Context: an optimization exercise on an open-source flow, tuned for small area. The choices shown serve that exercise and are no tape-out recipe. In this exercise RTL edits were held to simulation tests only and were not proved equivalent to the original. Some runs may be left out. An edit can pass the tests and still lose a function that they never use. No driver is modelled on the clock port, so clocking that relies on it looks cheaper here than on a real chip.

`design.v`:
```
module ReadoutConfigurator(
           SMT_MD, PDZ, NAPZ, ENTRI, INTUPZ, PGA
       );
output SMT_MD, PDZ, NAPZ, ENTRI, INTUPZ;
output [2:0] PGA;
assign SMT_MD = 0;  
assign PDZ = 1;  
assign NAPZ = 1;  
assign ENTRI = 0;  
assign INTUPZ = 0;  
assign PGA = 3;  
endmodule
module AdcController(
           clk, reset, start_acquisition, data_enable, is_error, data_out,
           SCLK, CNVST, RD, CS, RESET, OB2C, PD, SDOUT, RDERROR, BUSY
       );
localparam T2 = 100;
localparam T9 = 3;
localparam MODE_ERROR_RDERROR = 0;
localparam MODE_ERROR_NOT_READY = 1;
localparam MODE_RESETTING = 2;
localparam MODE_RESET_WAIT_BUSY_UP = 3;
localparam MODE_RESET_WAIT_BUSY_DOWN = 4;
localparam MODE_READY = 5;
localparam MODE_CONV_WAIT_BUSY_UP = 6;
localparam MODE_CONV_WAIT_BUSY_DOWN = 7;
localparam MODE_ACQUISITION = 8;
localparam MODE_AFTER_ACQUISITION = 9;
input clk, reset, start_acquisition;
input RDERROR, BUSY, SDOUT;
output data_enable, is_error;
output [15:0] data_out;
reg [17:0] data;
output reg SCLK, CNVST, CS, RESET;
output RD, OB2C, PD;
reg [31:0] counter;
reg counter_on;
reg [31:0] reset_counter;
reg [4:0] data_index;
reg [3:0] mode;
always @(posedge clk) begin
    if (reset) begin
        data <= 0;
        SCLK <= 1;  
        CNVST <= 1;
        CS <= 1;
        counter <= 0;
        counter_on <= 0;
        data_index <= 17;
        RESET <= 1;
        mode <= MODE_RESETTING;
        reset_counter <= 1;
    end else if (RDERROR) begin
        mode <= MODE_ERROR_RDERROR;
    end else if (mode == !MODE_READY && start_acquisition) begin
        mode <= MODE_ERROR_NOT_READY;
    end else begin
        if (mode == MODE_RESETTING) begin
            reset_counter <= reset_counter + 1;
            if (reset_counter == T9) begin
                RESET <= 0;
                mode <= MODE_RESET_WAIT_BUSY_UP;
            end
        end
        if (mode == MODE_RESET_WAIT_BUSY_UP) begin
            if (BUSY) begin
                mode <= MODE_RESET_WAIT_BUSY_DOWN;
            end
        end
        if (mode == MODE_RESET_WAIT_BUSY_DOWN) begin
            if (!BUSY) begin
                mode <= MODE_READY;
            end
        end
        if (mode == MODE_READY) begin
            if (start_acquisition) begin
                CNVST <= 0;
                counter <= 0;
                counter_on <= 1;
                mode <= MODE_CONV_WAIT_BUSY_UP;
            end
        end
        if (mode == MODE_CONV_WAIT_BUSY_UP) begin
            if (BUSY) begin
                mode <= MODE_CONV_WAIT_BUSY_DOWN;
            end
        end
        if (mode == MODE_CONV_WAIT_BUSY_DOWN) begin
            if (!BUSY) begin
                mode <= MODE_ACQUISITION;
                CS <= 0;  
                data_index <= 17;  
            end
        end
        if (mode == MODE_ACQUISITION) begin
            SCLK <= !SCLK;  
            if (SCLK == 0) begin
                data[data_index] <= SDOUT;
                if (data_index >= 1) begin
                    data_index <= data_index - 1;
                end else begin
                    mode <= MODE_AFTER_ACQUISITION;
                    CS <= 1;
                end
            end
        end
        if (mode == MODE_AFTER_ACQUISITION) begin
            if (counter >= T2) begin
                mode <= MODE_READY;
                counter_on <= 0;
            end
        end
        if (counter_on) begin
            counter <= counter + 1;
        end
    end
end
assign data_out = data[17:2];
assign data_enable = (mode == MODE_AFTER_ACQUISITION);
assign is_error = (mode == MODE_ERROR_NOT_READY || mode == MODE_ERROR_RDERROR);
assign RD = 0;
assign OB2C = 0;  
assign PD = 0;
endmodule
module DataSerializer(
           clk, reset, lower_adc_data, upper_adc_data,
           lower_adc_data_enable, upper_adc_data_enable, out_bit
       );
localparam MODE_WAIT_ADC_DATA_ENABLE_UP = 0;
localparam MODE_NOTIFY_START_SERIALIZING = 1;
localparam MODE_NOTIFY_CHANNEL = 2;
localparam MODE_SERIALIZING = 3;
localparam MODE_AFTER_SERIALIZING = 4;
input clk, reset, lower_adc_data_enable, upper_adc_data_enable;
input [15:0] lower_adc_data, upper_adc_data;
output reg out_bit;
reg [15:0] data;
reg [3:0] data_index;
reg [2:0] mode;
reg channel;  
reg lower_adc_data_next_ready;
reg upper_adc_data_next_ready;
always @(posedge clk) begin
    if (reset) begin
        out_bit <= 0;  
        data <= 0;
        data_index <= 0;
        mode <= MODE_WAIT_ADC_DATA_ENABLE_UP;
        channel <= 0;
        lower_adc_data_next_ready <= 1;
        upper_adc_data_next_ready <= 1;
    end else begin
        if (mode == MODE_WAIT_ADC_DATA_ENABLE_UP) begin
            if ((lower_adc_data_enable && lower_adc_data_next_ready) || (upper_adc_data_enable && upper_adc_data_next_ready)) begin
                mode <= MODE_NOTIFY_START_SERIALIZING;
                out_bit <= 1;
            end
            if (lower_adc_data_enable && lower_adc_data_next_ready) begin
                data <= lower_adc_data;
                channel <= 0;
                lower_adc_data_next_ready <= 0;
            end else if (upper_adc_data_enable && upper_adc_data_next_ready) begin
                data <= upper_adc_data;
                channel <= 1;
                upper_adc_data_next_ready <= 0;
            end
        end
        if (mode == MODE_NOTIFY_START_SERIALIZING) begin
            out_bit <= channel;
            mode <= MODE_NOTIFY_CHANNEL;
            data_index <= 15;
        end
        if (mode == MODE_NOTIFY_CHANNEL) begin
            out_bit <= data[data_index];
            data_index <= data_index - 1;
            mode <= MODE_SERIALIZING;
        end
        if (mode == MODE_SERIALIZING) begin
            out_bit <= data[data_index];
            if (data_index >= 1) begin
                data_index <= data_index - 1;
            end else begin
                mode <= MODE_AFTER_SERIALIZING;
            end
        end
        if (mode == MODE_AFTER_SERIALIZING) begin
            out_bit <= 0;
            mode <= MODE_WAIT_ADC_DATA_ENABLE_UP;
        end
        if (!lower_adc_data_next_ready && !lower_adc_data_enable) begin
            lower_adc_data_next_ready <= 1;
        end
        if (!upper_adc_data_next_ready && !upper_adc_data_enable) begin
            upper_adc_data_next_ready <= 1;
        end
    end
end
endmodule
module SlaveFPGA(
           clk, reset, start_lower_adc, start_upper_adc, serial_data_out,
           lower_adc_error, upper_adc_error,
           SMT_MD, PDZ, NAPZ, ENTRI, INTUPZ, PGA,
           SCLK0, CNVST0, RD0, CS0, RESET0, OB2C0, PD0, SDOUT0, RDERROR0, BUSY0,
           SCLK1, CNVST1, RD1, CS1, RESET1, OB2C1, PD1, SDOUT1, RDERROR1, BUSY1
       );
input clk, reset;
input start_lower_adc, start_upper_adc;
output serial_data_out;
output lower_adc_error, upper_adc_error;
output SMT_MD, PDZ, NAPZ, ENTRI, INTUPZ;
output [2:0] PGA;
output SCLK0, CNVST0, RD0, CS0, RESET0, OB2C0, PD0;
input SDOUT0, RDERROR0, BUSY0;
output SCLK1, CNVST1, RD1, CS1, RESET1, OB2C1, PD1;
input SDOUT1, RDERROR1, BUSY1;
wire [15:0] lower_adc_data_wire, upper_adc_data_wire;
wire lower_adc_data_enable_wire, upper_adc_data_enable_wire;
ReadoutConfigurator readout_configurator(
                        SMT_MD, PDZ, NAPZ, ENTRI, INTUPZ, PGA
                    );
AdcController lower_adc_controller(
                  clk, reset, start_lower_adc, lower_adc_data_enable_wire, lower_adc_error, lower_adc_data_wire,
                  SCLK0, CNVST0, RD0, CS0, RESET0, OB2C0, PD0, SDOUT0, RDERROR0, BUSY0
              );
AdcController upper_adc_controller(
                  clk, reset, start_upper_adc, upper_adc_data_enable_wire, upper_adc_error, upper_adc_data_wire,
                  SCLK1, CNVST1, RD1, CS1, RESET1, OB2C1, PD1, SDOUT1, RDERROR1, BUSY1
              );
DataSerializer data_serializer(
                   clk, reset, lower_adc_data_wire, upper_adc_data_wire, lower_adc_data_enable_wire,
                   upper_adc_data_enable_wire, serial_data_out
               );
endmodule
```
`run.sh`:
```
#!/bin/bash
# synth_recipe.tcl (not shown) runs the flow's synth.tcl, then flattens the netlist and writes it again
# the make line also repeats each setting of config.mk as NAME=value (left out here)
make -C /OpenROAD-flow-scripts/flow DESIGN_CONFIG=/design/flow/config.mk WORK_HOME=/design/flow/orfs CLKGATE_MAP_FILE= SYNTH_SCRIPT=/design/flow/synth_recipe.tcl finish
```
`config.mk`:
```
export PLATFORM = sky130hd
export DESIGN_NAME = SlaveFPGA
export DESIGN_NICKNAME = SlaveFPGA
export VERILOG_FILES = /design/flow/design.v
export SDC_FILE = /design/flow/constraint.sdc
export NUM_CORES = 4
export LEC_CHECK = 0
export CAP_MARGIN = 20
export CORE_MARGIN = 2
export CORE_UTILIZATION = 45
export SLEW_MARGIN = 20
```
`constraint.sdc`:
```
create_clock -name core_clock -period 8.0 [get_ports {clk}]
set_input_delay 1.6000 -clock core_clock [delete_from_list [all_inputs] [get_ports {clk}]]
set_output_delay 1.6000 -clock core_clock [all_outputs]
set_load 0.01 [all_outputs]
```
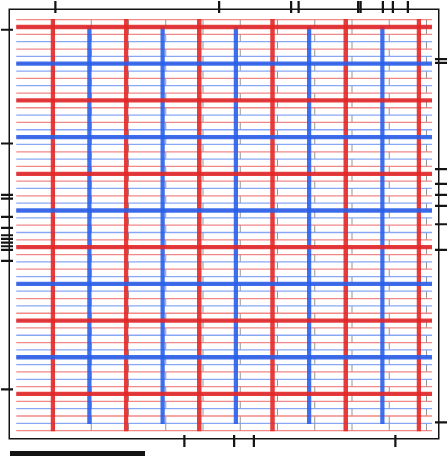
Run 1: power grid
Bar = 50 um. Pins as bars on the die edge. Tap cells in gray.
net	color
VSS	red
VDD	blue
signal pins	35
tap cells	319
met5 straps	11
rows	56

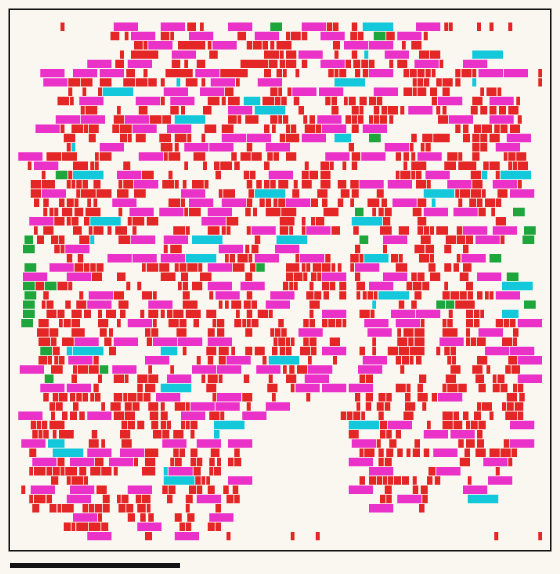
Run 1: placed cells, one color a class
Bar = 50 um.
class	color	cells	share of their area
sequential cells	magenta	215	37%
remaining logic cells	red	1004	54%
clock drivers and dummy loads	cyan	42	6.6%
remaining buffers and delay cells	green	27	2.2%
final cell utilization of the core: 0.506
row cnt: 56

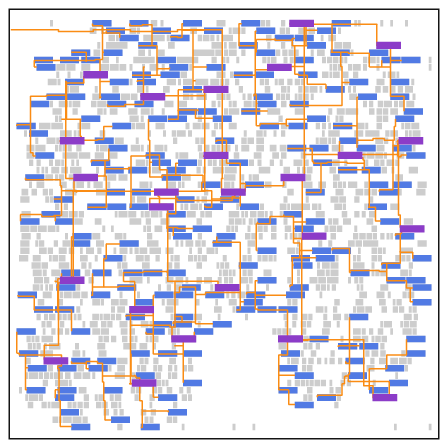
Run 1: clock wires, drivers and flops
[clock-net drivers] purple | count: 25
[flip-flops] blue | count: 215
[clock wires] orange | length: 2920 um
flops lie	widely spread
routed clock nets	26

==> notes.md, run 1 <==
cells along the critical path=clkdlybuf4s50_1 -> nor4bb_1 -> nand3_1 -> a2111oi_0 -> nand4_1 -> mux2i_1; DRC errors left=0; Max Slew Vio Count=0; status=complete, no violations; Finish-stage setup viols=0; number of buffers created by CTS=25; clock tree from TritonCTS=yes; mux contribution to synthesized area=0.0387; global placement routability congestion=~0.85; Synthesis Warnings=2; floorplan die width=159 um; Max-area cell class=multi-input combinational cells; number of top-level pins=35; tap cell count=roughly 320; Layout Area Growth over Synthesis=10.5%; total via count in the routed design=9048; data arrival time of the worst path=4.49 ns; CP Launch Point=start_lower_adc; highest-count cells in the layout ignoring fill and taps=sky130_fd_sc_hd__dfxtp_1, sky130_fd_sc_hd__nor2_1, sky130_fd_sc_hd__nand2_1, sky130_fd_sc_hd__a21oi_1, sky130_fd_sc_hd__nand3_1; die height=roughly 160 um; Global Route met3 Usage=0.0250; Overflow after GRT=0; setup repair after global routing missed its margin=false; area fraction in and, or, nand and nor cells after synthesis=0.275; total count of hold-check failures in the final report=0; Seq/Total Area, Yosys=0.400; clock period minus final worst setup slack=4.07 ns; register share of the cell area=0.362; post-DR wirelength/cell=14.7 um; share of synthesized cell area in full adder, half adder and majority cells=0.0198
[run 1: through the flow]
step	worst slack, ns	hold slack, ns	utilization	cell area, um2
after floorplan	4.31	0.438	-	10800
after global placement	3.37	0.438	0.473	11100
after detailed placement	3.38	0.439	0.473	11100
after CTS	3.93	0.447	0.505	11900
after global routing	3.60	0.463	0.506	11900
final	3.93	0.447	0.506	11900
[run 1: worst paths after layout]
path	to	depth (start not counted)	slack, ns
setup / recovery	lower_adc_controller.counter[25]	6	3.93
hold reg to reg	upper_adc_controller.CNVST	2	0.45
hold / removal	upper_adc_controller.CNVST	2	0.45
setup reg to reg	lower_adc_controller.counter[25]	5	4.82
[run 1: sequential cells by signal (all words and copies together) (netlist names), 3 cells and up]
name	cells
upper_adc_controller.reset_counter	32
lower_adc_controller.counter	32
lower_adc_controller.data	16
data_serializer.data	16
upper_adc_controller.counter	32
lower_adc_controller.mode	4
upper_adc_controller.data_index	5
upper_adc_controller.mode	4
lower_adc_controller.reset_counter	32
data_serializer.data_index	4
lower_adc_controller.data_index	5
data_serializer.mode	3
upper_adc_controller.data	16
--- run 2 (changed files replaced; the others as in run 1) ---
==> design.v <==
module ReadoutConfigurator(
           SMT_MD, PDZ, NAPZ, ENTRI, INTUPZ, PGA
       );
output SMT_MD, PDZ, NAPZ, ENTRI, INTUPZ;
output [2:0] PGA;
assign SMT_MD = 0;  
assign PDZ = 1;  
assign NAPZ = 1;  
assign ENTRI = 0;
assign INTUPZ = 0;
assign PGA = 3;
endmodule
module AdcController(
           clk, reset, start_acquisition, data_enable, is_error, data_out,
           SCLK, CNVST, RD, CS, RESET, OB2C, PD, SDOUT, RDERROR, BUSY
       );
localparam T2 = 100;
localparam M_ERROR     = 4'd0;
localparam M_RESETTING = 4'd2;
localparam M_RST_UP    = 4'd3;
localparam M_RST_DOWN  = 4'd4;
localparam M_READY     = 4'd5;
localparam M_CONV_UP   = 4'd6;
localparam M_CONV_DOWN = 4'd7;
localparam M_ACQ       = 4'd8;
localparam M_AFTER     = 4'd9;
input clk, reset, start_acquisition;
input RDERROR, BUSY, SDOUT;
output data_enable, is_error;
output [15:0] data_out;
output reg SCLK, CNVST, CS, RESET;
output RD, OB2C, PD;
reg [15:0] data;
reg [6:0] counter;
reg [1:0] reset_counter;
reg [4:0] data_index;
reg [3:0] mode;
wire counter_done = (counter >= T2);
always @(posedge clk) begin
    if (mode == M_READY && start_acquisition)
        counter <= 0;
    else if (!counter_done)
        counter <= counter + 1'b1;
end
integer i;
always @(posedge clk) begin
    if (mode == M_ACQ && !SCLK)
        for (i = 0; i < 16; i = i + 1)
            if (data_index == i + 2) data[i] <= SDOUT;
end
always @(posedge clk) begin
    if (reset) begin
        SCLK <= 1;
        CNVST <= 1;
        CS <= 1;
        RESET <= 1;
        mode <= M_RESETTING;
        reset_counter <= 1;
    end else if (RDERROR) begin
        mode <= M_ERROR;
    end else begin
        case (mode)
        M_RESETTING: begin
            reset_counter <= reset_counter + 1'b1;
            if (reset_counter == 3) begin
                RESET <= 0;
                mode <= M_RST_UP;
            end
        end
        M_RST_UP:   if (BUSY) mode <= M_RST_DOWN;
        M_RST_DOWN: if (!BUSY) mode <= M_READY;
        M_READY: if (start_acquisition) begin
            CNVST <= 0;
            mode <= M_CONV_UP;
        end
        M_CONV_UP:   if (BUSY) mode <= M_CONV_DOWN;
        M_CONV_DOWN: if (!BUSY) begin
            mode <= M_ACQ;
            CS <= 0;
            data_index <= 17;
        end
        M_ACQ: begin
            SCLK <= !SCLK;
            if (!SCLK) begin
                if (data_index != 0) begin
                    data_index <= data_index - 1'b1;
                end else begin
                    mode <= M_AFTER;
                    CS <= 1;
                end
            end
        end
        M_AFTER: if (counter_done) mode <= M_READY;
        default: ;
        endcase
    end
end
assign data_out = data;
assign data_enable = (mode == M_AFTER);
assign is_error = (mode == M_ERROR);
assign RD = 0;
assign OB2C = 0;
assign PD = 0;
endmodule
module DataSerializer(
           clk, reset, lower_adc_data, upper_adc_data,
           lower_adc_data_enable, upper_adc_data_enable, out_bit
       );
input clk, reset, lower_adc_data_enable, upper_adc_data_enable;
input [15:0] lower_adc_data, upper_adc_data;
output out_bit;
reg [4:0] phase;
reg channel;
reg lower_next_ready, upper_next_ready;
wire idle = (phase == 0);
wire take_lower = lower_adc_data_enable && lower_next_ready;
wire take_upper = upper_adc_data_enable && upper_next_ready;
always @(posedge clk) begin
    if (reset)
        phase <= 0;
    else if (!idle)
        phase <= phase + 1'b1;
    else if (take_lower || take_upper)
        phase <= 14;
    if (idle)
        channel <= !take_lower;
    lower_next_ready <= !lower_adc_data_enable || (lower_next_ready && !idle);
    upper_next_ready <= !upper_adc_data_enable || (upper_next_ready && (!idle || take_lower));
end
wire [15:0] data = channel ? upper_adc_data : lower_adc_data;
wire [3:0] index = ~phase[3:0];
assign out_bit = phase[4] ? data[index] : (phase == 14 || (phase == 15 && channel));
endmodule
module SlaveFPGA(
           clk, reset, start_lower_adc, start_upper_adc, serial_data_out,
           lower_adc_error, upper_adc_error,
           SMT_MD, PDZ, NAPZ, ENTRI, INTUPZ, PGA,
           SCLK0, CNVST0, RD0, CS0, RESET0, OB2C0, PD0, SDOUT0, RDERROR0, BUSY0,
           SCLK1, CNVST1, RD1, CS1, RESET1, OB2C1, PD1, SDOUT1, RDERROR1, BUSY1
       );
input clk, reset;
input start_lower_adc, start_upper_adc;
output serial_data_out;
output lower_adc_error, upper_adc_error;
output SMT_MD, PDZ, NAPZ, ENTRI, INTUPZ;
output [2:0] PGA;
output SCLK0, CNVST0, RD0, CS0, RESET0, OB2C0, PD0;
input SDOUT0, RDERROR0, BUSY0;
output SCLK1, CNVST1, RD1, CS1, RESET1, OB2C1, PD1;
input SDOUT1, RDERROR1, BUSY1;
wire [15:0] lower_adc_data_wire, upper_adc_data_wire;
wire lower_adc_data_enable_wire, upper_adc_data_enable_wire;
ReadoutConfigurator readout_configurator(
                        SMT_MD, PDZ, NAPZ, ENTRI, INTUPZ, PGA
                    );
AdcController lower_adc_controller(
                  clk, reset, start_lower_adc, lower_adc_data_enable_wire, lower_adc_error, lower_adc_data_wire,
                  SCLK0, CNVST0, RD0, CS0, RESET0, OB2C0, PD0, SDOUT0, RDERROR0, BUSY0
              );
AdcController upper_adc_controller(
                  clk, reset, start_upper_adc, upper_adc_data_enable_wire, upper_adc_error, upper_adc_data_wire,
                  SCLK1, CNVST1, RD1, CS1, RESET1, OB2C1, PD1, SDOUT1, RDERROR1, BUSY1
              );
DataSerializer data_serializer(
                   clk, reset, lower_adc_data_wire, upper_adc_data_wire, lower_adc_data_enable_wire,
                   upper_adc_data_enable_wire, serial_data_out
               );
endmodule
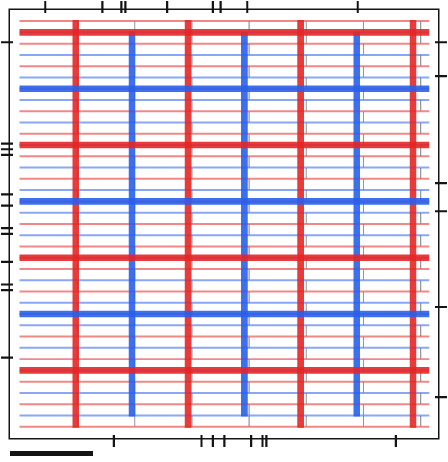
Run 2: power grid
Bar = 20 um. Pins as bars on the die edge. Tap cells in gray.
net	color
VDD	blue
VSS	red
met4 straps	7
signal pins	35
met1 rails	37
met5 straps	7
tap cells	133

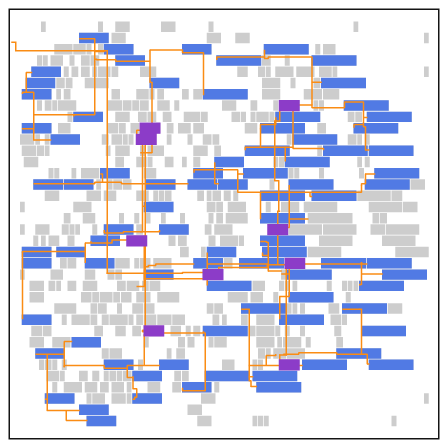
Run 2: clock wires, drivers and flops
[flip-flops] blue | count: 84
[clock wires] orange | length: 1050 um
[clock-net drivers] purple | count: 9
routed clock nets	10

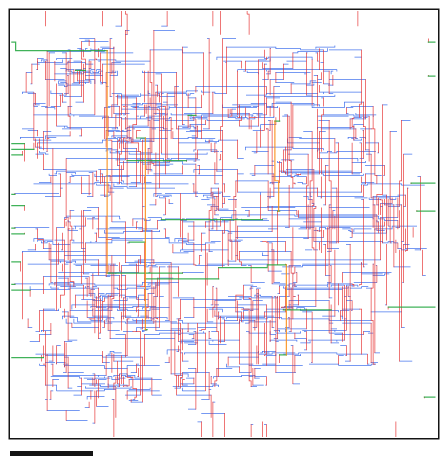
Run 2: signal wires by layer
Bar = 20 um.
layer	color	wire length
M2	red	3830 um
M1	blue	4010 um
M4	orange	144 um
M3	green	201 um
Final Routed Wirelength: 8180 um
total via count in the routed design: 3033

==> notes.md, run 2 <==
Max Slew Vio Count=0 (unchanged); final cell utilization of the core=0.499 (-0.00782); Max-area cell class=flip-flops and latches; register share of the cell area=0.437 (+0.0753); Hold WS=0.443 ns (-0.00431 ns); Finish-stage setup viols=0 (unchanged); mux contribution to synthesized area=0.0668 (+0.0281); number of buffers created by CTS=9 (-64%); placed standard-cell area=0.00463 mm2 (-58%); status=complete, no violations; Synthesis Warnings=2 (unchanged); highest-count cells in the layout ignoring fill and taps=sky130_fd_sc_hd__nor2_1, sky130_fd_sc_hd__edfxtp_1, sky130_fd_sc_hd__dfxtp_1, sky130_fd_sc_hd__nand2_1, sky130_fd_sc_hd__a21oi_1; Overflow after GRT=0 (unchanged); number of top-level pins=35 (unchanged); row cnt=36 (-36%); floorplan die width=103 um (-35%); registers with the most flip-flops=lower_adc_controller.data: 16 flops, upper_adc_controller.data: 16 flops; clock tree from TritonCTS=yes; slack of the critical path=3.60 ns (-0.330 ns); clock period minus final worst setup slack=4.40 ns (+0.330 ns); tap cell count=133 (-58%); Final Instance Area=0.00483 mm2 (-59%); post-DR wirelength/cell=14.1 um (-4.2%); share of synthesized cell area in full adder, half adder and majority cells=0.0564 (+0.0366); total count of hold-check failures in the final report=0 (unchanged); Global Route met3 Usage=0.0228 (-0.00219); area fraction in and, or, nand and nor cells after synthesis=0.211 (-0.0644)
## run 2: changes by cell type in the layout (fill, tap and decap cells not counted), moves of 34 or more
cell                       before  now
sky130_fd_sc_hd__nand3_1       60   10
sky130_fd_sc_hd__a21oi_1       74   23
sky130_fd_sc_hd__or3_1         40    4
sky130_fd_sc_hd__nand4_1       38    3
sky130_fd_sc_hd__dfxtp_1      215   41
sky130_fd_sc_hd__nor3_1        49   15
sky130_fd_sc_hd__o21ai_0       58   13
sky130_fd_sc_hd__nand2_1      121   36
sky130_fd_sc_hd__edfxtp_1       0   43
sky130_fd_sc_hd__nor2_1       121   57
## run 2: final timing paths
path | cells after the start | to | start
min | 2 | data_serializer.upper_next_ready | data_serializer.upper_next_ready
max | 5 | serial_data_out | data_serializer.channel
min reg2reg | 2 | data_serializer.upper_next_ready | data_serializer.upper_next_ready
max reg2reg | 6 | upper_adc_controller.mode[2] | upper_adc_controller.mode[2]
==> run 3: a larger rewrite; changed files in full <==
==> design.v <==
module ReadoutConfigurator(
           SMT_MD, PDZ, NAPZ, ENTRI, INTUPZ, PGA
       );
output SMT_MD, PDZ, NAPZ, ENTRI, INTUPZ;
output [2:0] PGA;
assign SMT_MD = 0;  
assign PDZ = 1;  
assign NAPZ = 1;  
assign ENTRI = 0;
assign INTUPZ = 0;
assign PGA = 3;
endmodule
module AdcController(
           clk, reset, start_acquisition, data_enable, is_error, data_out,
           SCLK, CNVST, RD, CS, RESET, OB2C, PD, SDOUT, RDERROR, BUSY
       );
localparam M_RST1   = 4'd0;    
localparam M_RST2   = 4'd1;
localparam M_RST3   = 4'd2;
localparam M_RUP    = 4'd3;    
localparam M_RDOWN  = 4'd4;    
localparam M_READY0 = 4'd5;    
localparam M_READY  = 4'd6;
localparam M_CUP    = 4'd7;    
localparam M_CDOWN  = 4'd8;    
localparam M_ACQ    = 4'd9;
localparam M_AFTER  = 4'd10;
localparam [6:0] CNT_SEED = 7'b0001111;
localparam [4:0] IDX_SEED = 5'b01010;
input clk, reset, start_acquisition;
input RDERROR, BUSY, SDOUT;
output data_enable, is_error;
output [15:0] data_out;
output reg SCLK;
output CNVST, CS, RESET;
output RD, OB2C, PD;
reg [15:0] data;
reg [6:0] counter;
reg counter_done;
reg [4:0] index;
reg [3:0] mode;
reg error;
wire run = !error && !RDERROR;
wire start_go = (mode == M_READY0 || mode == M_READY) && start_acquisition;
always @(posedge clk) begin
    if (start_go) begin
        counter <= CNT_SEED;
        counter_done <= 0;
    end else begin
        counter <= {counter[5:0], counter[6] ^ counter[5]};
        if (&counter) counter_done <= 1;
    end
end
function [4:0] idx_state;
    input integer steps;
    integer k;
    reg [4:0] s;
    begin
        s = IDX_SEED;
        for (k = 0; k < steps; k = k + 1) s = {s[3:0], s[4] ^ s[2]};
        idx_state = s;
    end
endfunction
wire sample = (mode == M_ACQ) && !SCLK;
wire last_bit = &index;
genvar g;
generate
    for (g = 0; g < 16; g = g + 1) begin : gen_data
        localparam [4:0] P = idx_state(15 - g);
        always @(posedge clk)
            if (sample && index == P) data[g] <= SDOUT;
    end
endgenerate
always @(posedge clk) begin
    if (mode == M_CDOWN)
        index <= IDX_SEED;
    else if (sample && run)
        index <= {index[3:0], index[4] ^ index[2]};
end
always @(posedge clk) begin
    if (reset) begin
        error <= 0;
        SCLK <= 1;
        mode <= M_RST1;
    end else if (RDERROR) begin
        error <= 1;
    end else if (!error) begin
        case (mode)
        M_RST1:   mode <= M_RST2;
        M_RST2:   mode <= M_RST3;
        M_RST3:   mode <= M_RUP;
        M_RUP:    if (BUSY) mode <= M_RDOWN;
        M_RDOWN:  if (!BUSY) mode <= M_READY0;
        M_READY0, M_READY: if (start_acquisition) mode <= M_CUP;
        M_CUP:    if (BUSY) mode <= M_CDOWN;
        M_CDOWN:  if (!BUSY) mode <= M_ACQ;
        M_ACQ: begin
            SCLK <= !SCLK;
            if (!SCLK && last_bit) mode <= M_AFTER;
        end
        M_AFTER:  if (counter_done) mode <= M_READY;
        default:  mode <= 4'bxxxx;
        endcase
    end
end
assign data_out = data;
assign data_enable = (mode == M_AFTER) && !error;
assign is_error = error;
assign RESET = (mode == M_RST1 || mode == M_RST2 || mode == M_RST3);
assign CNVST = (mode <= M_READY0);
assign CS = (mode != M_ACQ);
assign RD = 0;
assign OB2C = 0;
assign PD = 0;
endmodule
module DataSerializer(
           clk, reset, lower_adc_data, upper_adc_data,
           lower_adc_data_enable, upper_adc_data_enable, out_bit
       );
input clk, reset, lower_adc_data_enable, upper_adc_data_enable;
input [15:0] lower_adc_data, upper_adc_data;
output out_bit;
reg [4:0] phase;
reg channel;
reg lower_next_ready, upper_next_ready;
wire idle = (phase == 0);
wire take_lower = lower_adc_data_enable && lower_next_ready;
wire take_upper = upper_adc_data_enable && upper_next_ready;
always @(posedge clk) begin
    if (reset)
        phase <= 0;
    else if (!idle)
        phase <= phase + 1'b1;
    else if (take_lower || take_upper)
        phase <= 14;
    if (idle)
        channel <= !take_lower;
    lower_next_ready <= !lower_adc_data_enable || (lower_next_ready && !idle);
    upper_next_ready <= !upper_adc_data_enable || (upper_next_ready && (!idle || take_lower));
end
wire [15:0] data = channel ? upper_adc_data : lower_adc_data;
wire [3:0] index = ~phase[3:0];
assign out_bit = phase[4] ? data[index] : (phase == 14 || (phase == 15 && channel));
endmodule
module SlaveFPGA(
           clk, reset, start_lower_adc, start_upper_adc, serial_data_out,
           lower_adc_error, upper_adc_error,
           SMT_MD, PDZ, NAPZ, ENTRI, INTUPZ, PGA,
           SCLK0, CNVST0, RD0, CS0, RESET0, OB2C0, PD0, SDOUT0, RDERROR0, BUSY0,
           SCLK1, CNVST1, RD1, CS1, RESET1, OB2C1, PD1, SDOUT1, RDERROR1, BUSY1
       );
input clk, reset;
input start_lower_adc, start_upper_adc;
output serial_data_out;
output lower_adc_error, upper_adc_error;
output SMT_MD, PDZ, NAPZ, ENTRI, INTUPZ;
output [2:0] PGA;
output SCLK0, CNVST0, RD0, CS0, RESET0, OB2C0, PD0;
input SDOUT0, RDERROR0, BUSY0;
output SCLK1, CNVST1, RD1, CS1, RESET1, OB2C1, PD1;
input SDOUT1, RDERROR1, BUSY1;
wire [15:0] lower_adc_data_wire, upper_adc_data_wire;
wire lower_adc_data_enable_wire, upper_adc_data_enable_wire;
ReadoutConfigurator readout_configurator(
                        SMT_MD, PDZ, NAPZ, ENTRI, INTUPZ, PGA
                    );
AdcController lower_adc_controller(
                  clk, reset, start_lower_adc, lower_adc_data_enable_wire, lower_adc_error, lower_adc_data_wire,
                  SCLK0, CNVST0, RD0, CS0, RESET0, OB2C0, PD0, SDOUT0, RDERROR0, BUSY0
              );
AdcController upper_adc_controller(
                  clk, reset, start_upper_adc, upper_adc_data_enable_wire, upper_adc_error, upper_adc_data_wire,
                  SCLK1, CNVST1, RD1, CS1, RESET1, OB2C1, PD1, SDOUT1, RDERROR1, BUSY1
              );
DataSerializer data_serializer(
                   clk, reset, lower_adc_data_wire, upper_adc_data_wire, lower_adc_data_enable_wire,
                   upper_adc_data_enable_wire, serial_data_out
               );
endmodule
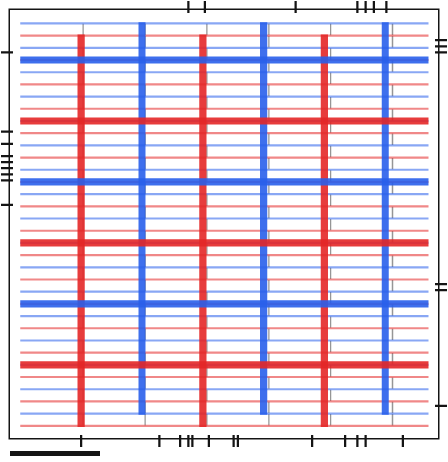
Run 3: power grid
Bar = 20 um. Pins as bars on the die edge. Tap cells in gray.
net	color
VDD	blue
VSS	red
rows	33
met1 rails	34
met5 straps	6
tap cells	105

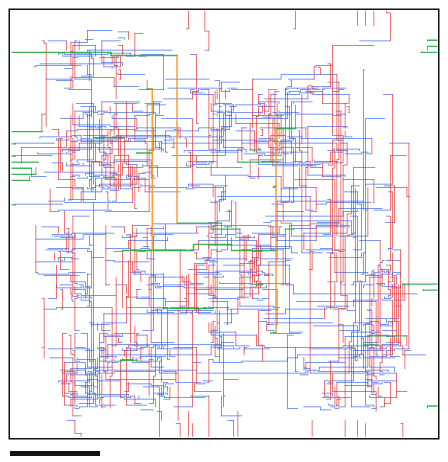
Run 3: signal wires by layer
Bar = 20 um.
layer	color	wire length
M1	blue	3620 um
M3	green	199 um
M2	red	3330 um
M4	orange	119 um

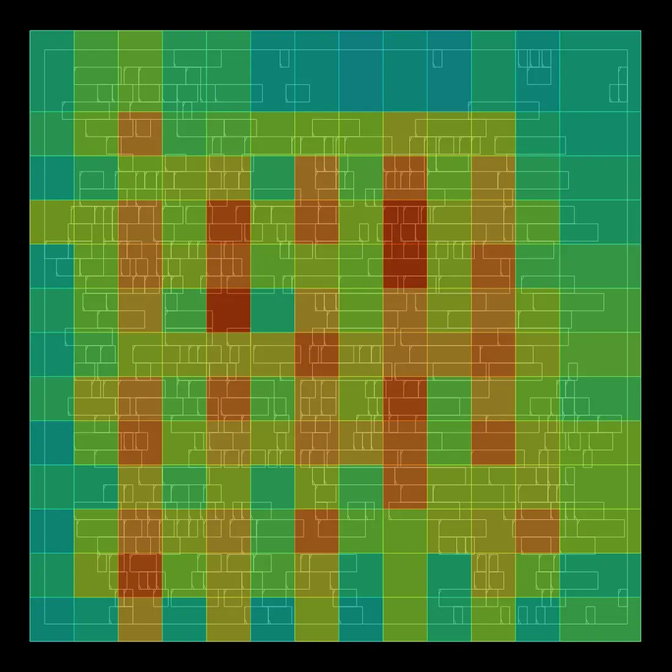
Run 3: routing congestion
final cell utilization of the core: 0.504
Global Route met3 Usage: 0.0300
met1 routing resource usage after global routing: 0.245

==> notes.md, run 3 <==
status=complete, no violations; CP Launch Point=data_serializer.channel; WHS Endpoint=lower_adc_controller.counter[3]; floorplan die width=95.5 um (-7.6%); total via count in the routed design=2622 (-14%); clock tree from TritonCTS=yes; placed standard-cell area=0.00394 mm2 (-15%); Max Slew Vio Count=0 (unchanged); depth of the worst register-to-register path=7 (+1); post-DR wirelength/cell=14.9 um (+5.5%); Hold Startpoint=lower_adc_controller.counter[2]; CP Depth=6 (+1); Synthesis Warnings=2 (unchanged); Final Instance Area=0.00412 mm2 (-15%); Hold WS=0.434 ns (-0.00902 ns); clock period minus final worst setup slack=4.38 ns (-0.0250 ns); Critical path destination=serial_data_out; Overflow after GRT=0 (unchanged)
==> run 3: changes by cell type after synthesis, sizes merged, moves of 6 or more <==
cell and change:
xor2 -6, ha -16, or3 +6, inv -12, o21ai -9, edfxtp -10, and3 -7, nor2 -15
nand3 -6, nand2b +7
==> run 3: area by class of cell <==
cell class	instances	area, um2
fillers	764	4060
flip-flops and latches	78	1890
clock inverters	5	31.3
repair buffers	20	200
clock buffers	11	153
multi-input cells	262	1690
well taps	105	131
inverters	7	26.3
==> run 3: cells by family (layout without fill, tap and decap cells) <==
kind of cell / count (synthesis) / count (layout) / share of synthesized area
buf+inv: 41 / 43 / 0.0621
xor+xnor: 7 / 7 / 0.0183
flops: 78 / 78 / 0.502
mux: 15 / 15 / 0.0664
fa+ha+maj: 4 / 4 / 0.0133
other cells: 2 / 14 / 0.00199
compound gates: 50 / 50 / 0.0877
simple gates: 172 / 172 / 0.248
==> run 3: layer usage <==
| metal | routed length [um] | GRT usage |
|---|---|---|
| met1 | 3620 | 0.245 |
| met2 | 3330 | 0.248 |
| met3 | 199 | 0.0300 |
| met4 | 119 | 0.0726 |
| met5 | 0 | 0 |
--- run 4 (changed files replaced; the others as in run 3) ---
removed: run.sh
==> design.v <==
module ReadoutConfigurator(
           SMT_MD, PDZ, NAPZ, ENTRI, INTUPZ, PGA
       );
output SMT_MD, PDZ, NAPZ, ENTRI, INTUPZ;
output [2:0] PGA;
assign SMT_MD = 0;  
assign PDZ = 1;  
assign NAPZ = 1;  
assign ENTRI = 0;
assign INTUPZ = 0;
assign PGA = 3;
endmodule
module AdcController(
           clk, reset, start_acquisition, data_enable, is_error, data_out,
           SCLK, CNVST, RD, CS, RESET, OB2C, PD, SDOUT, RDERROR, BUSY
       );
localparam [4:0] S_RST1 = 5'd5;
localparam [4:0] S_CUP  = 5'd14;
localparam [6:0] CNT_SEED = 7'b1001000;
input clk, reset, start_acquisition;
input RDERROR, BUSY, SDOUT;
output data_enable, is_error;
output [15:0] data_out;
output reg SCLK;
output CNVST, CS, RESET;
output RD, OB2C, PD;
reg [15:0] data;
reg [6:0] counter;
reg [4:0] s;
reg error;
wire counter_low = |counter[5:0];
wire counter_done = !counter_low && !counter[6];
wire in_acq   = s[4] || s[4:1] == 4'b0000;
wire is_rst   = !s[4] && !s[3] && s[2];                  
wire is_wait  = !s[4] && s[3] && (s[2] || !s[1]);        
wire is_ready = s == 5'd3 || s == 5'd10;
wire is_after = s == 5'd2;
always @(posedge clk) begin
    if (is_ready && start_acquisition)
        counter <= CNT_SEED;
    else
        counter <= {counter[5:0], (counter[6] ^ counter[5]) & counter_low};
end
genvar g;
generate
    for (g = 0; g < 16; g = g + 1) begin : gen_data
        always @(posedge clk)
            if (s[4] && !SCLK && s[3:0] == 15 - g) data[g] <= SDOUT;
    end
endgenerate
wire advance = !SCLK || is_rst || (is_wait && (BUSY ^ s[0])) ||
               (is_ready && start_acquisition) || (is_after && counter_done);
always @(posedge clk) begin
    if (reset) begin
        error <= 0;
        SCLK <= 1;
    end else if (RDERROR) begin
        error <= 1;
    end else if (!error && in_acq) begin
        SCLK <= !SCLK;
    end
end
always @(posedge clk) begin
    if (reset || !error && !RDERROR && advance)
        s <= reset ? S_RST1 : is_ready ? S_CUP : s + 1'b1;
end
assign data_out = data;
assign data_enable = is_after && !error;
assign is_error = error;
assign RESET = is_rst;
assign CNVST = !s[4] && (is_rst || s[3:1] == 3'b100 || s[3:0] == 4'b1010);
assign CS = !in_acq;
assign RD = 0;
assign OB2C = 0;
assign PD = 0;
endmodule
module DataSerializer(
           clk, reset, lower_adc_data, upper_adc_data,
           lower_adc_data_enable, upper_adc_data_enable, out_bit
       );
input clk, reset, lower_adc_data_enable, upper_adc_data_enable;
input [15:0] lower_adc_data, upper_adc_data;
output out_bit;
reg [4:0] phase;
reg channel;
reg lower_next_ready, upper_next_ready;
wire idle = (phase == 0);
wire take_lower = lower_adc_data_enable && lower_next_ready;
wire take_upper = upper_adc_data_enable && upper_next_ready;
always @(posedge clk) begin
    if (reset)
        phase <= 0;
    else if (!idle)
        phase <= phase + 1'b1;
    else if (take_lower || take_upper)
        phase <= 14;
    if (idle)
        channel <= !take_lower;
    lower_next_ready <= !lower_adc_data_enable || (lower_next_ready && !idle);
    upper_next_ready <= !upper_adc_data_enable || (upper_next_ready && (!idle || take_lower));
end
wire [15:0] data = channel ? upper_adc_data : lower_adc_data;
wire [3:0] index = ~phase[3:0];
assign out_bit = phase[4] ? data[index] : (phase == 14 || (phase == 15 && channel));
endmodule
module SlaveFPGA(
           clk, reset, start_lower_adc, start_upper_adc, serial_data_out,
           lower_adc_error, upper_adc_error,
           SMT_MD, PDZ, NAPZ, ENTRI, INTUPZ, PGA,
           SCLK0, CNVST0, RD0, CS0, RESET0, OB2C0, PD0, SDOUT0, RDERROR0, BUSY0,
           SCLK1, CNVST1, RD1, CS1, RESET1, OB2C1, PD1, SDOUT1, RDERROR1, BUSY1
       );
input clk, reset;
input start_lower_adc, start_upper_adc;
output serial_data_out;
output lower_adc_error, upper_adc_error;
output SMT_MD, PDZ, NAPZ, ENTRI, INTUPZ;
output [2:0] PGA;
output SCLK0, CNVST0, RD0, CS0, RESET0, OB2C0, PD0;
input SDOUT0, RDERROR0, BUSY0;
output SCLK1, CNVST1, RD1, CS1, RESET1, OB2C1, PD1;
input SDOUT1, RDERROR1, BUSY1;
wire [15:0] lower_adc_data_wire, upper_adc_data_wire;
wire lower_adc_data_enable_wire, upper_adc_data_enable_wire;
ReadoutConfigurator readout_configurator(
                        SMT_MD, PDZ, NAPZ, ENTRI, INTUPZ, PGA
                    );
AdcController lower_adc_controller(
                  clk, reset, start_lower_adc, lower_adc_data_enable_wire, lower_adc_error, lower_adc_data_wire,
                  SCLK0, CNVST0, RD0, CS0, RESET0, OB2C0, PD0, SDOUT0, RDERROR0, BUSY0
              );
AdcController upper_adc_controller(
                  clk, reset, start_upper_adc, upper_adc_data_enable_wire, upper_adc_error, upper_adc_data_wire,
                  SCLK1, CNVST1, RD1, CS1, RESET1, OB2C1, PD1, SDOUT1, RDERROR1, BUSY1
              );
DataSerializer data_serializer(
                   clk, reset, lower_adc_data_wire, upper_adc_data_wire, lower_adc_data_enable_wire,
                   upper_adc_data_enable_wire, serial_data_out
               );
endmodule
==> flow/run.sh <==
#!/bin/bash
# Standard layout (standard.sh, standard synthesis) with two changes:
# - port buffers use the smallest buffer (buf_1) instead of ORFS's default choice;
# - clock tree from clkbuf_4 buffers, without CTS dummy loads.
# make's output goes to standard_flow.log; each ORFS step keeps its own log
# under orfs/logs/.
set -euo pipefail
bash standard.sh \
  'BUFFER_PORTS_ARGS=-buffer_cell sky130_fd_sc_hd__buf_1' \
  'CTS_ARGS=-sink_clustering_enable -repair_clock_nets -buf_list sky130_fd_sc_hd__clkbuf_4 -dont_use_dummy_load' \
  finish > standard_flow.log 2>&1
==> standard.sh <==
#!/bin/bash
# synth_recipe.tcl (not shown) runs the flow's synth.tcl, then flattens the netlist and writes it again
# the make line also repeats each setting of config.mk as NAME=value (left out here)
make -C /OpenROAD-flow-scripts/flow DESIGN_CONFIG=/design/flow/config.mk WORK_HOME=/design/flow/orfs CLKGATE_MAP_FILE= SYNTH_SCRIPT=/design/flow/synth_recipe.tcl "${@:-finish}"
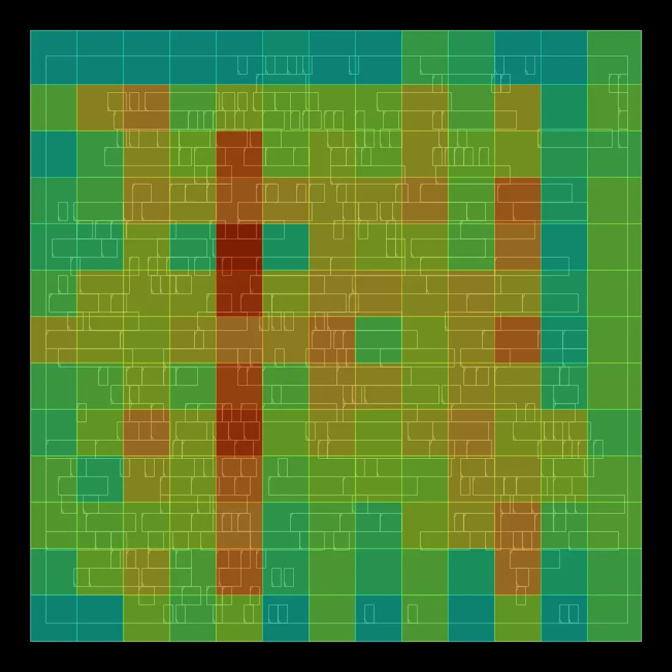
Run 4: routing congestion
Most Crowded Layer GR: met2
post-DR wirelength/cell: 14.6 um
grt met2 use: 0.249
met1 routing resource usage after global routing: 0.214
GRT Resource Usage Total: 0.158

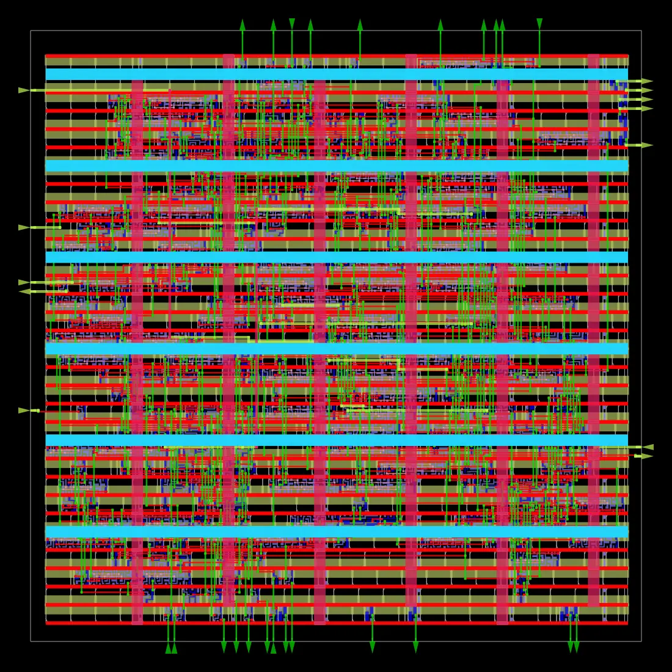
Run 4: top view of the die
final cell utilization of the core: 0.488
Post-Layout Cell Count: 423
floorplan die width: 90.8 um
Final Instance Area: 0.00356 mm2

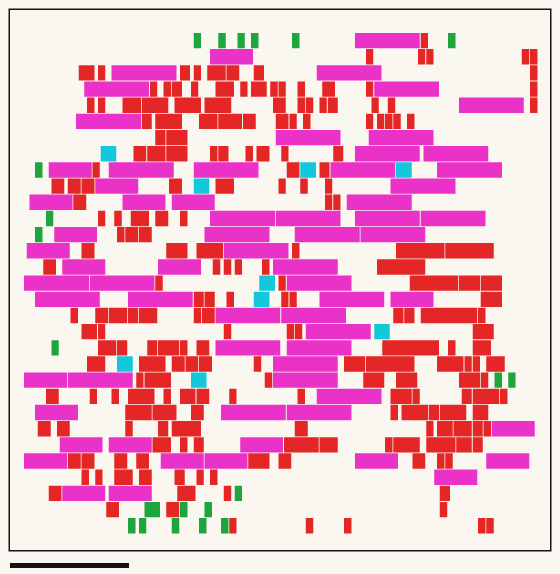
Run 4: placed cells, one color a class
Bar = 20 um.
class	color	cells	share of their area
sequential cells	magenta	68	52%
remaining buffers and delay cells	green	21	2.4%
clock-net drivers	cyan	9	2.0%
remaining logic cells	red	226	43%

==> notes.md, run 4 <==
status=complete, no violations; dominant synthesized flop cell=sky130_fd_sc_hd__edfxtp_1; area of combinational cells with multiple inputs=0.00143 mm2 (-15%); clock period minus final worst setup slack=3.99 ns (-0.387 ns); Routed met3 length=231 um (+16%); instance count along the most critical hold path=1; clock tree from TritonCTS=yes; fillers=717 (-6.2%); Max Slew Vio Count=0 (unchanged); Critical path destination=serial_data_out; wire length on met2=2900 um (-13%); Hold Startpoint=lower_adc_controller.counter[2]; Cell Area, Synth=0.00339 mm2; total die area=0.00825 mm2; depth of the worst register-to-register path=5 (-2); global placement routability congestion=0.760; most common cell after layout, fill and taps aside=sky130_fd_sc_hd__nor2_1; total via count in the routed design=2133 (-19%); Hold WS=0.465 ns (+0.0310 ns); ratio of cells with drive above 1 in the final layout=0.0833; WHS Endpoint=lower_adc_controller.counter[3]; data required time of the worst path=between 6 and 7 ns; Synthesis Warnings=2 (unchanged); post-route met1 wirelength=2990 um (-17%); CP Depth=7 (+1); stage delay of the slowest cell on the critical path=0.56 ns; setup repair after global routing missed its margin=false; count of antenna-violating nets left after detailed routing=0; CP Launch Point=data_serializer.phase[1]; placed standard-cell area=0.00349 mm2 (-11%); Global Route met3 Usage=0.0476 (+0.0175); Seq. cell area=0.00179 mm2 (-5.3%); highest metal layer with signal wires=met4; pre-CTS worst setup slack=4.42 ns
-- run 4: cell types whose count changed after synthesis, sizes merged, moves of 6 or more --
cell / previous run / this run
nor2: 43 / 54
xor2: 1 / 8
nor3: 15 / 9
edfxtp: 33 / 43
a21oi: 18 / 5
nor4: 9 / 2
clkbuf: 13 / 4
ha: 4 / 12
inv: 7 / 13
dfxtp: 45 / 25
nand2: 31 / 16
nor2b: 8 / 0
-- run 4: logic make-up (layout without fill, tap and decap cells) --
kind of cell | after synthesis | count (layout) | synth area share
adders and majority gates | 12 | 12 | 0.0443
DFF | 68 | 68 | 0.528
other | 2 | 14 | 0.00221
and+or+nand+nor | 133 | 133 | 0.197
xor gates and xnor gates | 12 | 12 | 0.0310
buffers and inverters | 38 | 44 | 0.0623
AOI/OAI and AO/OA | 25 | 25 | 0.0598
muxes | 16 | 16 | 0.0753
-- run 4: final cells by class --
class,instances,area share
clock buffer,9,0.0190
inverter,14,0.0162
multi-input combinational,212,0.403
sequential,68,0.504
tap,99,0.0348
timing repair buffer,21,0.0232
## Run 5: what changed since run 4
--- a/design.v
+++ b/design.v
@@ -85,14 +85,15 @@
 reg channel;
 reg lower_next_ready, upper_next_ready;
-wire idle = (phase == 0);
+wire idle = phase[4] && !phase[3];
 wire take_lower = lower_adc_data_enable && lower_next_ready;
 wire take_upper = upper_adc_data_enable && upper_next_ready;
+wire take = take_lower || take_upper;
 always @(posedge clk) begin
     if (reset)
-        phase <= 0;
-    else if (!idle)
+        phase <= 5'd16;
+    else if (idle)
+        phase <= {1'b1, take, take, take, 1'b0};
+    else
         phase <= phase + 1'b1;
-    else if (take_lower || take_upper)
-        phase <= 14;
     if (idle)
         channel <= !take_lower;
@@ -100,7 +101,8 @@
     upper_next_ready <= !upper_adc_data_enable || (upper_next_ready && (!idle || take_lower));
 end
-wire [15:0] data = channel ? upper_adc_data : lower_adc_data;
-wire [3:0] index = ~phase[3:0];
-assign out_bit = phase[4] ? data[index] : (phase == 14 || (phase == 15 && channel));
+wire [3:0] idx = ~phase[3:0];
+wire lo = lower_adc_data[idx];
+wire up = upper_adc_data[idx];
+assign out_bit = phase[4] ? (phase[3] && (!phase[0] || channel)) : (channel ? up : lo);
 endmodule
 module SlaveFPGA(
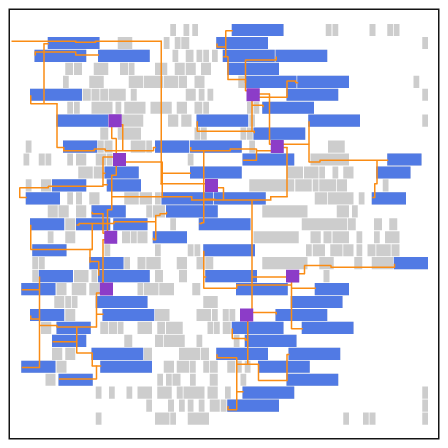
Run 5: clock wires, drivers and flops
[clock wires] orange | length: 775 um
[clock-net drivers] purple | count: 9
[flip-flops] blue | count: 68
flops lie	widely spread
routed clock nets	10
Post-Route Skew: 0.0280 ns
clock latency on the worst-skew pair: 0.38 ns

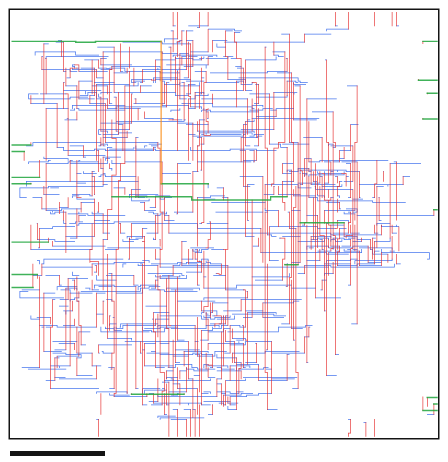
Run 5: signal wires by layer
Bar = 20 um.
layer	color	wire length
M1	blue	2870 um
M4	orange	29.9 um
M3	green	154 um
M2	red	2920 um

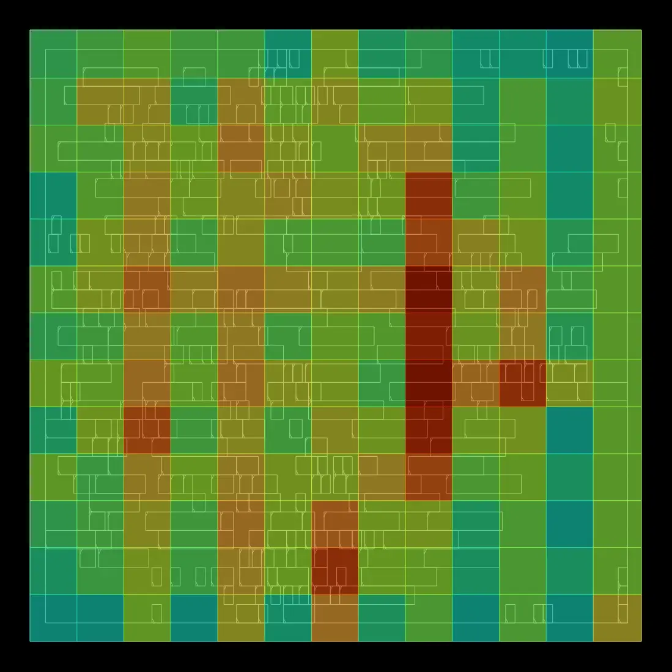
Run 5: routing congestion
Global Route met3 Usage: 0.0360
final cell utilization of the core: 0.480
met1 routing resource usage after global routing: 0.215

==> notes.md, run 5 <==
status=complete, no violations; floorplan die width=89.9 um (-1.0%); Critical path destination=serial_data_out; instance count along the most critical hold path=1 (unchanged); share of the final layout cell area in multi-input gates=0.388 (-0.0150); register share of the cell area=0.518 (+0.0138); Final Instance Area=0.00346 mm2 (-2.7%); number of flip-flops and latches=68 (unchanged); CP Launch Point=data_serializer.channel; CP Depth=5 (-2); ratio of cells with drive above 1 in the final layout=0.0408 (-0.0426); total via count in the routed design=2103 (-1.4%); Max-area cell class=flip-flops and latches; total die area=0.00808 mm2 (-2.0%); clock tree from TritonCTS=yes; pre-CTS worst setup slack=4.54 ns (+0.111 ns); data required time of the worst path=6.40 ns (about the same); Most Crowded Layer GR=met2; setup repair after global routing missed its margin=false; Hold WS=0.454 ns (-0.0111 ns); fillers=703 (-2.0%); Max Slew Vio Count=0 (unchanged); stage delay of the slowest cell on the critical path=0.69 ns (+0.13 ns); non-clock buffer area fraction after layout=0.0217 (-0.00153); Seq. cell area=0.00179 mm2 (unchanged)
## run 5: cell types whose count changed in the layout (fill, tap and decap cells not counted), sizes merged, moves of 3 or more
cell   before  now
or3         6    2
nor4b       2    5
or2         4    1
o21ai       3    9
nor2       54   44
nor2b       0    3
ha         12    9
nand3       8   16
mux2i       9    6
## run 5: worst min path at each step
stage / end / slack [ns]
final: upper_adc_controller.counter[3] / 0.45
after global routing: upper_adc_controller.counter[3] / 0.48
after CTS: upper_adc_controller.counter[3] / 0.46
after detailed placement: upper_adc_controller.counter[3] / 0.44
after global placement: upper_adc_controller.counter[3] / 0.43
after floorplan: lower_adc_controller.counter[3] / 0.41
## run 5: logic make-up after synthesis
logic type | synth area share
buffers and inverters | 0.0690
xor gates and xnor gates | 0.0396
other | 0.00226
muxes | 0.0645
and+or+nand+nor | 0.196
DFF | 0.540
adders and majority gates | 0.0339
AOI/OAI and AO/OA | 0.0554
## run 5: per-layer routing
metal	vias up	part of all wire
li1	1074	-
met1	1001	0.48
met2	26	0.49
met3	2	0.026
met4	0	0.0049
met5	-	0
## Run 6: what changed since run 5
--- a/design.v
+++ b/design.v
@@ -17,5 +17,5 @@
 localparam [4:0] S_RST1 = 5'd5;
 localparam [4:0] S_CUP  = 5'd14;
-localparam [6:0] CNT_SEED = 7'b1001000;
+localparam [6:0] CNT_SEED = 7'b0011101;
 input clk, reset, start_acquisition;
 input RDERROR, BUSY, SDOUT;
@@ -29,6 +29,6 @@
 reg [4:0] s;
 reg error;
-wire counter_low = |counter[5:0];
-wire counter_done = !counter_low && !counter[6];
+wire counter_low = counter[5] || !counter[4] || counter[3] || !counter[2] || counter[1] || !counter[0];
+wire counter_done = !counter_low && counter[6];
 wire in_acq   = s[4] || s[4:1] == 4'b0000;
 wire is_rst   = !s[4] && !s[3] && s[2];                  
@@ -40,5 +40,5 @@
         counter <= CNT_SEED;
     else
-        counter <= {counter[5:0], (counter[6] ^ counter[5]) & counter_low};
+        counter <= {~counter[5:0], !((counter[6] ~^ counter[5]) && counter_low)};
 end
 genvar g;
==> flow/run.sh (replaced) <==
#!/bin/bash
# Standard layout (standard.sh, standard synthesis) with three changes:
# - after floorplan, combinational cells get the smallest drive strength of
#   their family (flow/downsize.tcl); later repair steps size up as needed;
# - port buffers use the smallest buffer (buf_1) instead of ORFS's default choice;
# - clock tree from clkbuf_4 buffers, without CTS dummy loads.
# make's output goes to standard_flow.log; each ORFS step keeps its own log
# under orfs/logs/.
set -euo pipefail
bash standard.sh \
  "POST_FLOORPLAN_TCL=$(pwd)/flow/downsize.tcl" \
  'BUFFER_PORTS_ARGS=-buffer_cell sky130_fd_sc_hd__buf_1' \
  'CTS_ARGS=-sink_clustering_enable -repair_clock_nets -buf_list sky130_fd_sc_hd__clkbuf_4 -dont_use_dummy_load' \
  finish > standard_flow.log 2>&1
==> flow/downsize.tcl (new file) <==
# POST_FLOORPLAN hook: give every combinational cell the smallest-area cell of
# its family (same name but for the drive strength) with the same function.
# Timing has several ns of slack here; later steps (repair_design, repair_timing)
# still size up whatever needs it. Registers and tie cells are left alone.
set n 0
foreach inst [get_cells *] {
  set lc [get_lib_cells -of_objects $inst]
  set name [get_name $lc]
  if {[string match "*df*" $name] || [string match "*conb*" $name]} continue
  if {![regexp {^(sky130_fd_sc_hd__.+)_[0-9]+$} $name -> fam]} continue
  set best $lc
  set ba [get_property $lc area]
  foreach e [get_lib_cells ${fam}_*] {
    if {![regexp "^${fam}_\[0-9\]+\$" [get_name $e]]} continue
    if {[lsearch -exact $::env(DONT_USE_CELLS) [get_name $e]] >= 0} continue
    if {![sta::equiv_cells $lc $e]} continue
    set a [get_property $e area]
    if {$a < $ba - 0.001} { set best $e; set ba $a }
  }
  if {$best != $lc} {
    replace_cell $inst $best
    incr n
  }
}
puts "downsize: replaced $n cells"
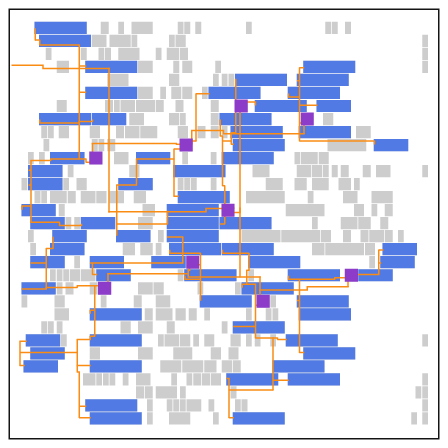
Run 6: clock wires, drivers and flops
[flip-flops] blue | count: 68
[clock-net drivers] purple | count: 9
[clock wires] orange | length: 750 um
routed clock nets	10
clock latency on the worst-skew pair: 0.40 ns
Post-Route Skew: 0.0367 ns

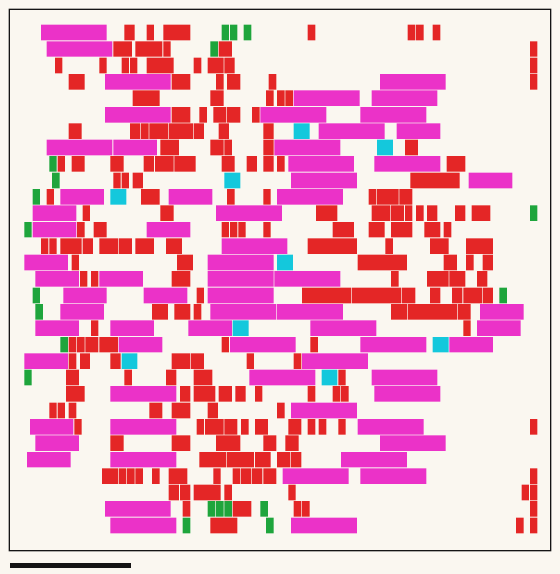
Run 6: placed cells, one color a class
Bar = 20 um.
class	color	cells	share of their area
clock-net drivers	cyan	9	2.1%
remaining logic cells	red	216	41%
sequential cells	magenta	68	55%
remaining buffers and delay cells	green	20	2.3%

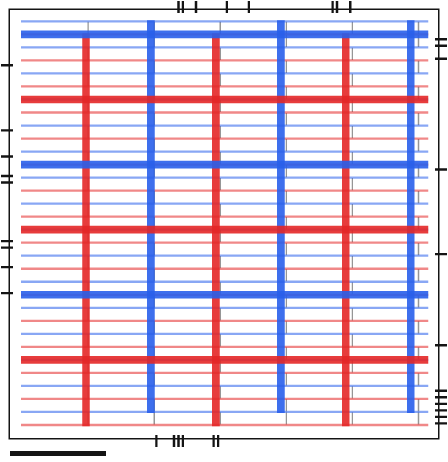
Run 6: power grid
Bar = 20 um. Pins as bars on the die edge. Tap cells in gray.
net	color
VSS	red
VDD	blue
met4 straps	6
rows	31
met1 rails	32
tap cells	99
die height: 89.4 um
total core area: 0.00718 mm2
floorplan die width: 89.4 um

==> notes.md, run 6 <==
ratio of cells with drive above 1 in the final layout=0.0575 (+0.0168); setup repair after global routing missed its margin=false; non-clock buffer area fraction after layout=0.0220 (+0.000342); ratio of routed vias to standard cells=4.97; Most Crowded Layer GR=met2; highest metal layer with signal wires=met4; Final Instance Area=0.00341 mm2 (-1.6%); register share of the cell area=0.526 (+0.00817); count of non-CTS inverters in the layout=11; number of buffers created by CTS=9; total via count in the routed design=2046 (-2.7%); fillers=687 (-2.3%); post-route met1 wirelength=2780 um (-3.2%); status=complete, no violations; wire length on met2=2850 um (-2.3%); total of plain and repair buffers excluding clock buffers=20; slowest stage cell on the critical path=sky130_fd_sc_hd__edfxtp_1; Worst Hold Class=reg2reg; final cell utilization of the core=0.475 (-0.00490); number of nets at the end of the flow=334; highest fanout seen on the critical path=11; pre-CTS worst setup slack=4.39 ns (-0.143 ns); Seq. cell area=0.00179 mm2 (unchanged); data required time of the worst path=6.40 ns (about the same); total die area=0.00800 mm2 (-1.0%); met1 routing resource usage after global routing=0.215 (+0.000235); Post-synth EDFFs=43; kind of cell with the highest combined delay on the critical path=flip-flops; Hold WS=0.395 ns (-0.0582 ns); clock tree from TritonCTS=yes; post-CTS clock slew at the launch and capture registers of the worst setup and hold paths=about 0.12 ns; number of flip-flops and latches=68 (unchanged); Diodes inserted=0; stage delay of the slowest cell on the critical path=0.72 ns (+0.03 ns); Global Route met3 Usage=0.0591 (+0.0231); half-perimeter wire length after placement=4420 um; Max Slew Vio Count=0 (unchanged); share of the final layout cell area in multi-input gates=0.384 (-0.00415); number of instances in the synthesized netlist=roughly 300; area of combinational cells with multiple inputs=between 0.001 and 0.0015 mm2; Routed met3 length=204 um (+32%); number of global-route vias before repair=1962; Seq/Total Area, Yosys=0.546; Max-area cell class=flip-flops and latches
-- run 6: cell count changes after synthesis, moves of 3 or more --
cell	before	now
sky130_fd_sc_hd__and3_1	3	0
sky130_fd_sc_hd__nand3_1	16	10
sky130_fd_sc_hd__nand3b_1	2	5
sky130_fd_sc_hd__or3_1	2	5
sky130_fd_sc_hd__inv_1	15	11
sky130_fd_sc_hd__nor2_1	44	53
sky130_fd_sc_hd__and2_1	8	2
-- run 6: worst paths after layout --
path | start | slack [ns] | cells after the start | end
setup / recovery | data_serializer.channel | 4.03 | 4 | serial_data_out
hold / removal | upper_adc_controller.counter[2] | 0.40 | 1 | upper_adc_controller.counter[3]
hold reg to reg | upper_adc_controller.counter[2] | 0.40 | 1 | upper_adc_controller.counter[3]
setup reg to reg | upper_adc_controller.s[0] | 5.48 | 6 | upper_adc_controller.s[0]
-- run 6: logic make-up after synthesis --
group | Yosys count | share of synthesized area
AO/OA/AOI/OAI | 26 | 0.0568
XOR/XNOR | 15 | 0.0400
adder cells (fa/ha/maj) | 9 | 0.0343
buffers and inverters | 37 | 0.0617
flip-flops | 68 | 0.546
multiplexers | 12 | 0.0652
other | 2 | 0.00229
AND/OR/NAND/NOR | 129 | 0.194
## Run 7: what changed since run 6
--- a/design.v
+++ b/design.v
@@ -15,6 +15,4 @@
            SCLK, CNVST, RD, CS, RESET, OB2C, PD, SDOUT, RDERROR, BUSY
        );
-localparam [4:0] S_RST1 = 5'd5;
-localparam [4:0] S_CUP  = 5'd14;
 localparam [6:0] CNT_SEED = 7'b0011101;
 input clk, reset, start_acquisition;
@@ -31,9 +29,12 @@
 wire counter_low = counter[5] || !counter[4] || counter[3] || !counter[2] || counter[1] || !counter[0];
 wire counter_done = !counter_low && counter[6];
-wire in_acq   = s[4] || s[4:1] == 4'b0000;
-wire is_rst   = !s[4] && !s[3] && s[2];                  
-wire is_wait  = !s[4] && s[3] && (s[2] || !s[1]);        
-wire is_ready = s == 5'd3 || s == 5'd10;
-wire is_after = s == 5'd2;
+wire in_acq   = (s[4]) || (s[1] && s[2] && s[3]) || (s[0] && s[1] && s[2]);
+wire is_rst   = (s[0] && !s[2] && !s[3] && !s[4]) || (!s[0] && s[2] && !s[3] && !s[4]);
+wire is_up    = (!s[0] && !s[1] && !s[4]) || (!s[1] && s[2] && !s[3] && !s[4]);
+wire is_down  = (s[0] && !s[2] && s[3] && !s[4]);
+wire is_ready = (!s[0] && !s[2] && !s[4]);
+wire is_after = (s[0] && s[2] && s[3] && !s[4]);
+wire g        = (!s[2] && !s[3] && s[4]) || (!s[0] && s[2] && s[3]) || (s[0] && !s[1] && !s[3]) || (!s[0] && !s[2] && !s[4]) || (s[0] && !s[3] && s[4]) || (s[0] && s[1] && !s[2] && s[4]);
+wire h        = (s[2] && s[4]) || (s[3] && s[4]) || (!s[1] && s[4]) || (!s[0] && s[4]) || (s[0] && s[1] && s[3]);
 always @(posedge clk) begin
     if (is_ready && start_acquisition)
@@ -42,12 +43,21 @@
         counter <= {~counter[5:0], !((counter[6] ~^ counter[5]) && counter_low)};
 end
-genvar g;
-generate
-    for (g = 0; g < 16; g = g + 1) begin : gen_data
-        always @(posedge clk)
-            if (s[4] && !SCLK && s[3:0] == 15 - g) data[g] <= SDOUT;
-    end
-endgenerate
-wire advance = !SCLK || is_rst || (is_wait && (BUSY ^ s[0])) ||
+always @(posedge clk) if (!SCLK && s == 5'd22) data[15] <= SDOUT;
+always @(posedge clk) if (!SCLK && s == 5'd28) data[14] <= SDOUT;
+always @(posedge clk) if (!SCLK && s == 5'd25) data[13] <= SDOUT;
+always @(posedge clk) if (!SCLK && s == 5'd18) data[12] <= SDOUT;
+always @(posedge clk) if (!SCLK && s == 5'd21) data[11] <= SDOUT;
+always @(posedge clk) if (!SCLK && s == 5'd27) data[10] <= SDOUT;
+always @(posedge clk) if (!SCLK && s == 5'd23) data[9] <= SDOUT;
+always @(posedge clk) if (!SCLK && s == 5'd31) data[8] <= SDOUT;
+always @(posedge clk) if (!SCLK && s == 5'd30) data[7] <= SDOUT;
+always @(posedge clk) if (!SCLK && s == 5'd29) data[6] <= SDOUT;
+always @(posedge clk) if (!SCLK && s == 5'd26) data[5] <= SDOUT;
+always @(posedge clk) if (!SCLK && s == 5'd20) data[4] <= SDOUT;
+always @(posedge clk) if (!SCLK && s == 5'd24) data[3] <= SDOUT;
+always @(posedge clk) if (!SCLK && s == 5'd16) data[2] <= SDOUT;
+always @(posedge clk) if (!SCLK && s == 5'd17) data[1] <= SDOUT;
+always @(posedge clk) if (!SCLK && s == 5'd19) data[0] <= SDOUT;
+wire advance = !SCLK || is_rst || (is_up && BUSY) || (is_down && !BUSY) ||
                (is_ready && start_acquisition) || (is_after && counter_done);
 always @(posedge clk) begin
@@ -63,5 +73,5 @@
 always @(posedge clk) begin
     if (reset || !error && !RDERROR && advance)
-        s <= reset ? S_RST1 : is_ready ? S_CUP : s + 1'b1;
+        s <= reset ? 5'd1 : {h, s[2:0], g};
 end
 assign data_out = data;
@@ -69,5 +79,5 @@
 assign is_error = error;
 assign RESET = is_rst;
-assign CNVST = !s[4] && (is_rst || s[3:1] == 3'b100 || s[3:0] == 4'b1010);
+assign CNVST = (!s[2] && !s[3] && !s[4]) || (!s[0] && !s[1] && !s[4]) || (!s[1] && !s[2] && !s[4]) || (!s[0] && !s[3] && !s[4]);
 assign CS = !in_acq;
 assign RD = 0;
==> flow/run.sh (replaced) <==
#!/bin/bash
# Standard layout (standard.sh, standard synthesis) with these changes:
# - after floorplan, combinational cells get the smallest drive strength of
#   their family (flow/downsize.tcl); later repair steps size up as needed;
# - port buffers use the smallest buffer (buf_1) instead of ORFS's default choice;
# - clock tree from clkbuf_4 buffers, without CTS dummy loads; a clock
#   buffer whose flip-flops would see a slow clock edge becomes a clkbuf_8
#   (flow/clock_slew.tcl).
# make's output goes to standard_flow.log; each ORFS step keeps its own log
# under orfs/logs/.
set -euo pipefail
bash standard.sh \
  "POST_FLOORPLAN_TCL=$(pwd)/flow/downsize.tcl" \
  "POST_CTS_TCL=$(pwd)/flow/clock_slew.tcl" \
  'BUFFER_PORTS_ARGS=-buffer_cell sky130_fd_sc_hd__buf_1' \
  'CTS_ARGS=-sink_clustering_enable -repair_clock_nets -buf_list sky130_fd_sc_hd__clkbuf_4 -dont_use_dummy_load' \
  finish > standard_flow.log 2>&1
==> flow/clock_slew.tcl (new file) <==
estimate_parasitics -placement
set changed 0
foreach buf [get_cells *] {
  if {[get_property $buf ref_name] ne "sky130_fd_sc_hd__clkbuf_4"} continue
  set worst 0
  foreach opin [get_pins -of_objects $buf -filter "direction == output"] {
    foreach p [get_pins -of_objects [get_nets -of_objects $opin] -filter "direction == input"] {
      if {![string match "*df*" [get_property [get_cells -of_objects $p] ref_name]]} continue
      foreach prop {slew_max_rise slew_max_fall} {
        set s [get_property $p $prop]
        if {$s > $worst} { set worst $s }
      }
    }
  }
  puts "clock_slew: [get_name $buf] [format %.1f [expr {$worst * 1000}]] ps"
  if {$worst > 0.105} {
    replace_cell $buf sky130_fd_sc_hd__clkbuf_8
    incr changed
  }
}
puts "clock_slew: upsized $changed clock buffers"
if {$changed} {
  detailed_placement
  estimate_parasitics -placement
}
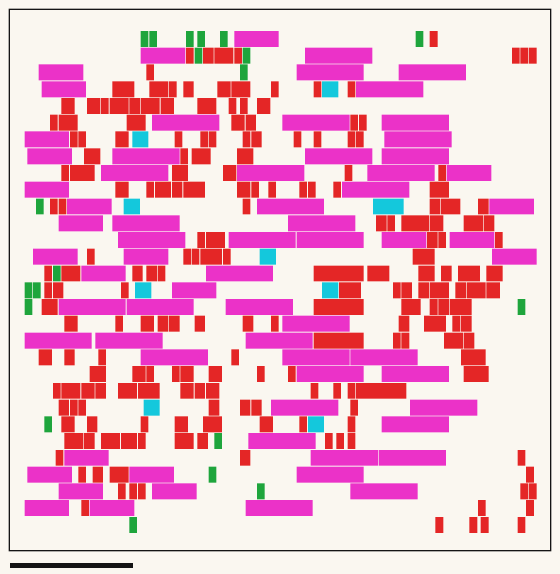
Run 7: placed cells, one color a class
Bar = 20 um.
class	color	cells	share of their area
clock-net drivers	cyan	9	2.3%
sequential cells	magenta	68	57%
remaining buffers and delay cells	green	20	2.4%
remaining logic cells	red	209	39%

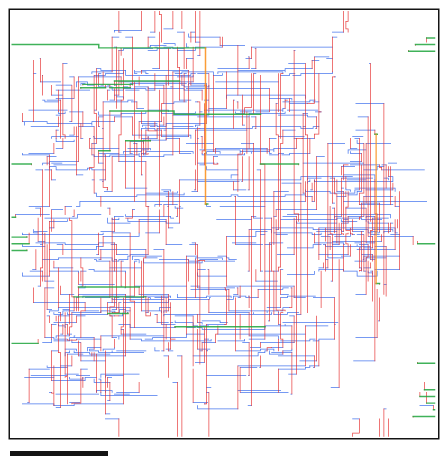
Run 7: signal wires by layer
Bar = 20 um.
layer	color	wire length
M3	green	219 um
M1	blue	2800 um
M2	red	2790 um
M4	orange	62.6 um
total via count in the routed design: 2057
GRT Resource Usage Total: 0.167
Final Routed Wirelength: 5870 um
post-DR wirelength/cell: 14.6 um

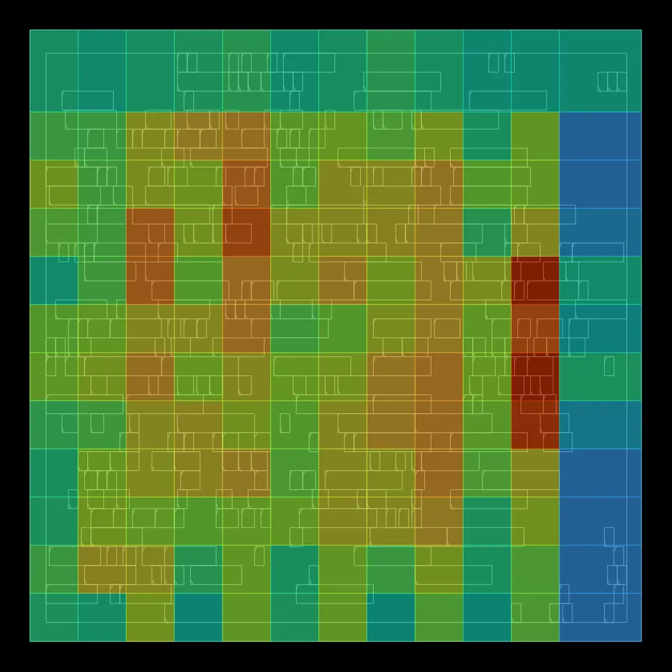
Run 7: routing congestion
Global Route met3 Usage: 0.0311
grt met2 use: 0.242
final cell utilization of the core: 0.483
met1 routing resource usage after global routing: 0.237

==> notes.md, run 7 <==
status=complete, no violations; post-CTS clock slew at the launch and capture registers of the worst setup and hold paths=0.10 ns (-0.02 ns); setup repair after global routing missed its margin=false; number of nets at the end of the flow=319 (-4.5%); Final Instance Area=0.00328 mm2 (-3.7%); pre-CTS worst setup slack=4.28 ns (-0.114 ns); Critical R2R Launch=upper_adc_controller.s[2]; area fraction in and, or, nand and nor cells after synthesis=0.197 (+0.00268); CP Launch Point=data_serializer.channel; die height=87.7 um (-2.0%); Post-synth EDFFs=43 (unchanged); total die area=0.00768 mm2 (-3.9%); data required time of the worst path=6.40 ns (about the same); Max-area cell class=flip-flops and latches; largest family of logic cells by synthesized area=simple AND/OR/NAND/NOR gates; Seq/Total Area, Yosys=0.569 (+0.0232); Diodes inserted=0 (unchanged); highest fanout seen on the critical path=14 (+3); total of plain and repair buffers excluding clock buffers=20 (unchanged); floorplan die width=87.7 um (-2.0%); half-perimeter wire length after placement=4210 um (-4.6%); area share of the largest cell type after synthesis=0.410; wire length on met2=2790 um (-2.4%); fraction of the mapped netlist area in compound gates=0.0775 (+0.0207); fillers=639 (-7.0%); Max Slew Vio Count=0 (unchanged); stage delay of the slowest cell on the critical path=0.79 ns (+0.07 ns); clock latency on the worst-skew pair=0.40 ns (about the same); area of combinational cells with multiple inputs=0.00120 mm2 (-8.5%); slowest stage cell on the critical path=sky130_fd_sc_hd__edfxtp_1; post-route met1 wirelength=2800 um (+0.72%); register share of the cell area=0.546 (+0.0205); fraction of synthesized cell area in xor and xnor cells=0.0278 (-0.0122); Hold WS=0.387 ns (-0.00827 ns); number of global-route vias before repair=1873 (-4.5%); count of non-CTS inverters in the layout=6 (-5); number of flip-flops and latches=68 (unchanged); Hold Startpoint=lower_adc_controller.counter[1]; clock tree from TritonCTS=yes; kind of critical path=reg2out; mux contribution to synthesized area=0.0580 (-0.00716); share of the final layout cell area in multi-input gates=0.365 (-0.0190); highest metal layer with signal wires=met4; number of instances in the synthesized netlist=294 (-1.3%); share of synthesized cell area in full adder, half adder and majority cells=0.00397 (-0.0303); ratio of cells with drive above 1 in the final layout=0.0588 (+0.00132); post-route setup TNS=0 ns; Most Crowded Layer GR=met2; Seq. cell area=0.00179 mm2 (unchanged)
-- run 7: cell types whose count changed after synthesis, sizes merged, moves of 3 or more --
| cell | previous run | this run |
|---|---|---|
| a221oi | 0 | 3 |
| a31oi | 2 | 5 |
| ha | 9 | 1 |
| inv | 11 | 6 |
| nand2 | 15 | 26 |
| nand2b | 15 | 6 |
| nand3 | 10 | 16 |
| nand3b | 5 | 2 |
| nor2 | 53 | 49 |
| nor2b | 4 | 7 |
| o211ai | 1 | 4 |
| xor2 | 10 | 3 |
-- run 7: worst max-delay path, delay by kind of cell (launching register included) --
kind,cells,cell delay (ns)
and+or+nand+nor,1,0.08
muxes,1,0.58
DFF,1,0.79
buffers and inverters,1,0.15
AOI/OAI and AO/OA,3,0.56
-- run 7: path summary, 6_finish.rpt --
check	end	slack (ns)	cells past startpoint
worst max register to register	upper_adc_controller.s[3]	5.93	3
worst max-delay path	serial_data_out	3.85	6
worst min register to register	lower_adc_controller.counter[2]	0.39	1
worst min-delay path	lower_adc_controller.counter[2]	0.39	1
-- run 7: stage by stage --
stage	std cells
after floorplan	306
after global placement	393
after detailed placement	393
after global routing	402
final	402
## Run 8: what changed since run 7
--- a/flow/run.sh
+++ b/flow/run.sh
@@ -1,4 +1,6 @@
 #!/bin/bash
-# Standard layout (standard.sh, standard synthesis) with these changes:
+# Standard layout (standard.sh) with these changes:
+# - synthesis is the standard flow's own script (synth_recipe.tcl, unchanged) except that ABC
+#   maps with flow/abc_area.script (flow/synth.tcl); the registers are the same;
 # - after floorplan, combinational cells get the smallest drive strength of
 #   their family (flow/downsize.tcl); later repair steps size up as needed;
@@ -11,4 +13,5 @@
 set -euo pipefail
 bash standard.sh \
+  "SYNTH_SCRIPT=$(pwd)/flow/synth.tcl" \
   "POST_FLOORPLAN_TCL=$(pwd)/flow/downsize.tcl" \
   "POST_CTS_TCL=$(pwd)/flow/clock_slew.tcl" \
==> flow/abc_area.script (new file) <==
&get -n
&st
&syn2
&dch
&nf -R 1000
&put
mfs2
&get -n
&st
&dch
&nf -R 1000
&put
dnsize -c
==> flow/synth.tcl (new file) <==
# The standard flow's synthesis script (synth_recipe.tcl, sourced unchanged) with one change:
# ABC maps the logic with flow/abc_area.script, which recovers area under the
# (loose) clock period, instead of ORFS's abc_speed.script. Flip-flops are
# mapped before ABC runs, so the registers are those of the standard synthesis.
set flow_dir [file dirname [file normalize [info script]]]
set ::my_abc_script [file join $flow_dir abc_area.script]
proc abc {args} {
  set i [lsearch -exact $args -script]
  if {$i >= 0} { lset args [expr {$i + 1}] $::my_abc_script }
  yosys abc {*}$args
}
source [file join [file dirname $flow_dir] synth_recipe.tcl]
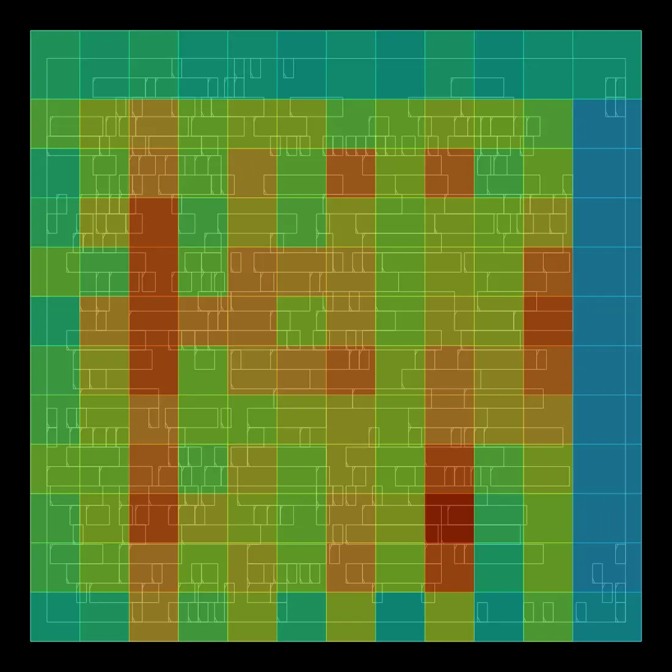
Run 8: routing congestion
GRT Resource Usage Total: 0.170
grt met2 use: 0.247
post-DR wirelength/cell: 15.3 um

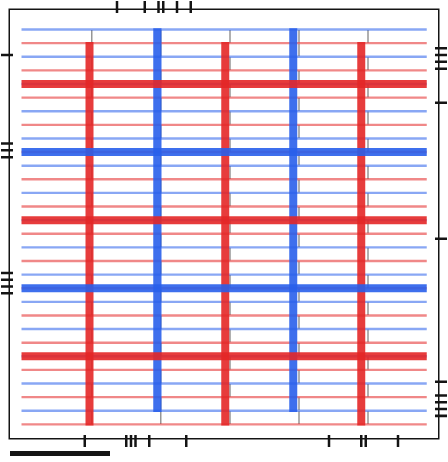
Run 8: power grid
Bar = 20 um. Pins as bars on the die edge. Tap cells in gray.
net	color
VSS	red
VDD	blue
tap cells	77
met5 straps	5
met1 rails	30
met4 straps	5
total core area: 0.00639 mm2
die height: 85.5 um
floorplan die width: 85.5 um

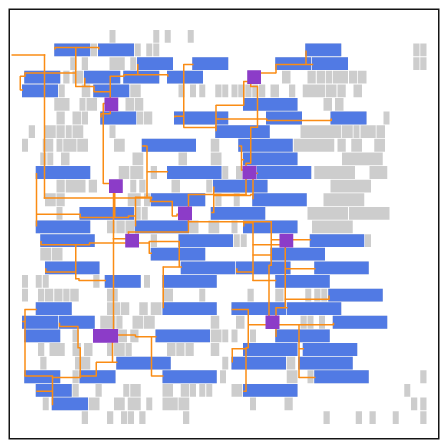
Run 8: clock wires, drivers and flops
[flip-flops] blue | count: 68
[clock-net drivers] purple | count: 9
[clock wires] orange | length: 739 um
flops lie	widely spread

==> notes.md, run 8 <==
status=complete, no violations; number of global-route vias before repair=1809 (-3.4%); depth of the worst register-to-register path=4 (+1); area of combinational cells with multiple inputs=0.00113 mm2 (-5.6%); Hold Startpoint=lower_adc_controller.counter[2]; slowest stage cell on the critical path=sky130_fd_sc_hd__edfxtp_1; register share of the cell area=0.564 (+0.0183); Max Slew Vio Count=0 (unchanged); Most Crowded Layer GR=met2; post-route setup TNS=0 ns (unchanged); Post-Layout Cell Count=373 (-7.2%); kind of cell with the highest combined delay on the critical path=multiplexers; Hold WS=0.382 ns (-0.00527 ns); data required time of the worst path=6.40 ns (about the same); Final Routed Wirelength=5690 um (-3.0%); total via count in the routed design=1984 (-3.5%); number of flip-flops and latches=68 (unchanged); setup repair after global routing missed its margin=false; count of non-CTS inverters in the layout=2 (-4); wire length on met2=2610 um (-6.1%); clock tree from TritonCTS=yes; stage delay of the slowest cell on the critical path=0.66 ns (-0.13 ns); area share of the largest cell type after synthesis=0.432 (+0.0220); pre-CTS worst setup slack=4.42 ns (+0.145 ns); total of plain and repair buffers excluding clock buffers=20 (unchanged); final cell utilization of the core=0.497 (+0.0142); met1 routing resource usage after global routing=0.241 (+0.00370); WHS Endpoint=lower_adc_controller.counter[3]; Critical R2R Launch=lower_adc_controller.s[0]; post-route met1 wirelength=2800 um (-0.18%)
-- run 8: changes by cell type after synthesis, moves of 5 or more --
| cell | change |
|---|---|
| sky130_fd_sc_hd__a21oi_1 | +10 |
| sky130_fd_sc_hd__xnor2_1 | -5 |
| sky130_fd_sc_hd__clkbuf_1 | -7 |
| sky130_fd_sc_hd__nand2_1 | +6 |
| sky130_fd_sc_hd__mux4_2 | +5 |
| sky130_fd_sc_hd__inv_1 | -6 |
| sky130_fd_sc_hd__mux2i_1 | -6 |
-- run 8: worst max-delay path by stage --
stage / from / to / slack, ns / depth (start not counted)
floorplan: data_serializer.channel / serial_data_out / 4.60 / 4
detailed placement: data_serializer.channel / serial_data_out / 4.42 / 5
global route: data_serializer.channel / serial_data_out / 3.84 / 5
finish: data_serializer.channel / serial_data_out / 4.04 / 5
global placement: data_serializer.channel / serial_data_out / 4.43 / 5
## Run 9: what changed since run 8
--- a/design.v
+++ b/design.v
@@ -27,6 +27,6 @@
 reg [4:0] s;
 reg error;
-wire counter_low = counter[5] || !counter[4] || counter[3] || !counter[2] || counter[1] || !counter[0];
-wire counter_done = !counter_low && counter[6];
+wire counter_low = !counter[4] || counter[3] || !counter[2] || counter[1] || !counter[0];
+wire counter_done = counter[6] && !counter[3] && counter[2] && !counter[1] && counter[0];
 wire in_acq   = (s[4]) || (s[1] && s[2] && s[3]) || (s[0] && s[1] && s[2]);
 wire is_rst   = (s[0] && !s[2] && !s[3] && !s[4]) || (!s[0] && s[2] && !s[3] && !s[4]);
--- a/flow/run.sh
+++ b/flow/run.sh
@@ -3,6 +3,8 @@
 # - synthesis is the standard flow's own script (synth_recipe.tcl, unchanged) except that ABC
 #   maps with flow/abc_area.script (flow/synth.tcl); the registers are the same;
-# - after floorplan, combinational cells get the smallest drive strength of
-#   their family (flow/downsize.tcl); later repair steps size up as needed;
+# - after floorplan (flow/post_floorplan.tcl), combinational cells get the
+#   smallest drive strength of their family (later repair steps size up as
+#   needed), and tie cells that use only HI are paired with ones that use only
+#   LO, each pair becoming one conb_1 using both outputs;
 # - port buffers use the smallest buffer (buf_1) instead of ORFS's default choice;
 # - clock tree from clkbuf_4 buffers, without CTS dummy loads; a clock
@@ -14,5 +16,5 @@
 bash standard.sh \
   "SYNTH_SCRIPT=$(pwd)/flow/synth.tcl" \
-  "POST_FLOORPLAN_TCL=$(pwd)/flow/downsize.tcl" \
+  "POST_FLOORPLAN_TCL=$(pwd)/flow/post_floorplan.tcl" \
   "POST_CTS_TCL=$(pwd)/flow/clock_slew.tcl" \
   'BUFFER_PORTS_ARGS=-buffer_cell sky130_fd_sc_hd__buf_1' \
==> flow/post_floorplan.tcl (new file) <==
# POST_FLOORPLAN hook.
#
# 1. Give every combinational cell the smallest-area cell of its family (same
#    name but for the drive strength) with the same function. Timing has
#    several ns of slack here; later steps (repair_design, repair_timing)
#    still size up whatever needs it. Registers and tie cells are left alone.
set n 0
foreach inst [get_cells *] {
  set lc [get_lib_cells -of_objects $inst]
  set name [get_name $lc]
  if {[string match "*df*" $name] || [string match "*conb*" $name]} continue
  if {![regexp {^(sky130_fd_sc_hd__.+)_[0-9]+$} $name -> fam]} continue
  set best $lc
  set ba [get_property $lc area]
  foreach e [get_lib_cells ${fam}_*] {
    if {![regexp "^${fam}_\[0-9\]+\$" [get_name $e]]} continue
    if {[lsearch -exact $::env(DONT_USE_CELLS) [get_name $e]] >= 0} continue
    if {![sta::equiv_cells $lc $e]} continue
    set a [get_property $e area]
    if {$a < $ba - 0.001} { set best $e; set ba $a }
  }
  if {$best != $lc} {
    replace_cell $inst $best
    incr n
  }
}
puts "post_floorplan: downsized $n cells"

# 2. A conb_1 tie cell has a HI and a LO output, and repair_tie_fanout gives
#    each constant port a tie cell of its own, using one of the two. Pair the
#    ones that use only HI with ones that use only LO, so that each pair is
#    one cell driving both nets; every constant port still has its own tie
#    output.
set block [ord::get_db_block]
set hi_only {}
set lo_only {}
foreach inst [$block getInsts] {
  if {[[$inst getMaster] getName] ne "sky130_fd_sc_hd__conb_1"} continue
  set hn [[$inst findITerm HI] getNet]
  set ln [[$inst findITerm LO] getNet]
  if {$hn ne "NULL" && $ln eq "NULL"} { lappend hi_only $inst }
  if {$ln ne "NULL" && $hn eq "NULL"} { lappend lo_only $inst }
}
set merged 0
foreach h $hi_only l $lo_only {
  if {$h eq "" || $l eq ""} break
  set hterm [$h findITerm HI]
  set net [$hterm getNet]
  $hterm disconnect
  [$l findITerm HI] connect $net
  odb::dbInst_destroy $h
  incr merged
}
puts "post_floorplan: merged $merged tie cells"
removed: flow/downsize.tcl
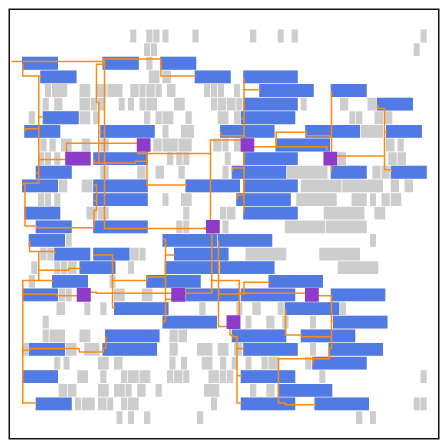
Run 9: clock wires, drivers and flops
[clock wires] orange | length: 719 um
[clock-net drivers] purple | count: 9
[flip-flops] blue | count: 68
routed clock nets	10
flops lie	widely spread

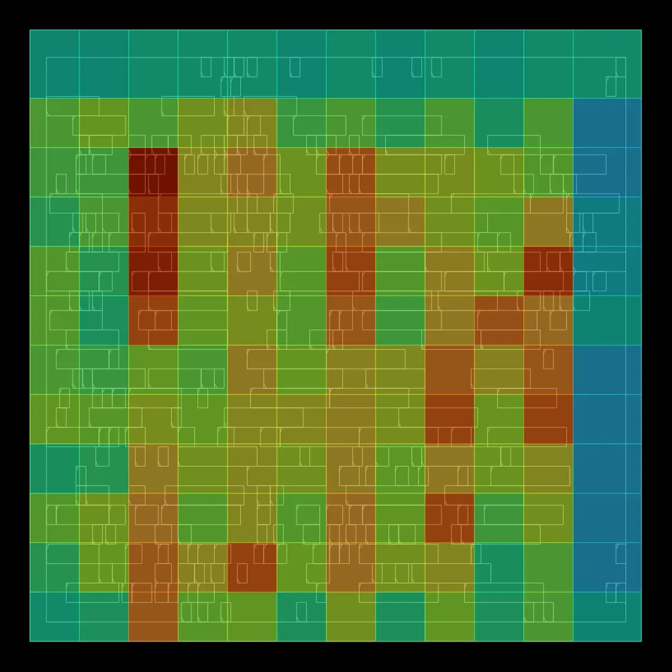
Run 9: routing congestion
post-DR wirelength/cell: 15.1 um
grt met2 use: 0.256

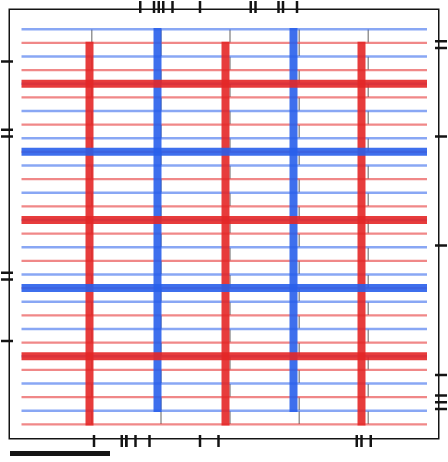
Run 9: power grid
Bar = 20 um. Pins as bars on the die edge. Tap cells in gray.
net	color
VSS	red
VDD	blue
rows	29
met5 straps	5
tap cells	77
signal pins	35
met1 rails	30

==> notes.md, run 9 <==
status=complete, no violations; floorplan die width=85.4 um (about the same); post-route met1 wirelength=2550 um (-8.8%); Final Routed Wirelength=5600 um (-1.6%); wire length on met2=2760 um (+5.7%); highest fanout seen on the critical path=9; WHS Endpoint=lower_adc_controller.counter[4]; total core area=0.00639 mm2 (unchanged); slowest stage cell on the critical path=sky130_fd_sc_hd__edfxtp_1; pre-CTS worst setup slack=4.26 ns (-0.160 ns); fraction of synthesized cell area in xor and xnor cells=0.00587; data required time of the worst path=6.40 ns (about the same); total count of hold-check failures in the final report=0; Slew Limit Headroom=0.531; number of global-route vias before repair=1875 (+3.6%); setup repair after global routing missed its margin=false; Hold Startpoint=lower_adc_controller.counter[3]; number of storage elements in the synthesis netlist=68; count of antenna-violating nets left after detailed routing=0; post-CTS clock slew at the launch and capture registers of the worst setup and hold paths=~0.1 ns; area share of the largest cell type after synthesis=0.433 (+0.000724); clock tree from TritonCTS=yes; Post-Layout Cell Count=372 (-0.27%); stage delay of the slowest cell on the critical path=0.66 ns (about the same); share of flip-flops with an asynchronous set or reset after synthesis=0; Critical R2R Launch=lower_adc_controller.s[0]; Max Slew Vio Count=0 (unchanged); global placement routability congestion=0.749; met1 routing resource usage after global routing=0.222 (-0.0192); Hold WS=0.363 ns (-0.0188 ns); most frequently used cell type in the post-synthesis netlist=sky130_fd_sc_hd__nor2_1; GRT Resource Usage Total=0.165 (-0.00520); Highest Clock Rate=242 MHz; depth of the worst register-to-register path=5 (+1); kind of cell with the highest combined delay on the critical path=multiplexers; Most Crowded Layer GR=met2; Diodes inserted=0; final cell utilization of the core=0.495 (-0.00196); post-route setup TNS=0 ns (unchanged); die height=85.4 um (about the same)
run 9: cell count changes after synthesis, sizes merged, moves of 3 or more:
| cell | before | now |
|---|---|---|
| nand3 | 13 | 4 |
| nor2 | 45 | 53 |
| nand2 | 32 | 36 |
| o22ai | 4 | 1 |
run 9: kinds of logic after synthesis:
| logic type | count (synthesis) |
|---|---|
| buffers and inverters | 15 |
| flip-flops | 68 |
| other | 2 |
| XOR/XNOR | 2 |
| AND/OR/NAND/NOR | 139 |
| multiplexers | 10 |
| adder cells (fa/ha/maj) | 1 |
| AO/OA/AOI/OAI | 34 |
run 9: layout make-up:
type / instances / area [um2]
inverter: 1 / 3.75
clock buffer: 9 / 73.8
tap: 77 / 96.3
multi-input combinational: 196 / 1110
fill: 605 / 3220
sequential: 68 / 1790
timing repair buffer: 21 / 82.6
run 9: how the worst max path moves through the flow:
| stage | slack, ns | endpoint | cells after the start | start |
|---|---|---|---|---|
| finish | 3.87 | serial_data_out | 5 | data_serializer.channel |
| global route | 3.64 | serial_data_out | 5 | data_serializer.channel |
| global placement | 4.30 | serial_data_out | 5 | data_serializer.channel |
| detailed placement | 4.26 | serial_data_out | 5 | data_serializer.channel |
| floorplan | 4.46 | serial_data_out | 4 | data_serializer.channel |
## Run 10: what changed since run 9
--- a/design.v
+++ b/design.v
@@ -25,4 +25,5 @@
 reg [15:0] data;
 reg [6:0] counter;
+reg [31:0] wrap;
 reg [4:0] s;
 reg error;
@@ -37,6 +38,14 @@
 wire g        = (!s[2] && !s[3] && s[4]) || (!s[0] && s[2] && s[3]) || (s[0] && !s[1] && !s[3]) || (!s[0] && !s[2] && !s[4]) || (s[0] && !s[3] && s[4]) || (s[0] && s[1] && !s[2] && s[4]);
 wire h        = (s[2] && s[4]) || (s[3] && s[4]) || (!s[1] && s[4]) || (!s[0] && s[4]) || (s[0] && s[1] && s[3]);
+wire wrap_low_zero = wrap[30:0] == 31'd0;
+wire wrap_last = wrap[31] && wrap_low_zero;
 always @(posedge clk) begin
     if (is_ready && start_acquisition)
+        wrap <= 32'd0;
+    else
+        wrap <= {wrap[30:0], wrap[31] ^ wrap[21] ^ wrap[1] ^ wrap[0] ^ wrap_low_zero};
+end
+always @(posedge clk) begin
+    if (is_ready && start_acquisition || wrap_last)
         counter <= CNT_SEED;
     else
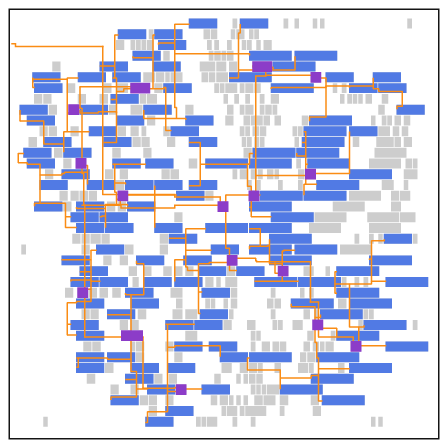
Run 10: clock wires, drivers and flops
[flip-flops] blue | count: 132
[clock wires] orange | length: 1380 um
[clock-net drivers] purple | count: 17
routed clock nets	18
Post-Route Skew: 0.0343 ns
clock latency on the worst-skew pair: 0.52 ns

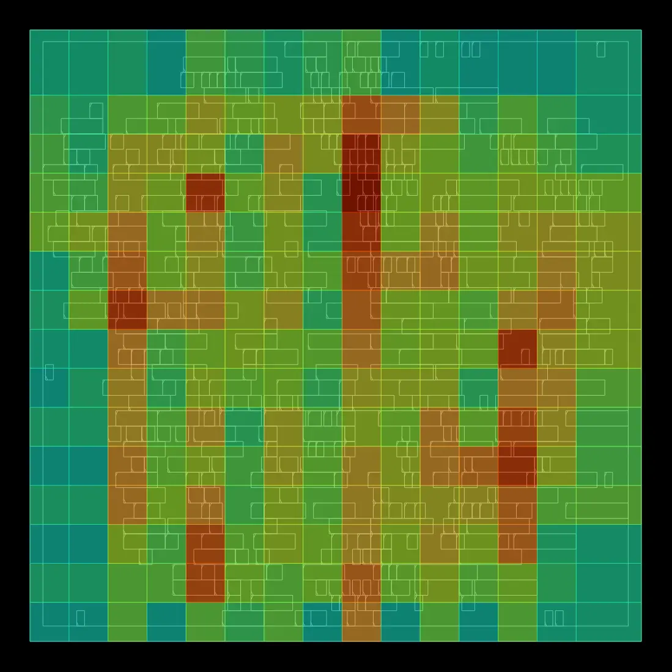
Run 10: routing congestion
grt met2 use: 0.239
Global Route met3 Usage: 0.0506
GRT Resource Usage Total: 0.156

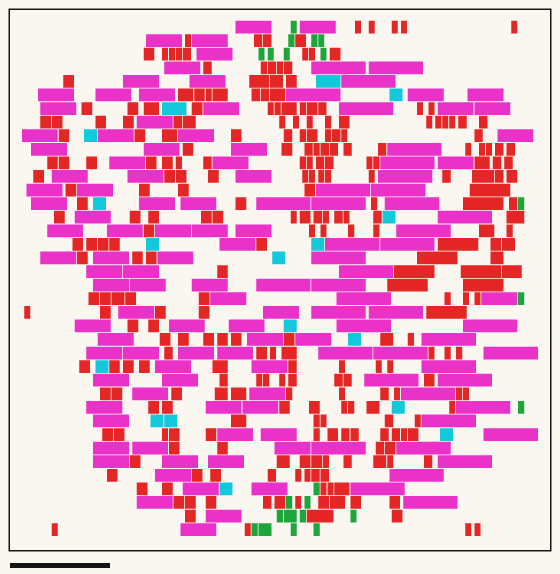
Run 10: placed cells, one color a class
Bar = 20 um.
class	color	cells	share of their area
remaining buffers and delay cells	green	22	1.8%
remaining logic cells	red	291	35%
clock-net drivers	cyan	17	2.8%
sequential cells	magenta	132	61%
register share of the cell area: 0.588
Final Instance Area: 0.00522 mm2
final cell utilization of the core: 0.488
row cnt: 38
total core area: 0.0107 mm2

==> notes.md, run 10 <==
status=complete, no violations; Final Routed Wirelength=8270 um (+48%); highest fanout seen on the critical path=9 (unchanged); area of combinational cells with multiple inputs=0.00173 mm2 (+55%); WHS Endpoint=upper_adc_controller.counter[4]; post-CTS clock slew at the launch and capture registers of the worst setup and hold paths=0.08 ns (-0.02 ns); Diodes inserted=0 (unchanged); depth of the worst register-to-register path=5 (unchanged); number of storage elements in the synthesis netlist=132 (+94%); met1 routing resource usage after global routing=0.200 (-0.0215); Critical R2R Launch=upper_adc_controller.s[0]; post-route met1 wirelength=3930 um (+54%); post-route setup TNS=0 ns (unchanged); Max Slew Vio Count=0 (unchanged); fraction of synthesized cell area in xor and xnor cells=0.0162 (+0.0103); global placement routability congestion=0.829 (+11%); clock tree from TritonCTS=yes; fillers=992 (+64%); Post-Layout Cell Count=602 (+62%); Highest Clock Rate=238 MHz (-1.9%); Slew Limit Headroom=0.532 (+0.000815); most frequently used cell type in the post-synthesis netlist=sky130_fd_sc_hd__dfxtp_1; setup repair after global routing missed its margin=false; share of flip-flops with an asynchronous set or reset after synthesis=0 (unchanged); area share of the largest cell type after synthesis=0.365 (-0.0676); count of antenna-violating nets left after detailed routing=0 (unchanged); CP Launch Point=data_serializer.channel; number of global-route vias before repair=2912 (+55%); post-DR wirelength/cell=13.7 um (-8.8%)
## run 10: cell types whose count changed after synthesis, sizes merged, moves of 4 or more
| cell | before | now |
|---|---|---|
| nor4 | 3 | 16 |
| dfxtp | 25 | 89 |
| nand3 | 4 | 8 |
| nor2b | 8 | 76 |
| nor3 | 15 | 19 |
| nor2 | 53 | 44 |
| xnor2 | 0 | 5 |
## run 10: final cells by class
cell class,count,share of cell area
inverters,4,0.00287
multi-input cells,287,0.331
flip-flops and latches,132,0.588
repair buffers,22,0.0172
clock buffers,17,0.0268
well taps,140,0.0335
## run 10: worst max-delay path by stage
stage,endpoint,slack [ns]
3_3_place_gp,serial_data_out,4.34
5_1_grt,serial_data_out,3.53
6_report,serial_data_out,3.79
3_5_place_dp,serial_data_out,4.30
2_1_floorplan,lower_adc_controller.s[0],3.02
## run 10: critical path, cell delays in order (launching register included)
cell and delay [ns]:
sky130_fd_sc_hd__edfxtp_1 0.65, sky130_fd_sc_hd__mux4_2 0.57, sky130_fd_sc_hd__mux4_2 0.47, sky130_fd_sc_hd__nor3b_1 0.19, sky130_fd_sc_hd__nor4_1 0.08, sky130_fd_sc_hd__buf_1 0.14
## Run 11: what changed since run 10
--- a/design.v
+++ b/design.v
@@ -15,5 +15,4 @@
            SCLK, CNVST, RD, CS, RESET, OB2C, PD, SDOUT, RDERROR, BUSY
        );
-localparam [6:0] CNT_SEED = 7'b0011101;
 input clk, reset, start_acquisition;
 input RDERROR, BUSY, SDOUT;
@@ -24,10 +23,8 @@
 output RD, OB2C, PD;
 reg [15:0] data;
-reg [6:0] counter;
-reg [31:0] wrap;
+reg [31:0] counter;
 reg [4:0] s;
 reg error;
-wire counter_low = !counter[4] || counter[3] || !counter[2] || counter[1] || !counter[0];
-wire counter_done = counter[6] && !counter[3] && counter[2] && !counter[1] && counter[0];
+wire counter_done = (counter >= 100);
 wire in_acq   = (s[4]) || (s[1] && s[2] && s[3]) || (s[0] && s[1] && s[2]);
 wire is_rst   = (s[0] && !s[2] && !s[3] && !s[4]) || (!s[0] && s[2] && !s[3] && !s[4]);
@@ -38,17 +35,9 @@
 wire g        = (!s[2] && !s[3] && s[4]) || (!s[0] && s[2] && s[3]) || (s[0] && !s[1] && !s[3]) || (!s[0] && !s[2] && !s[4]) || (s[0] && !s[3] && s[4]) || (s[0] && s[1] && !s[2] && s[4]);
 wire h        = (s[2] && s[4]) || (s[3] && s[4]) || (!s[1] && s[4]) || (!s[0] && s[4]) || (s[0] && s[1] && s[3]);
-wire wrap_low_zero = wrap[30:0] == 31'd0;
-wire wrap_last = wrap[31] && wrap_low_zero;
 always @(posedge clk) begin
     if (is_ready && start_acquisition)
-        wrap <= 32'd0;
+        counter <= 0;
     else
-        wrap <= {wrap[30:0], wrap[31] ^ wrap[21] ^ wrap[1] ^ wrap[0] ^ wrap_low_zero};
-end
-always @(posedge clk) begin
-    if (is_ready && start_acquisition || wrap_last)
-        counter <= CNT_SEED;
-    else
-        counter <= {~counter[5:0], !((counter[6] ~^ counter[5]) && counter_low)};
+        counter <= counter + 1'b1;
 end
 always @(posedge clk) if (!SCLK && s == 5'd22) data[15] <= SDOUT;
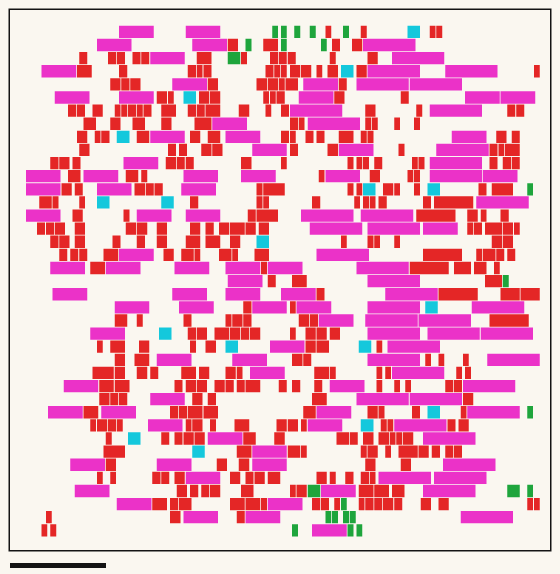
Run 11: placed cells, one color a class
Bar = 20 um.
class	color	cells	share of their area
clock-net drivers	cyan	17	2.4%
sequential cells	magenta	118	52%
remaining buffers and delay cells	green	23	1.8%
remaining logic cells	red	405	44%
total core area: 0.0114 mm2
row cnt: 39
register share of the cell area: 0.501

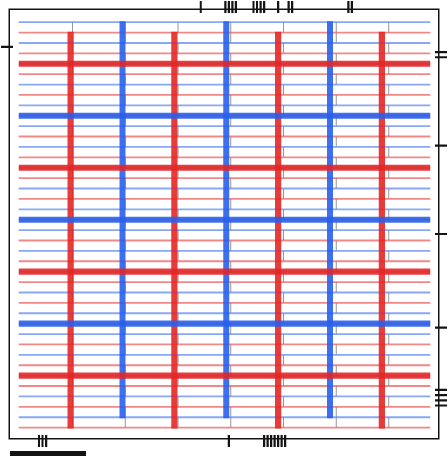
Run 11: power grid
Bar = 20 um. Pins as bars on the die edge. Tap cells in gray.
net	color
VSS	red
VDD	blue
rows	39
met4 straps	7
tap cells	143
met5 straps	7
floorplan die width: 112 um
die height: 112 um

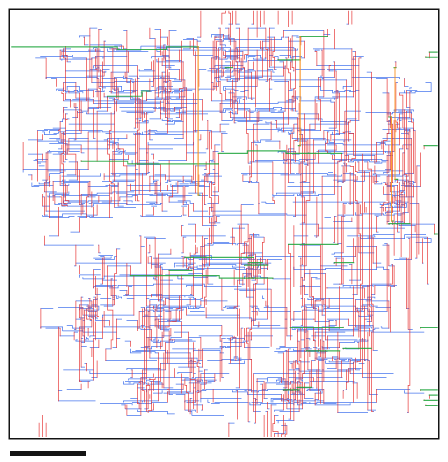
Run 11: signal wires by layer
Bar = 20 um.
layer	color	wire length
M4	orange	124 um
M3	green	309 um
M1	blue	5040 um
M2	red	5260 um

==> notes.md, run 11 <==
stage delay of the slowest cell on the critical path=0.63 ns (-0.02 ns); highest fanout seen on the critical path=13 (+4); cells along the critical path=mux2_1 -> a222oi_1 -> nor2_1 -> a211oi_1 -> a211oi_1 -> a31oi_1 -> o22ai_1 -> buf_1; share of flip-flops with an asynchronous set or reset after synthesis=0 (unchanged); GRT Resource Usage Total=0.180 (+0.0240); Max Slew Vio Count=0 (unchanged); number of storage elements in the synthesis netlist=118 (-11%); slowest stage cell on the critical path=sky130_fd_sc_hd__dfxtp_1; Global Route met3 Usage=0.0550 (+0.00435); status=complete, no violations; Critical Path Most Common Cell=sky130_fd_sc_hd__a211oi_1; Diodes inserted=0 (unchanged); fraction of synthesized cell area in xor and xnor cells=0.0150 (-0.00113); most frequently used cell type in the post-synthesis netlist=sky130_fd_sc_hd__dfxtp_1; ratio of routed vias to standard cells=approximately 5.7; global placement routability congestion=0.839 (+1.2%); pre-CTS worst setup slack=4.32 ns; Final Routed Wirelength=10700 um (+30%); most common cell after layout, fill and taps aside=sky130_fd_sc_hd__dfxtp_1; post-CTS clock slew at the launch and capture registers of the worst setup and hold paths=0.08 ns (about the same); count of antenna-violating nets left after detailed routing=0 (unchanged); post-route met1 wirelength=5040 um (+28%); buffers plus inverters on the worst setup path=1 (unchanged); Post-Route Skew=0.0220 ns (-0.0124 ns); met1 routing resource usage after global routing=0.222 (+0.0213); post-route setup TNS=0 ns (unchanged); grt met2 use=0.297 (+0.0588); number of global-route vias before repair=3795 (+30%); Slew Limit Headroom=0.558 (+0.0261); largest net degree at the start of global routing=30; clock latency on the worst-skew pair=0.51 ns (about the same); kind of cell with the highest combined delay on the critical path=compound AO/OA/AOI/OAI gates; area share of the largest cell type after synthesis=0.286 (-0.0790); Highest Clock Rate=238 MHz (about the same); clock tree from TritonCTS=yes
-- run 11: final timing paths --
path	from	slack, ns	endpoint	depth (start not counted)
worst max register to register	lower_adc_controller.counter[2]	5.24	lower_adc_controller.counter[31]	10
worst min-delay path	data_serializer.upper_next_ready	0.44	data_serializer.upper_next_ready	2
worst max-delay path	data_serializer.phase[0]	3.79	serial_data_out	8
worst min register to register	data_serializer.upper_next_ready	0.44	data_serializer.upper_next_ready	2
-- run 11: final cells by class --
cell class	instances	area, um2
inverters	6	22.5
well taps	143	179
multi-input cells	399	2360
clock buffers	17	128
repair buffers	23	97.6
flip-flops and latches	118	2790
fillers	1117	5840
-- run 11: cell families after synthesis --
| kind of cell | Yosys count |
|---|---|
| buf+inv | 20 |
| fa+ha+maj | 5 |
| other cells | 2 |
| simple gates | 249 |
| xor+xnor | 9 |
| mux | 9 |
| flops | 118 |
| compound gates | 117 |
-- run 11: through the flow --
stage	hold WS (ns)	utilization	instance area, um2	std cells
5_1_grt	0.469	0.488	5580	706
3_3_place_gp	0.423	0.477	5450	689
2_1_floorplan	0.414	-	5290	541
3_5_place_dp	0.437	0.477	5450	689
6_report	0.444	0.488	5580	706

==> layout pictures side by side <==
Top view of the die.
(a)
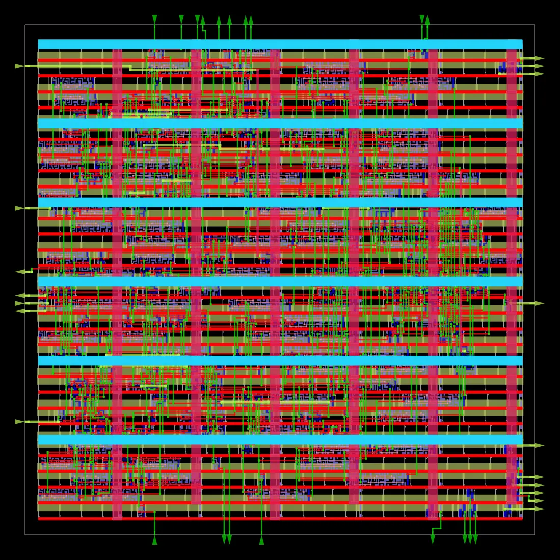
(b)
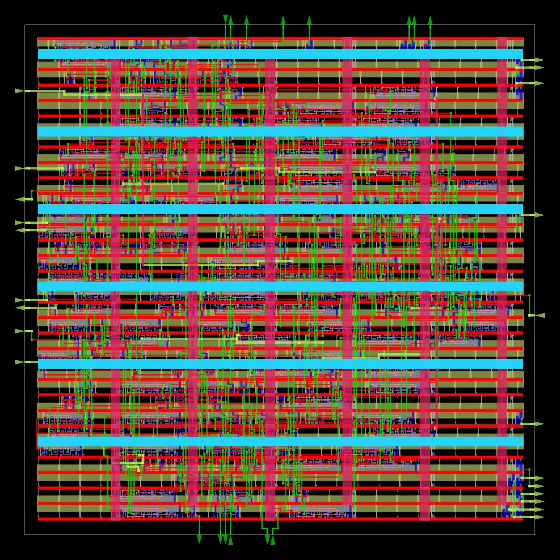
(c)
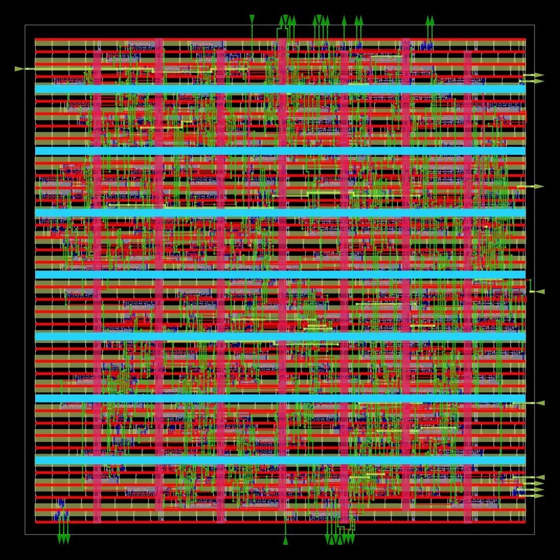
(d)
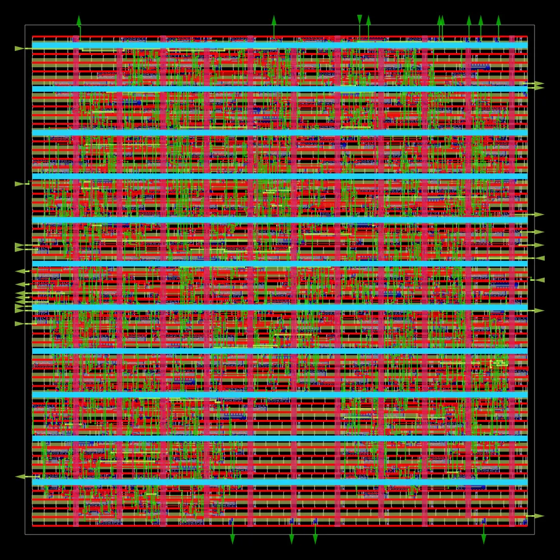
(e)
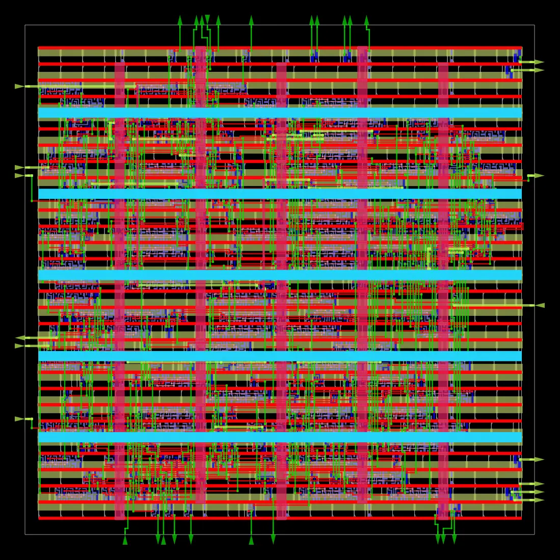
(f)
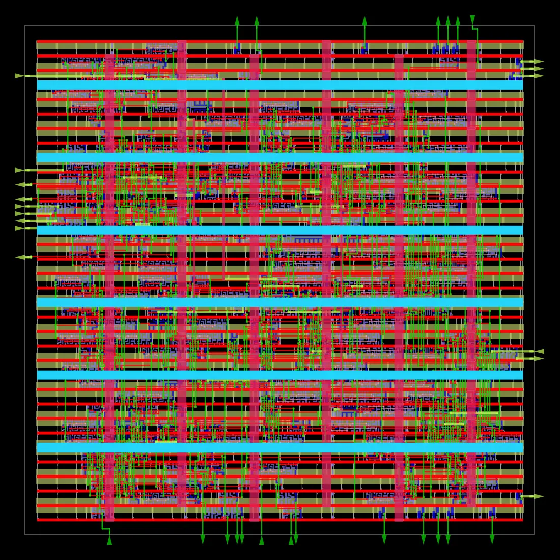
- most wire: (d)
| picture | from |
|---|---|
| (a) | run 7 |
| (d) | run 1 |
| (f) | run 3 |
| (e) | run 9 |
| (c) | run 11 |
| (b) | run 6 |


==> gallery <==
Signal wires by layer.
Plate I
Bar = 20 um.
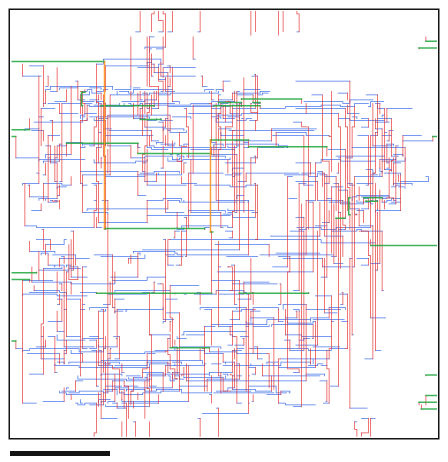
Plate II
Bar = 50 um.
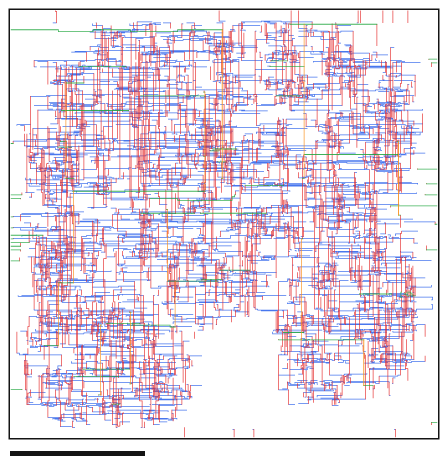
Plate III
Bar = 20 um.
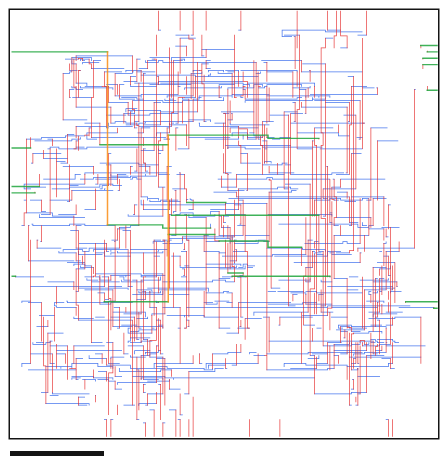
Plate IV
Bar = 20 um.
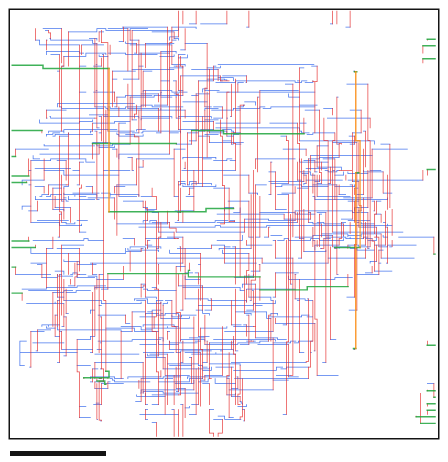
Plate V
Bar = 20 um.
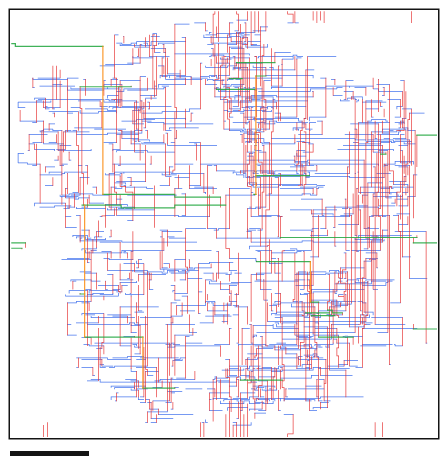
| picture | from |
|---|---|
| Plate III | run 4 |
| Plate I | run 9 |
| Plate V | run 10 |
| Plate IV | run 6 |
| Plate II | run 1 |

Key to Plate III:
layer	color	wire length
M4	orange	72.1 um
M3	green	232 um
M2	red	2900 um
M1	blue	2990 um

separate check: timing with driven ports:
In the flow no input, the clock included, has a driving cell. The finished layouts below were timed again as built, in two steps. Step 1 (the two cells are an assumption about what drives the block):
set clk [get_ports {clk}]
set_driving_cell -lib_cell sky130_fd_sc_hd__clkbuf_16 $clk
set_driving_cell -lib_cell sky130_fd_sc_hd__buf_2 [delete_from_list [all_inputs] $clk]
Step 2 moves the port delays by t, midway between the first and last clock arrival at a register: inputs arrive t later, outputs are due t later. That takes back most of the time a late clock gives input paths. a / b / c = no drivers / after step 1 / after step 2; a / b = the first two.
run | t, ns | setup slack, ns | hold WS [ns] | cell pins on the clock port's net
run 1 | 0.572 | 3.927 / 3.952 / 3.380 | 0.447 / 0.447 / 0.447 | 1
run 2 | 0.383 | 3.597 / 3.561 / 3.944 | 0.443 / 0.443 / 0.443 | 1
run 3 | 0.372 | 3.622 / 3.591 / 3.963 | 0.434 / 0.434 / 0.434 | 1
run 4 | 0.414 | 4.008 / 3.981 / 4.395 | 0.465 / 0.465 / 0.465 | 1
run 5 | 0.392 | 4.149 / 4.122 / 4.515 | 0.454 / 0.454 / 0.454 | 1
run 6 | 0.410 | 4.031 / 4.003 / 4.414 | 0.395 / 0.395 / 0.395 | 1
run 7 | 0.412 | 3.849 / 3.823 / 4.235 | 0.387 / 0.387 / 0.387 | 1
run 8 | 0.403 | 4.041 / 4.015 / 4.418 | 0.382 / 0.382 / 0.382 | 1
run 9 | 0.405 | 3.873 / 3.846 / 4.252 | 0.363 / 0.363 / 0.363 | 1
run 10 | 0.536 | 3.794 / 3.765 / 4.300 | 0.386 / 0.386 / 0.386 | 1
run 11 | 0.532 | 3.795 / 3.763 / 4.295 | 0.444 / 0.444 / 0.444 | 1
After both steps setup and hold are still met in every run listed. For run 1, which loses most, drivers alone change the setup slack by +0.025 ns; drivers and shift together by -0.547 ns.
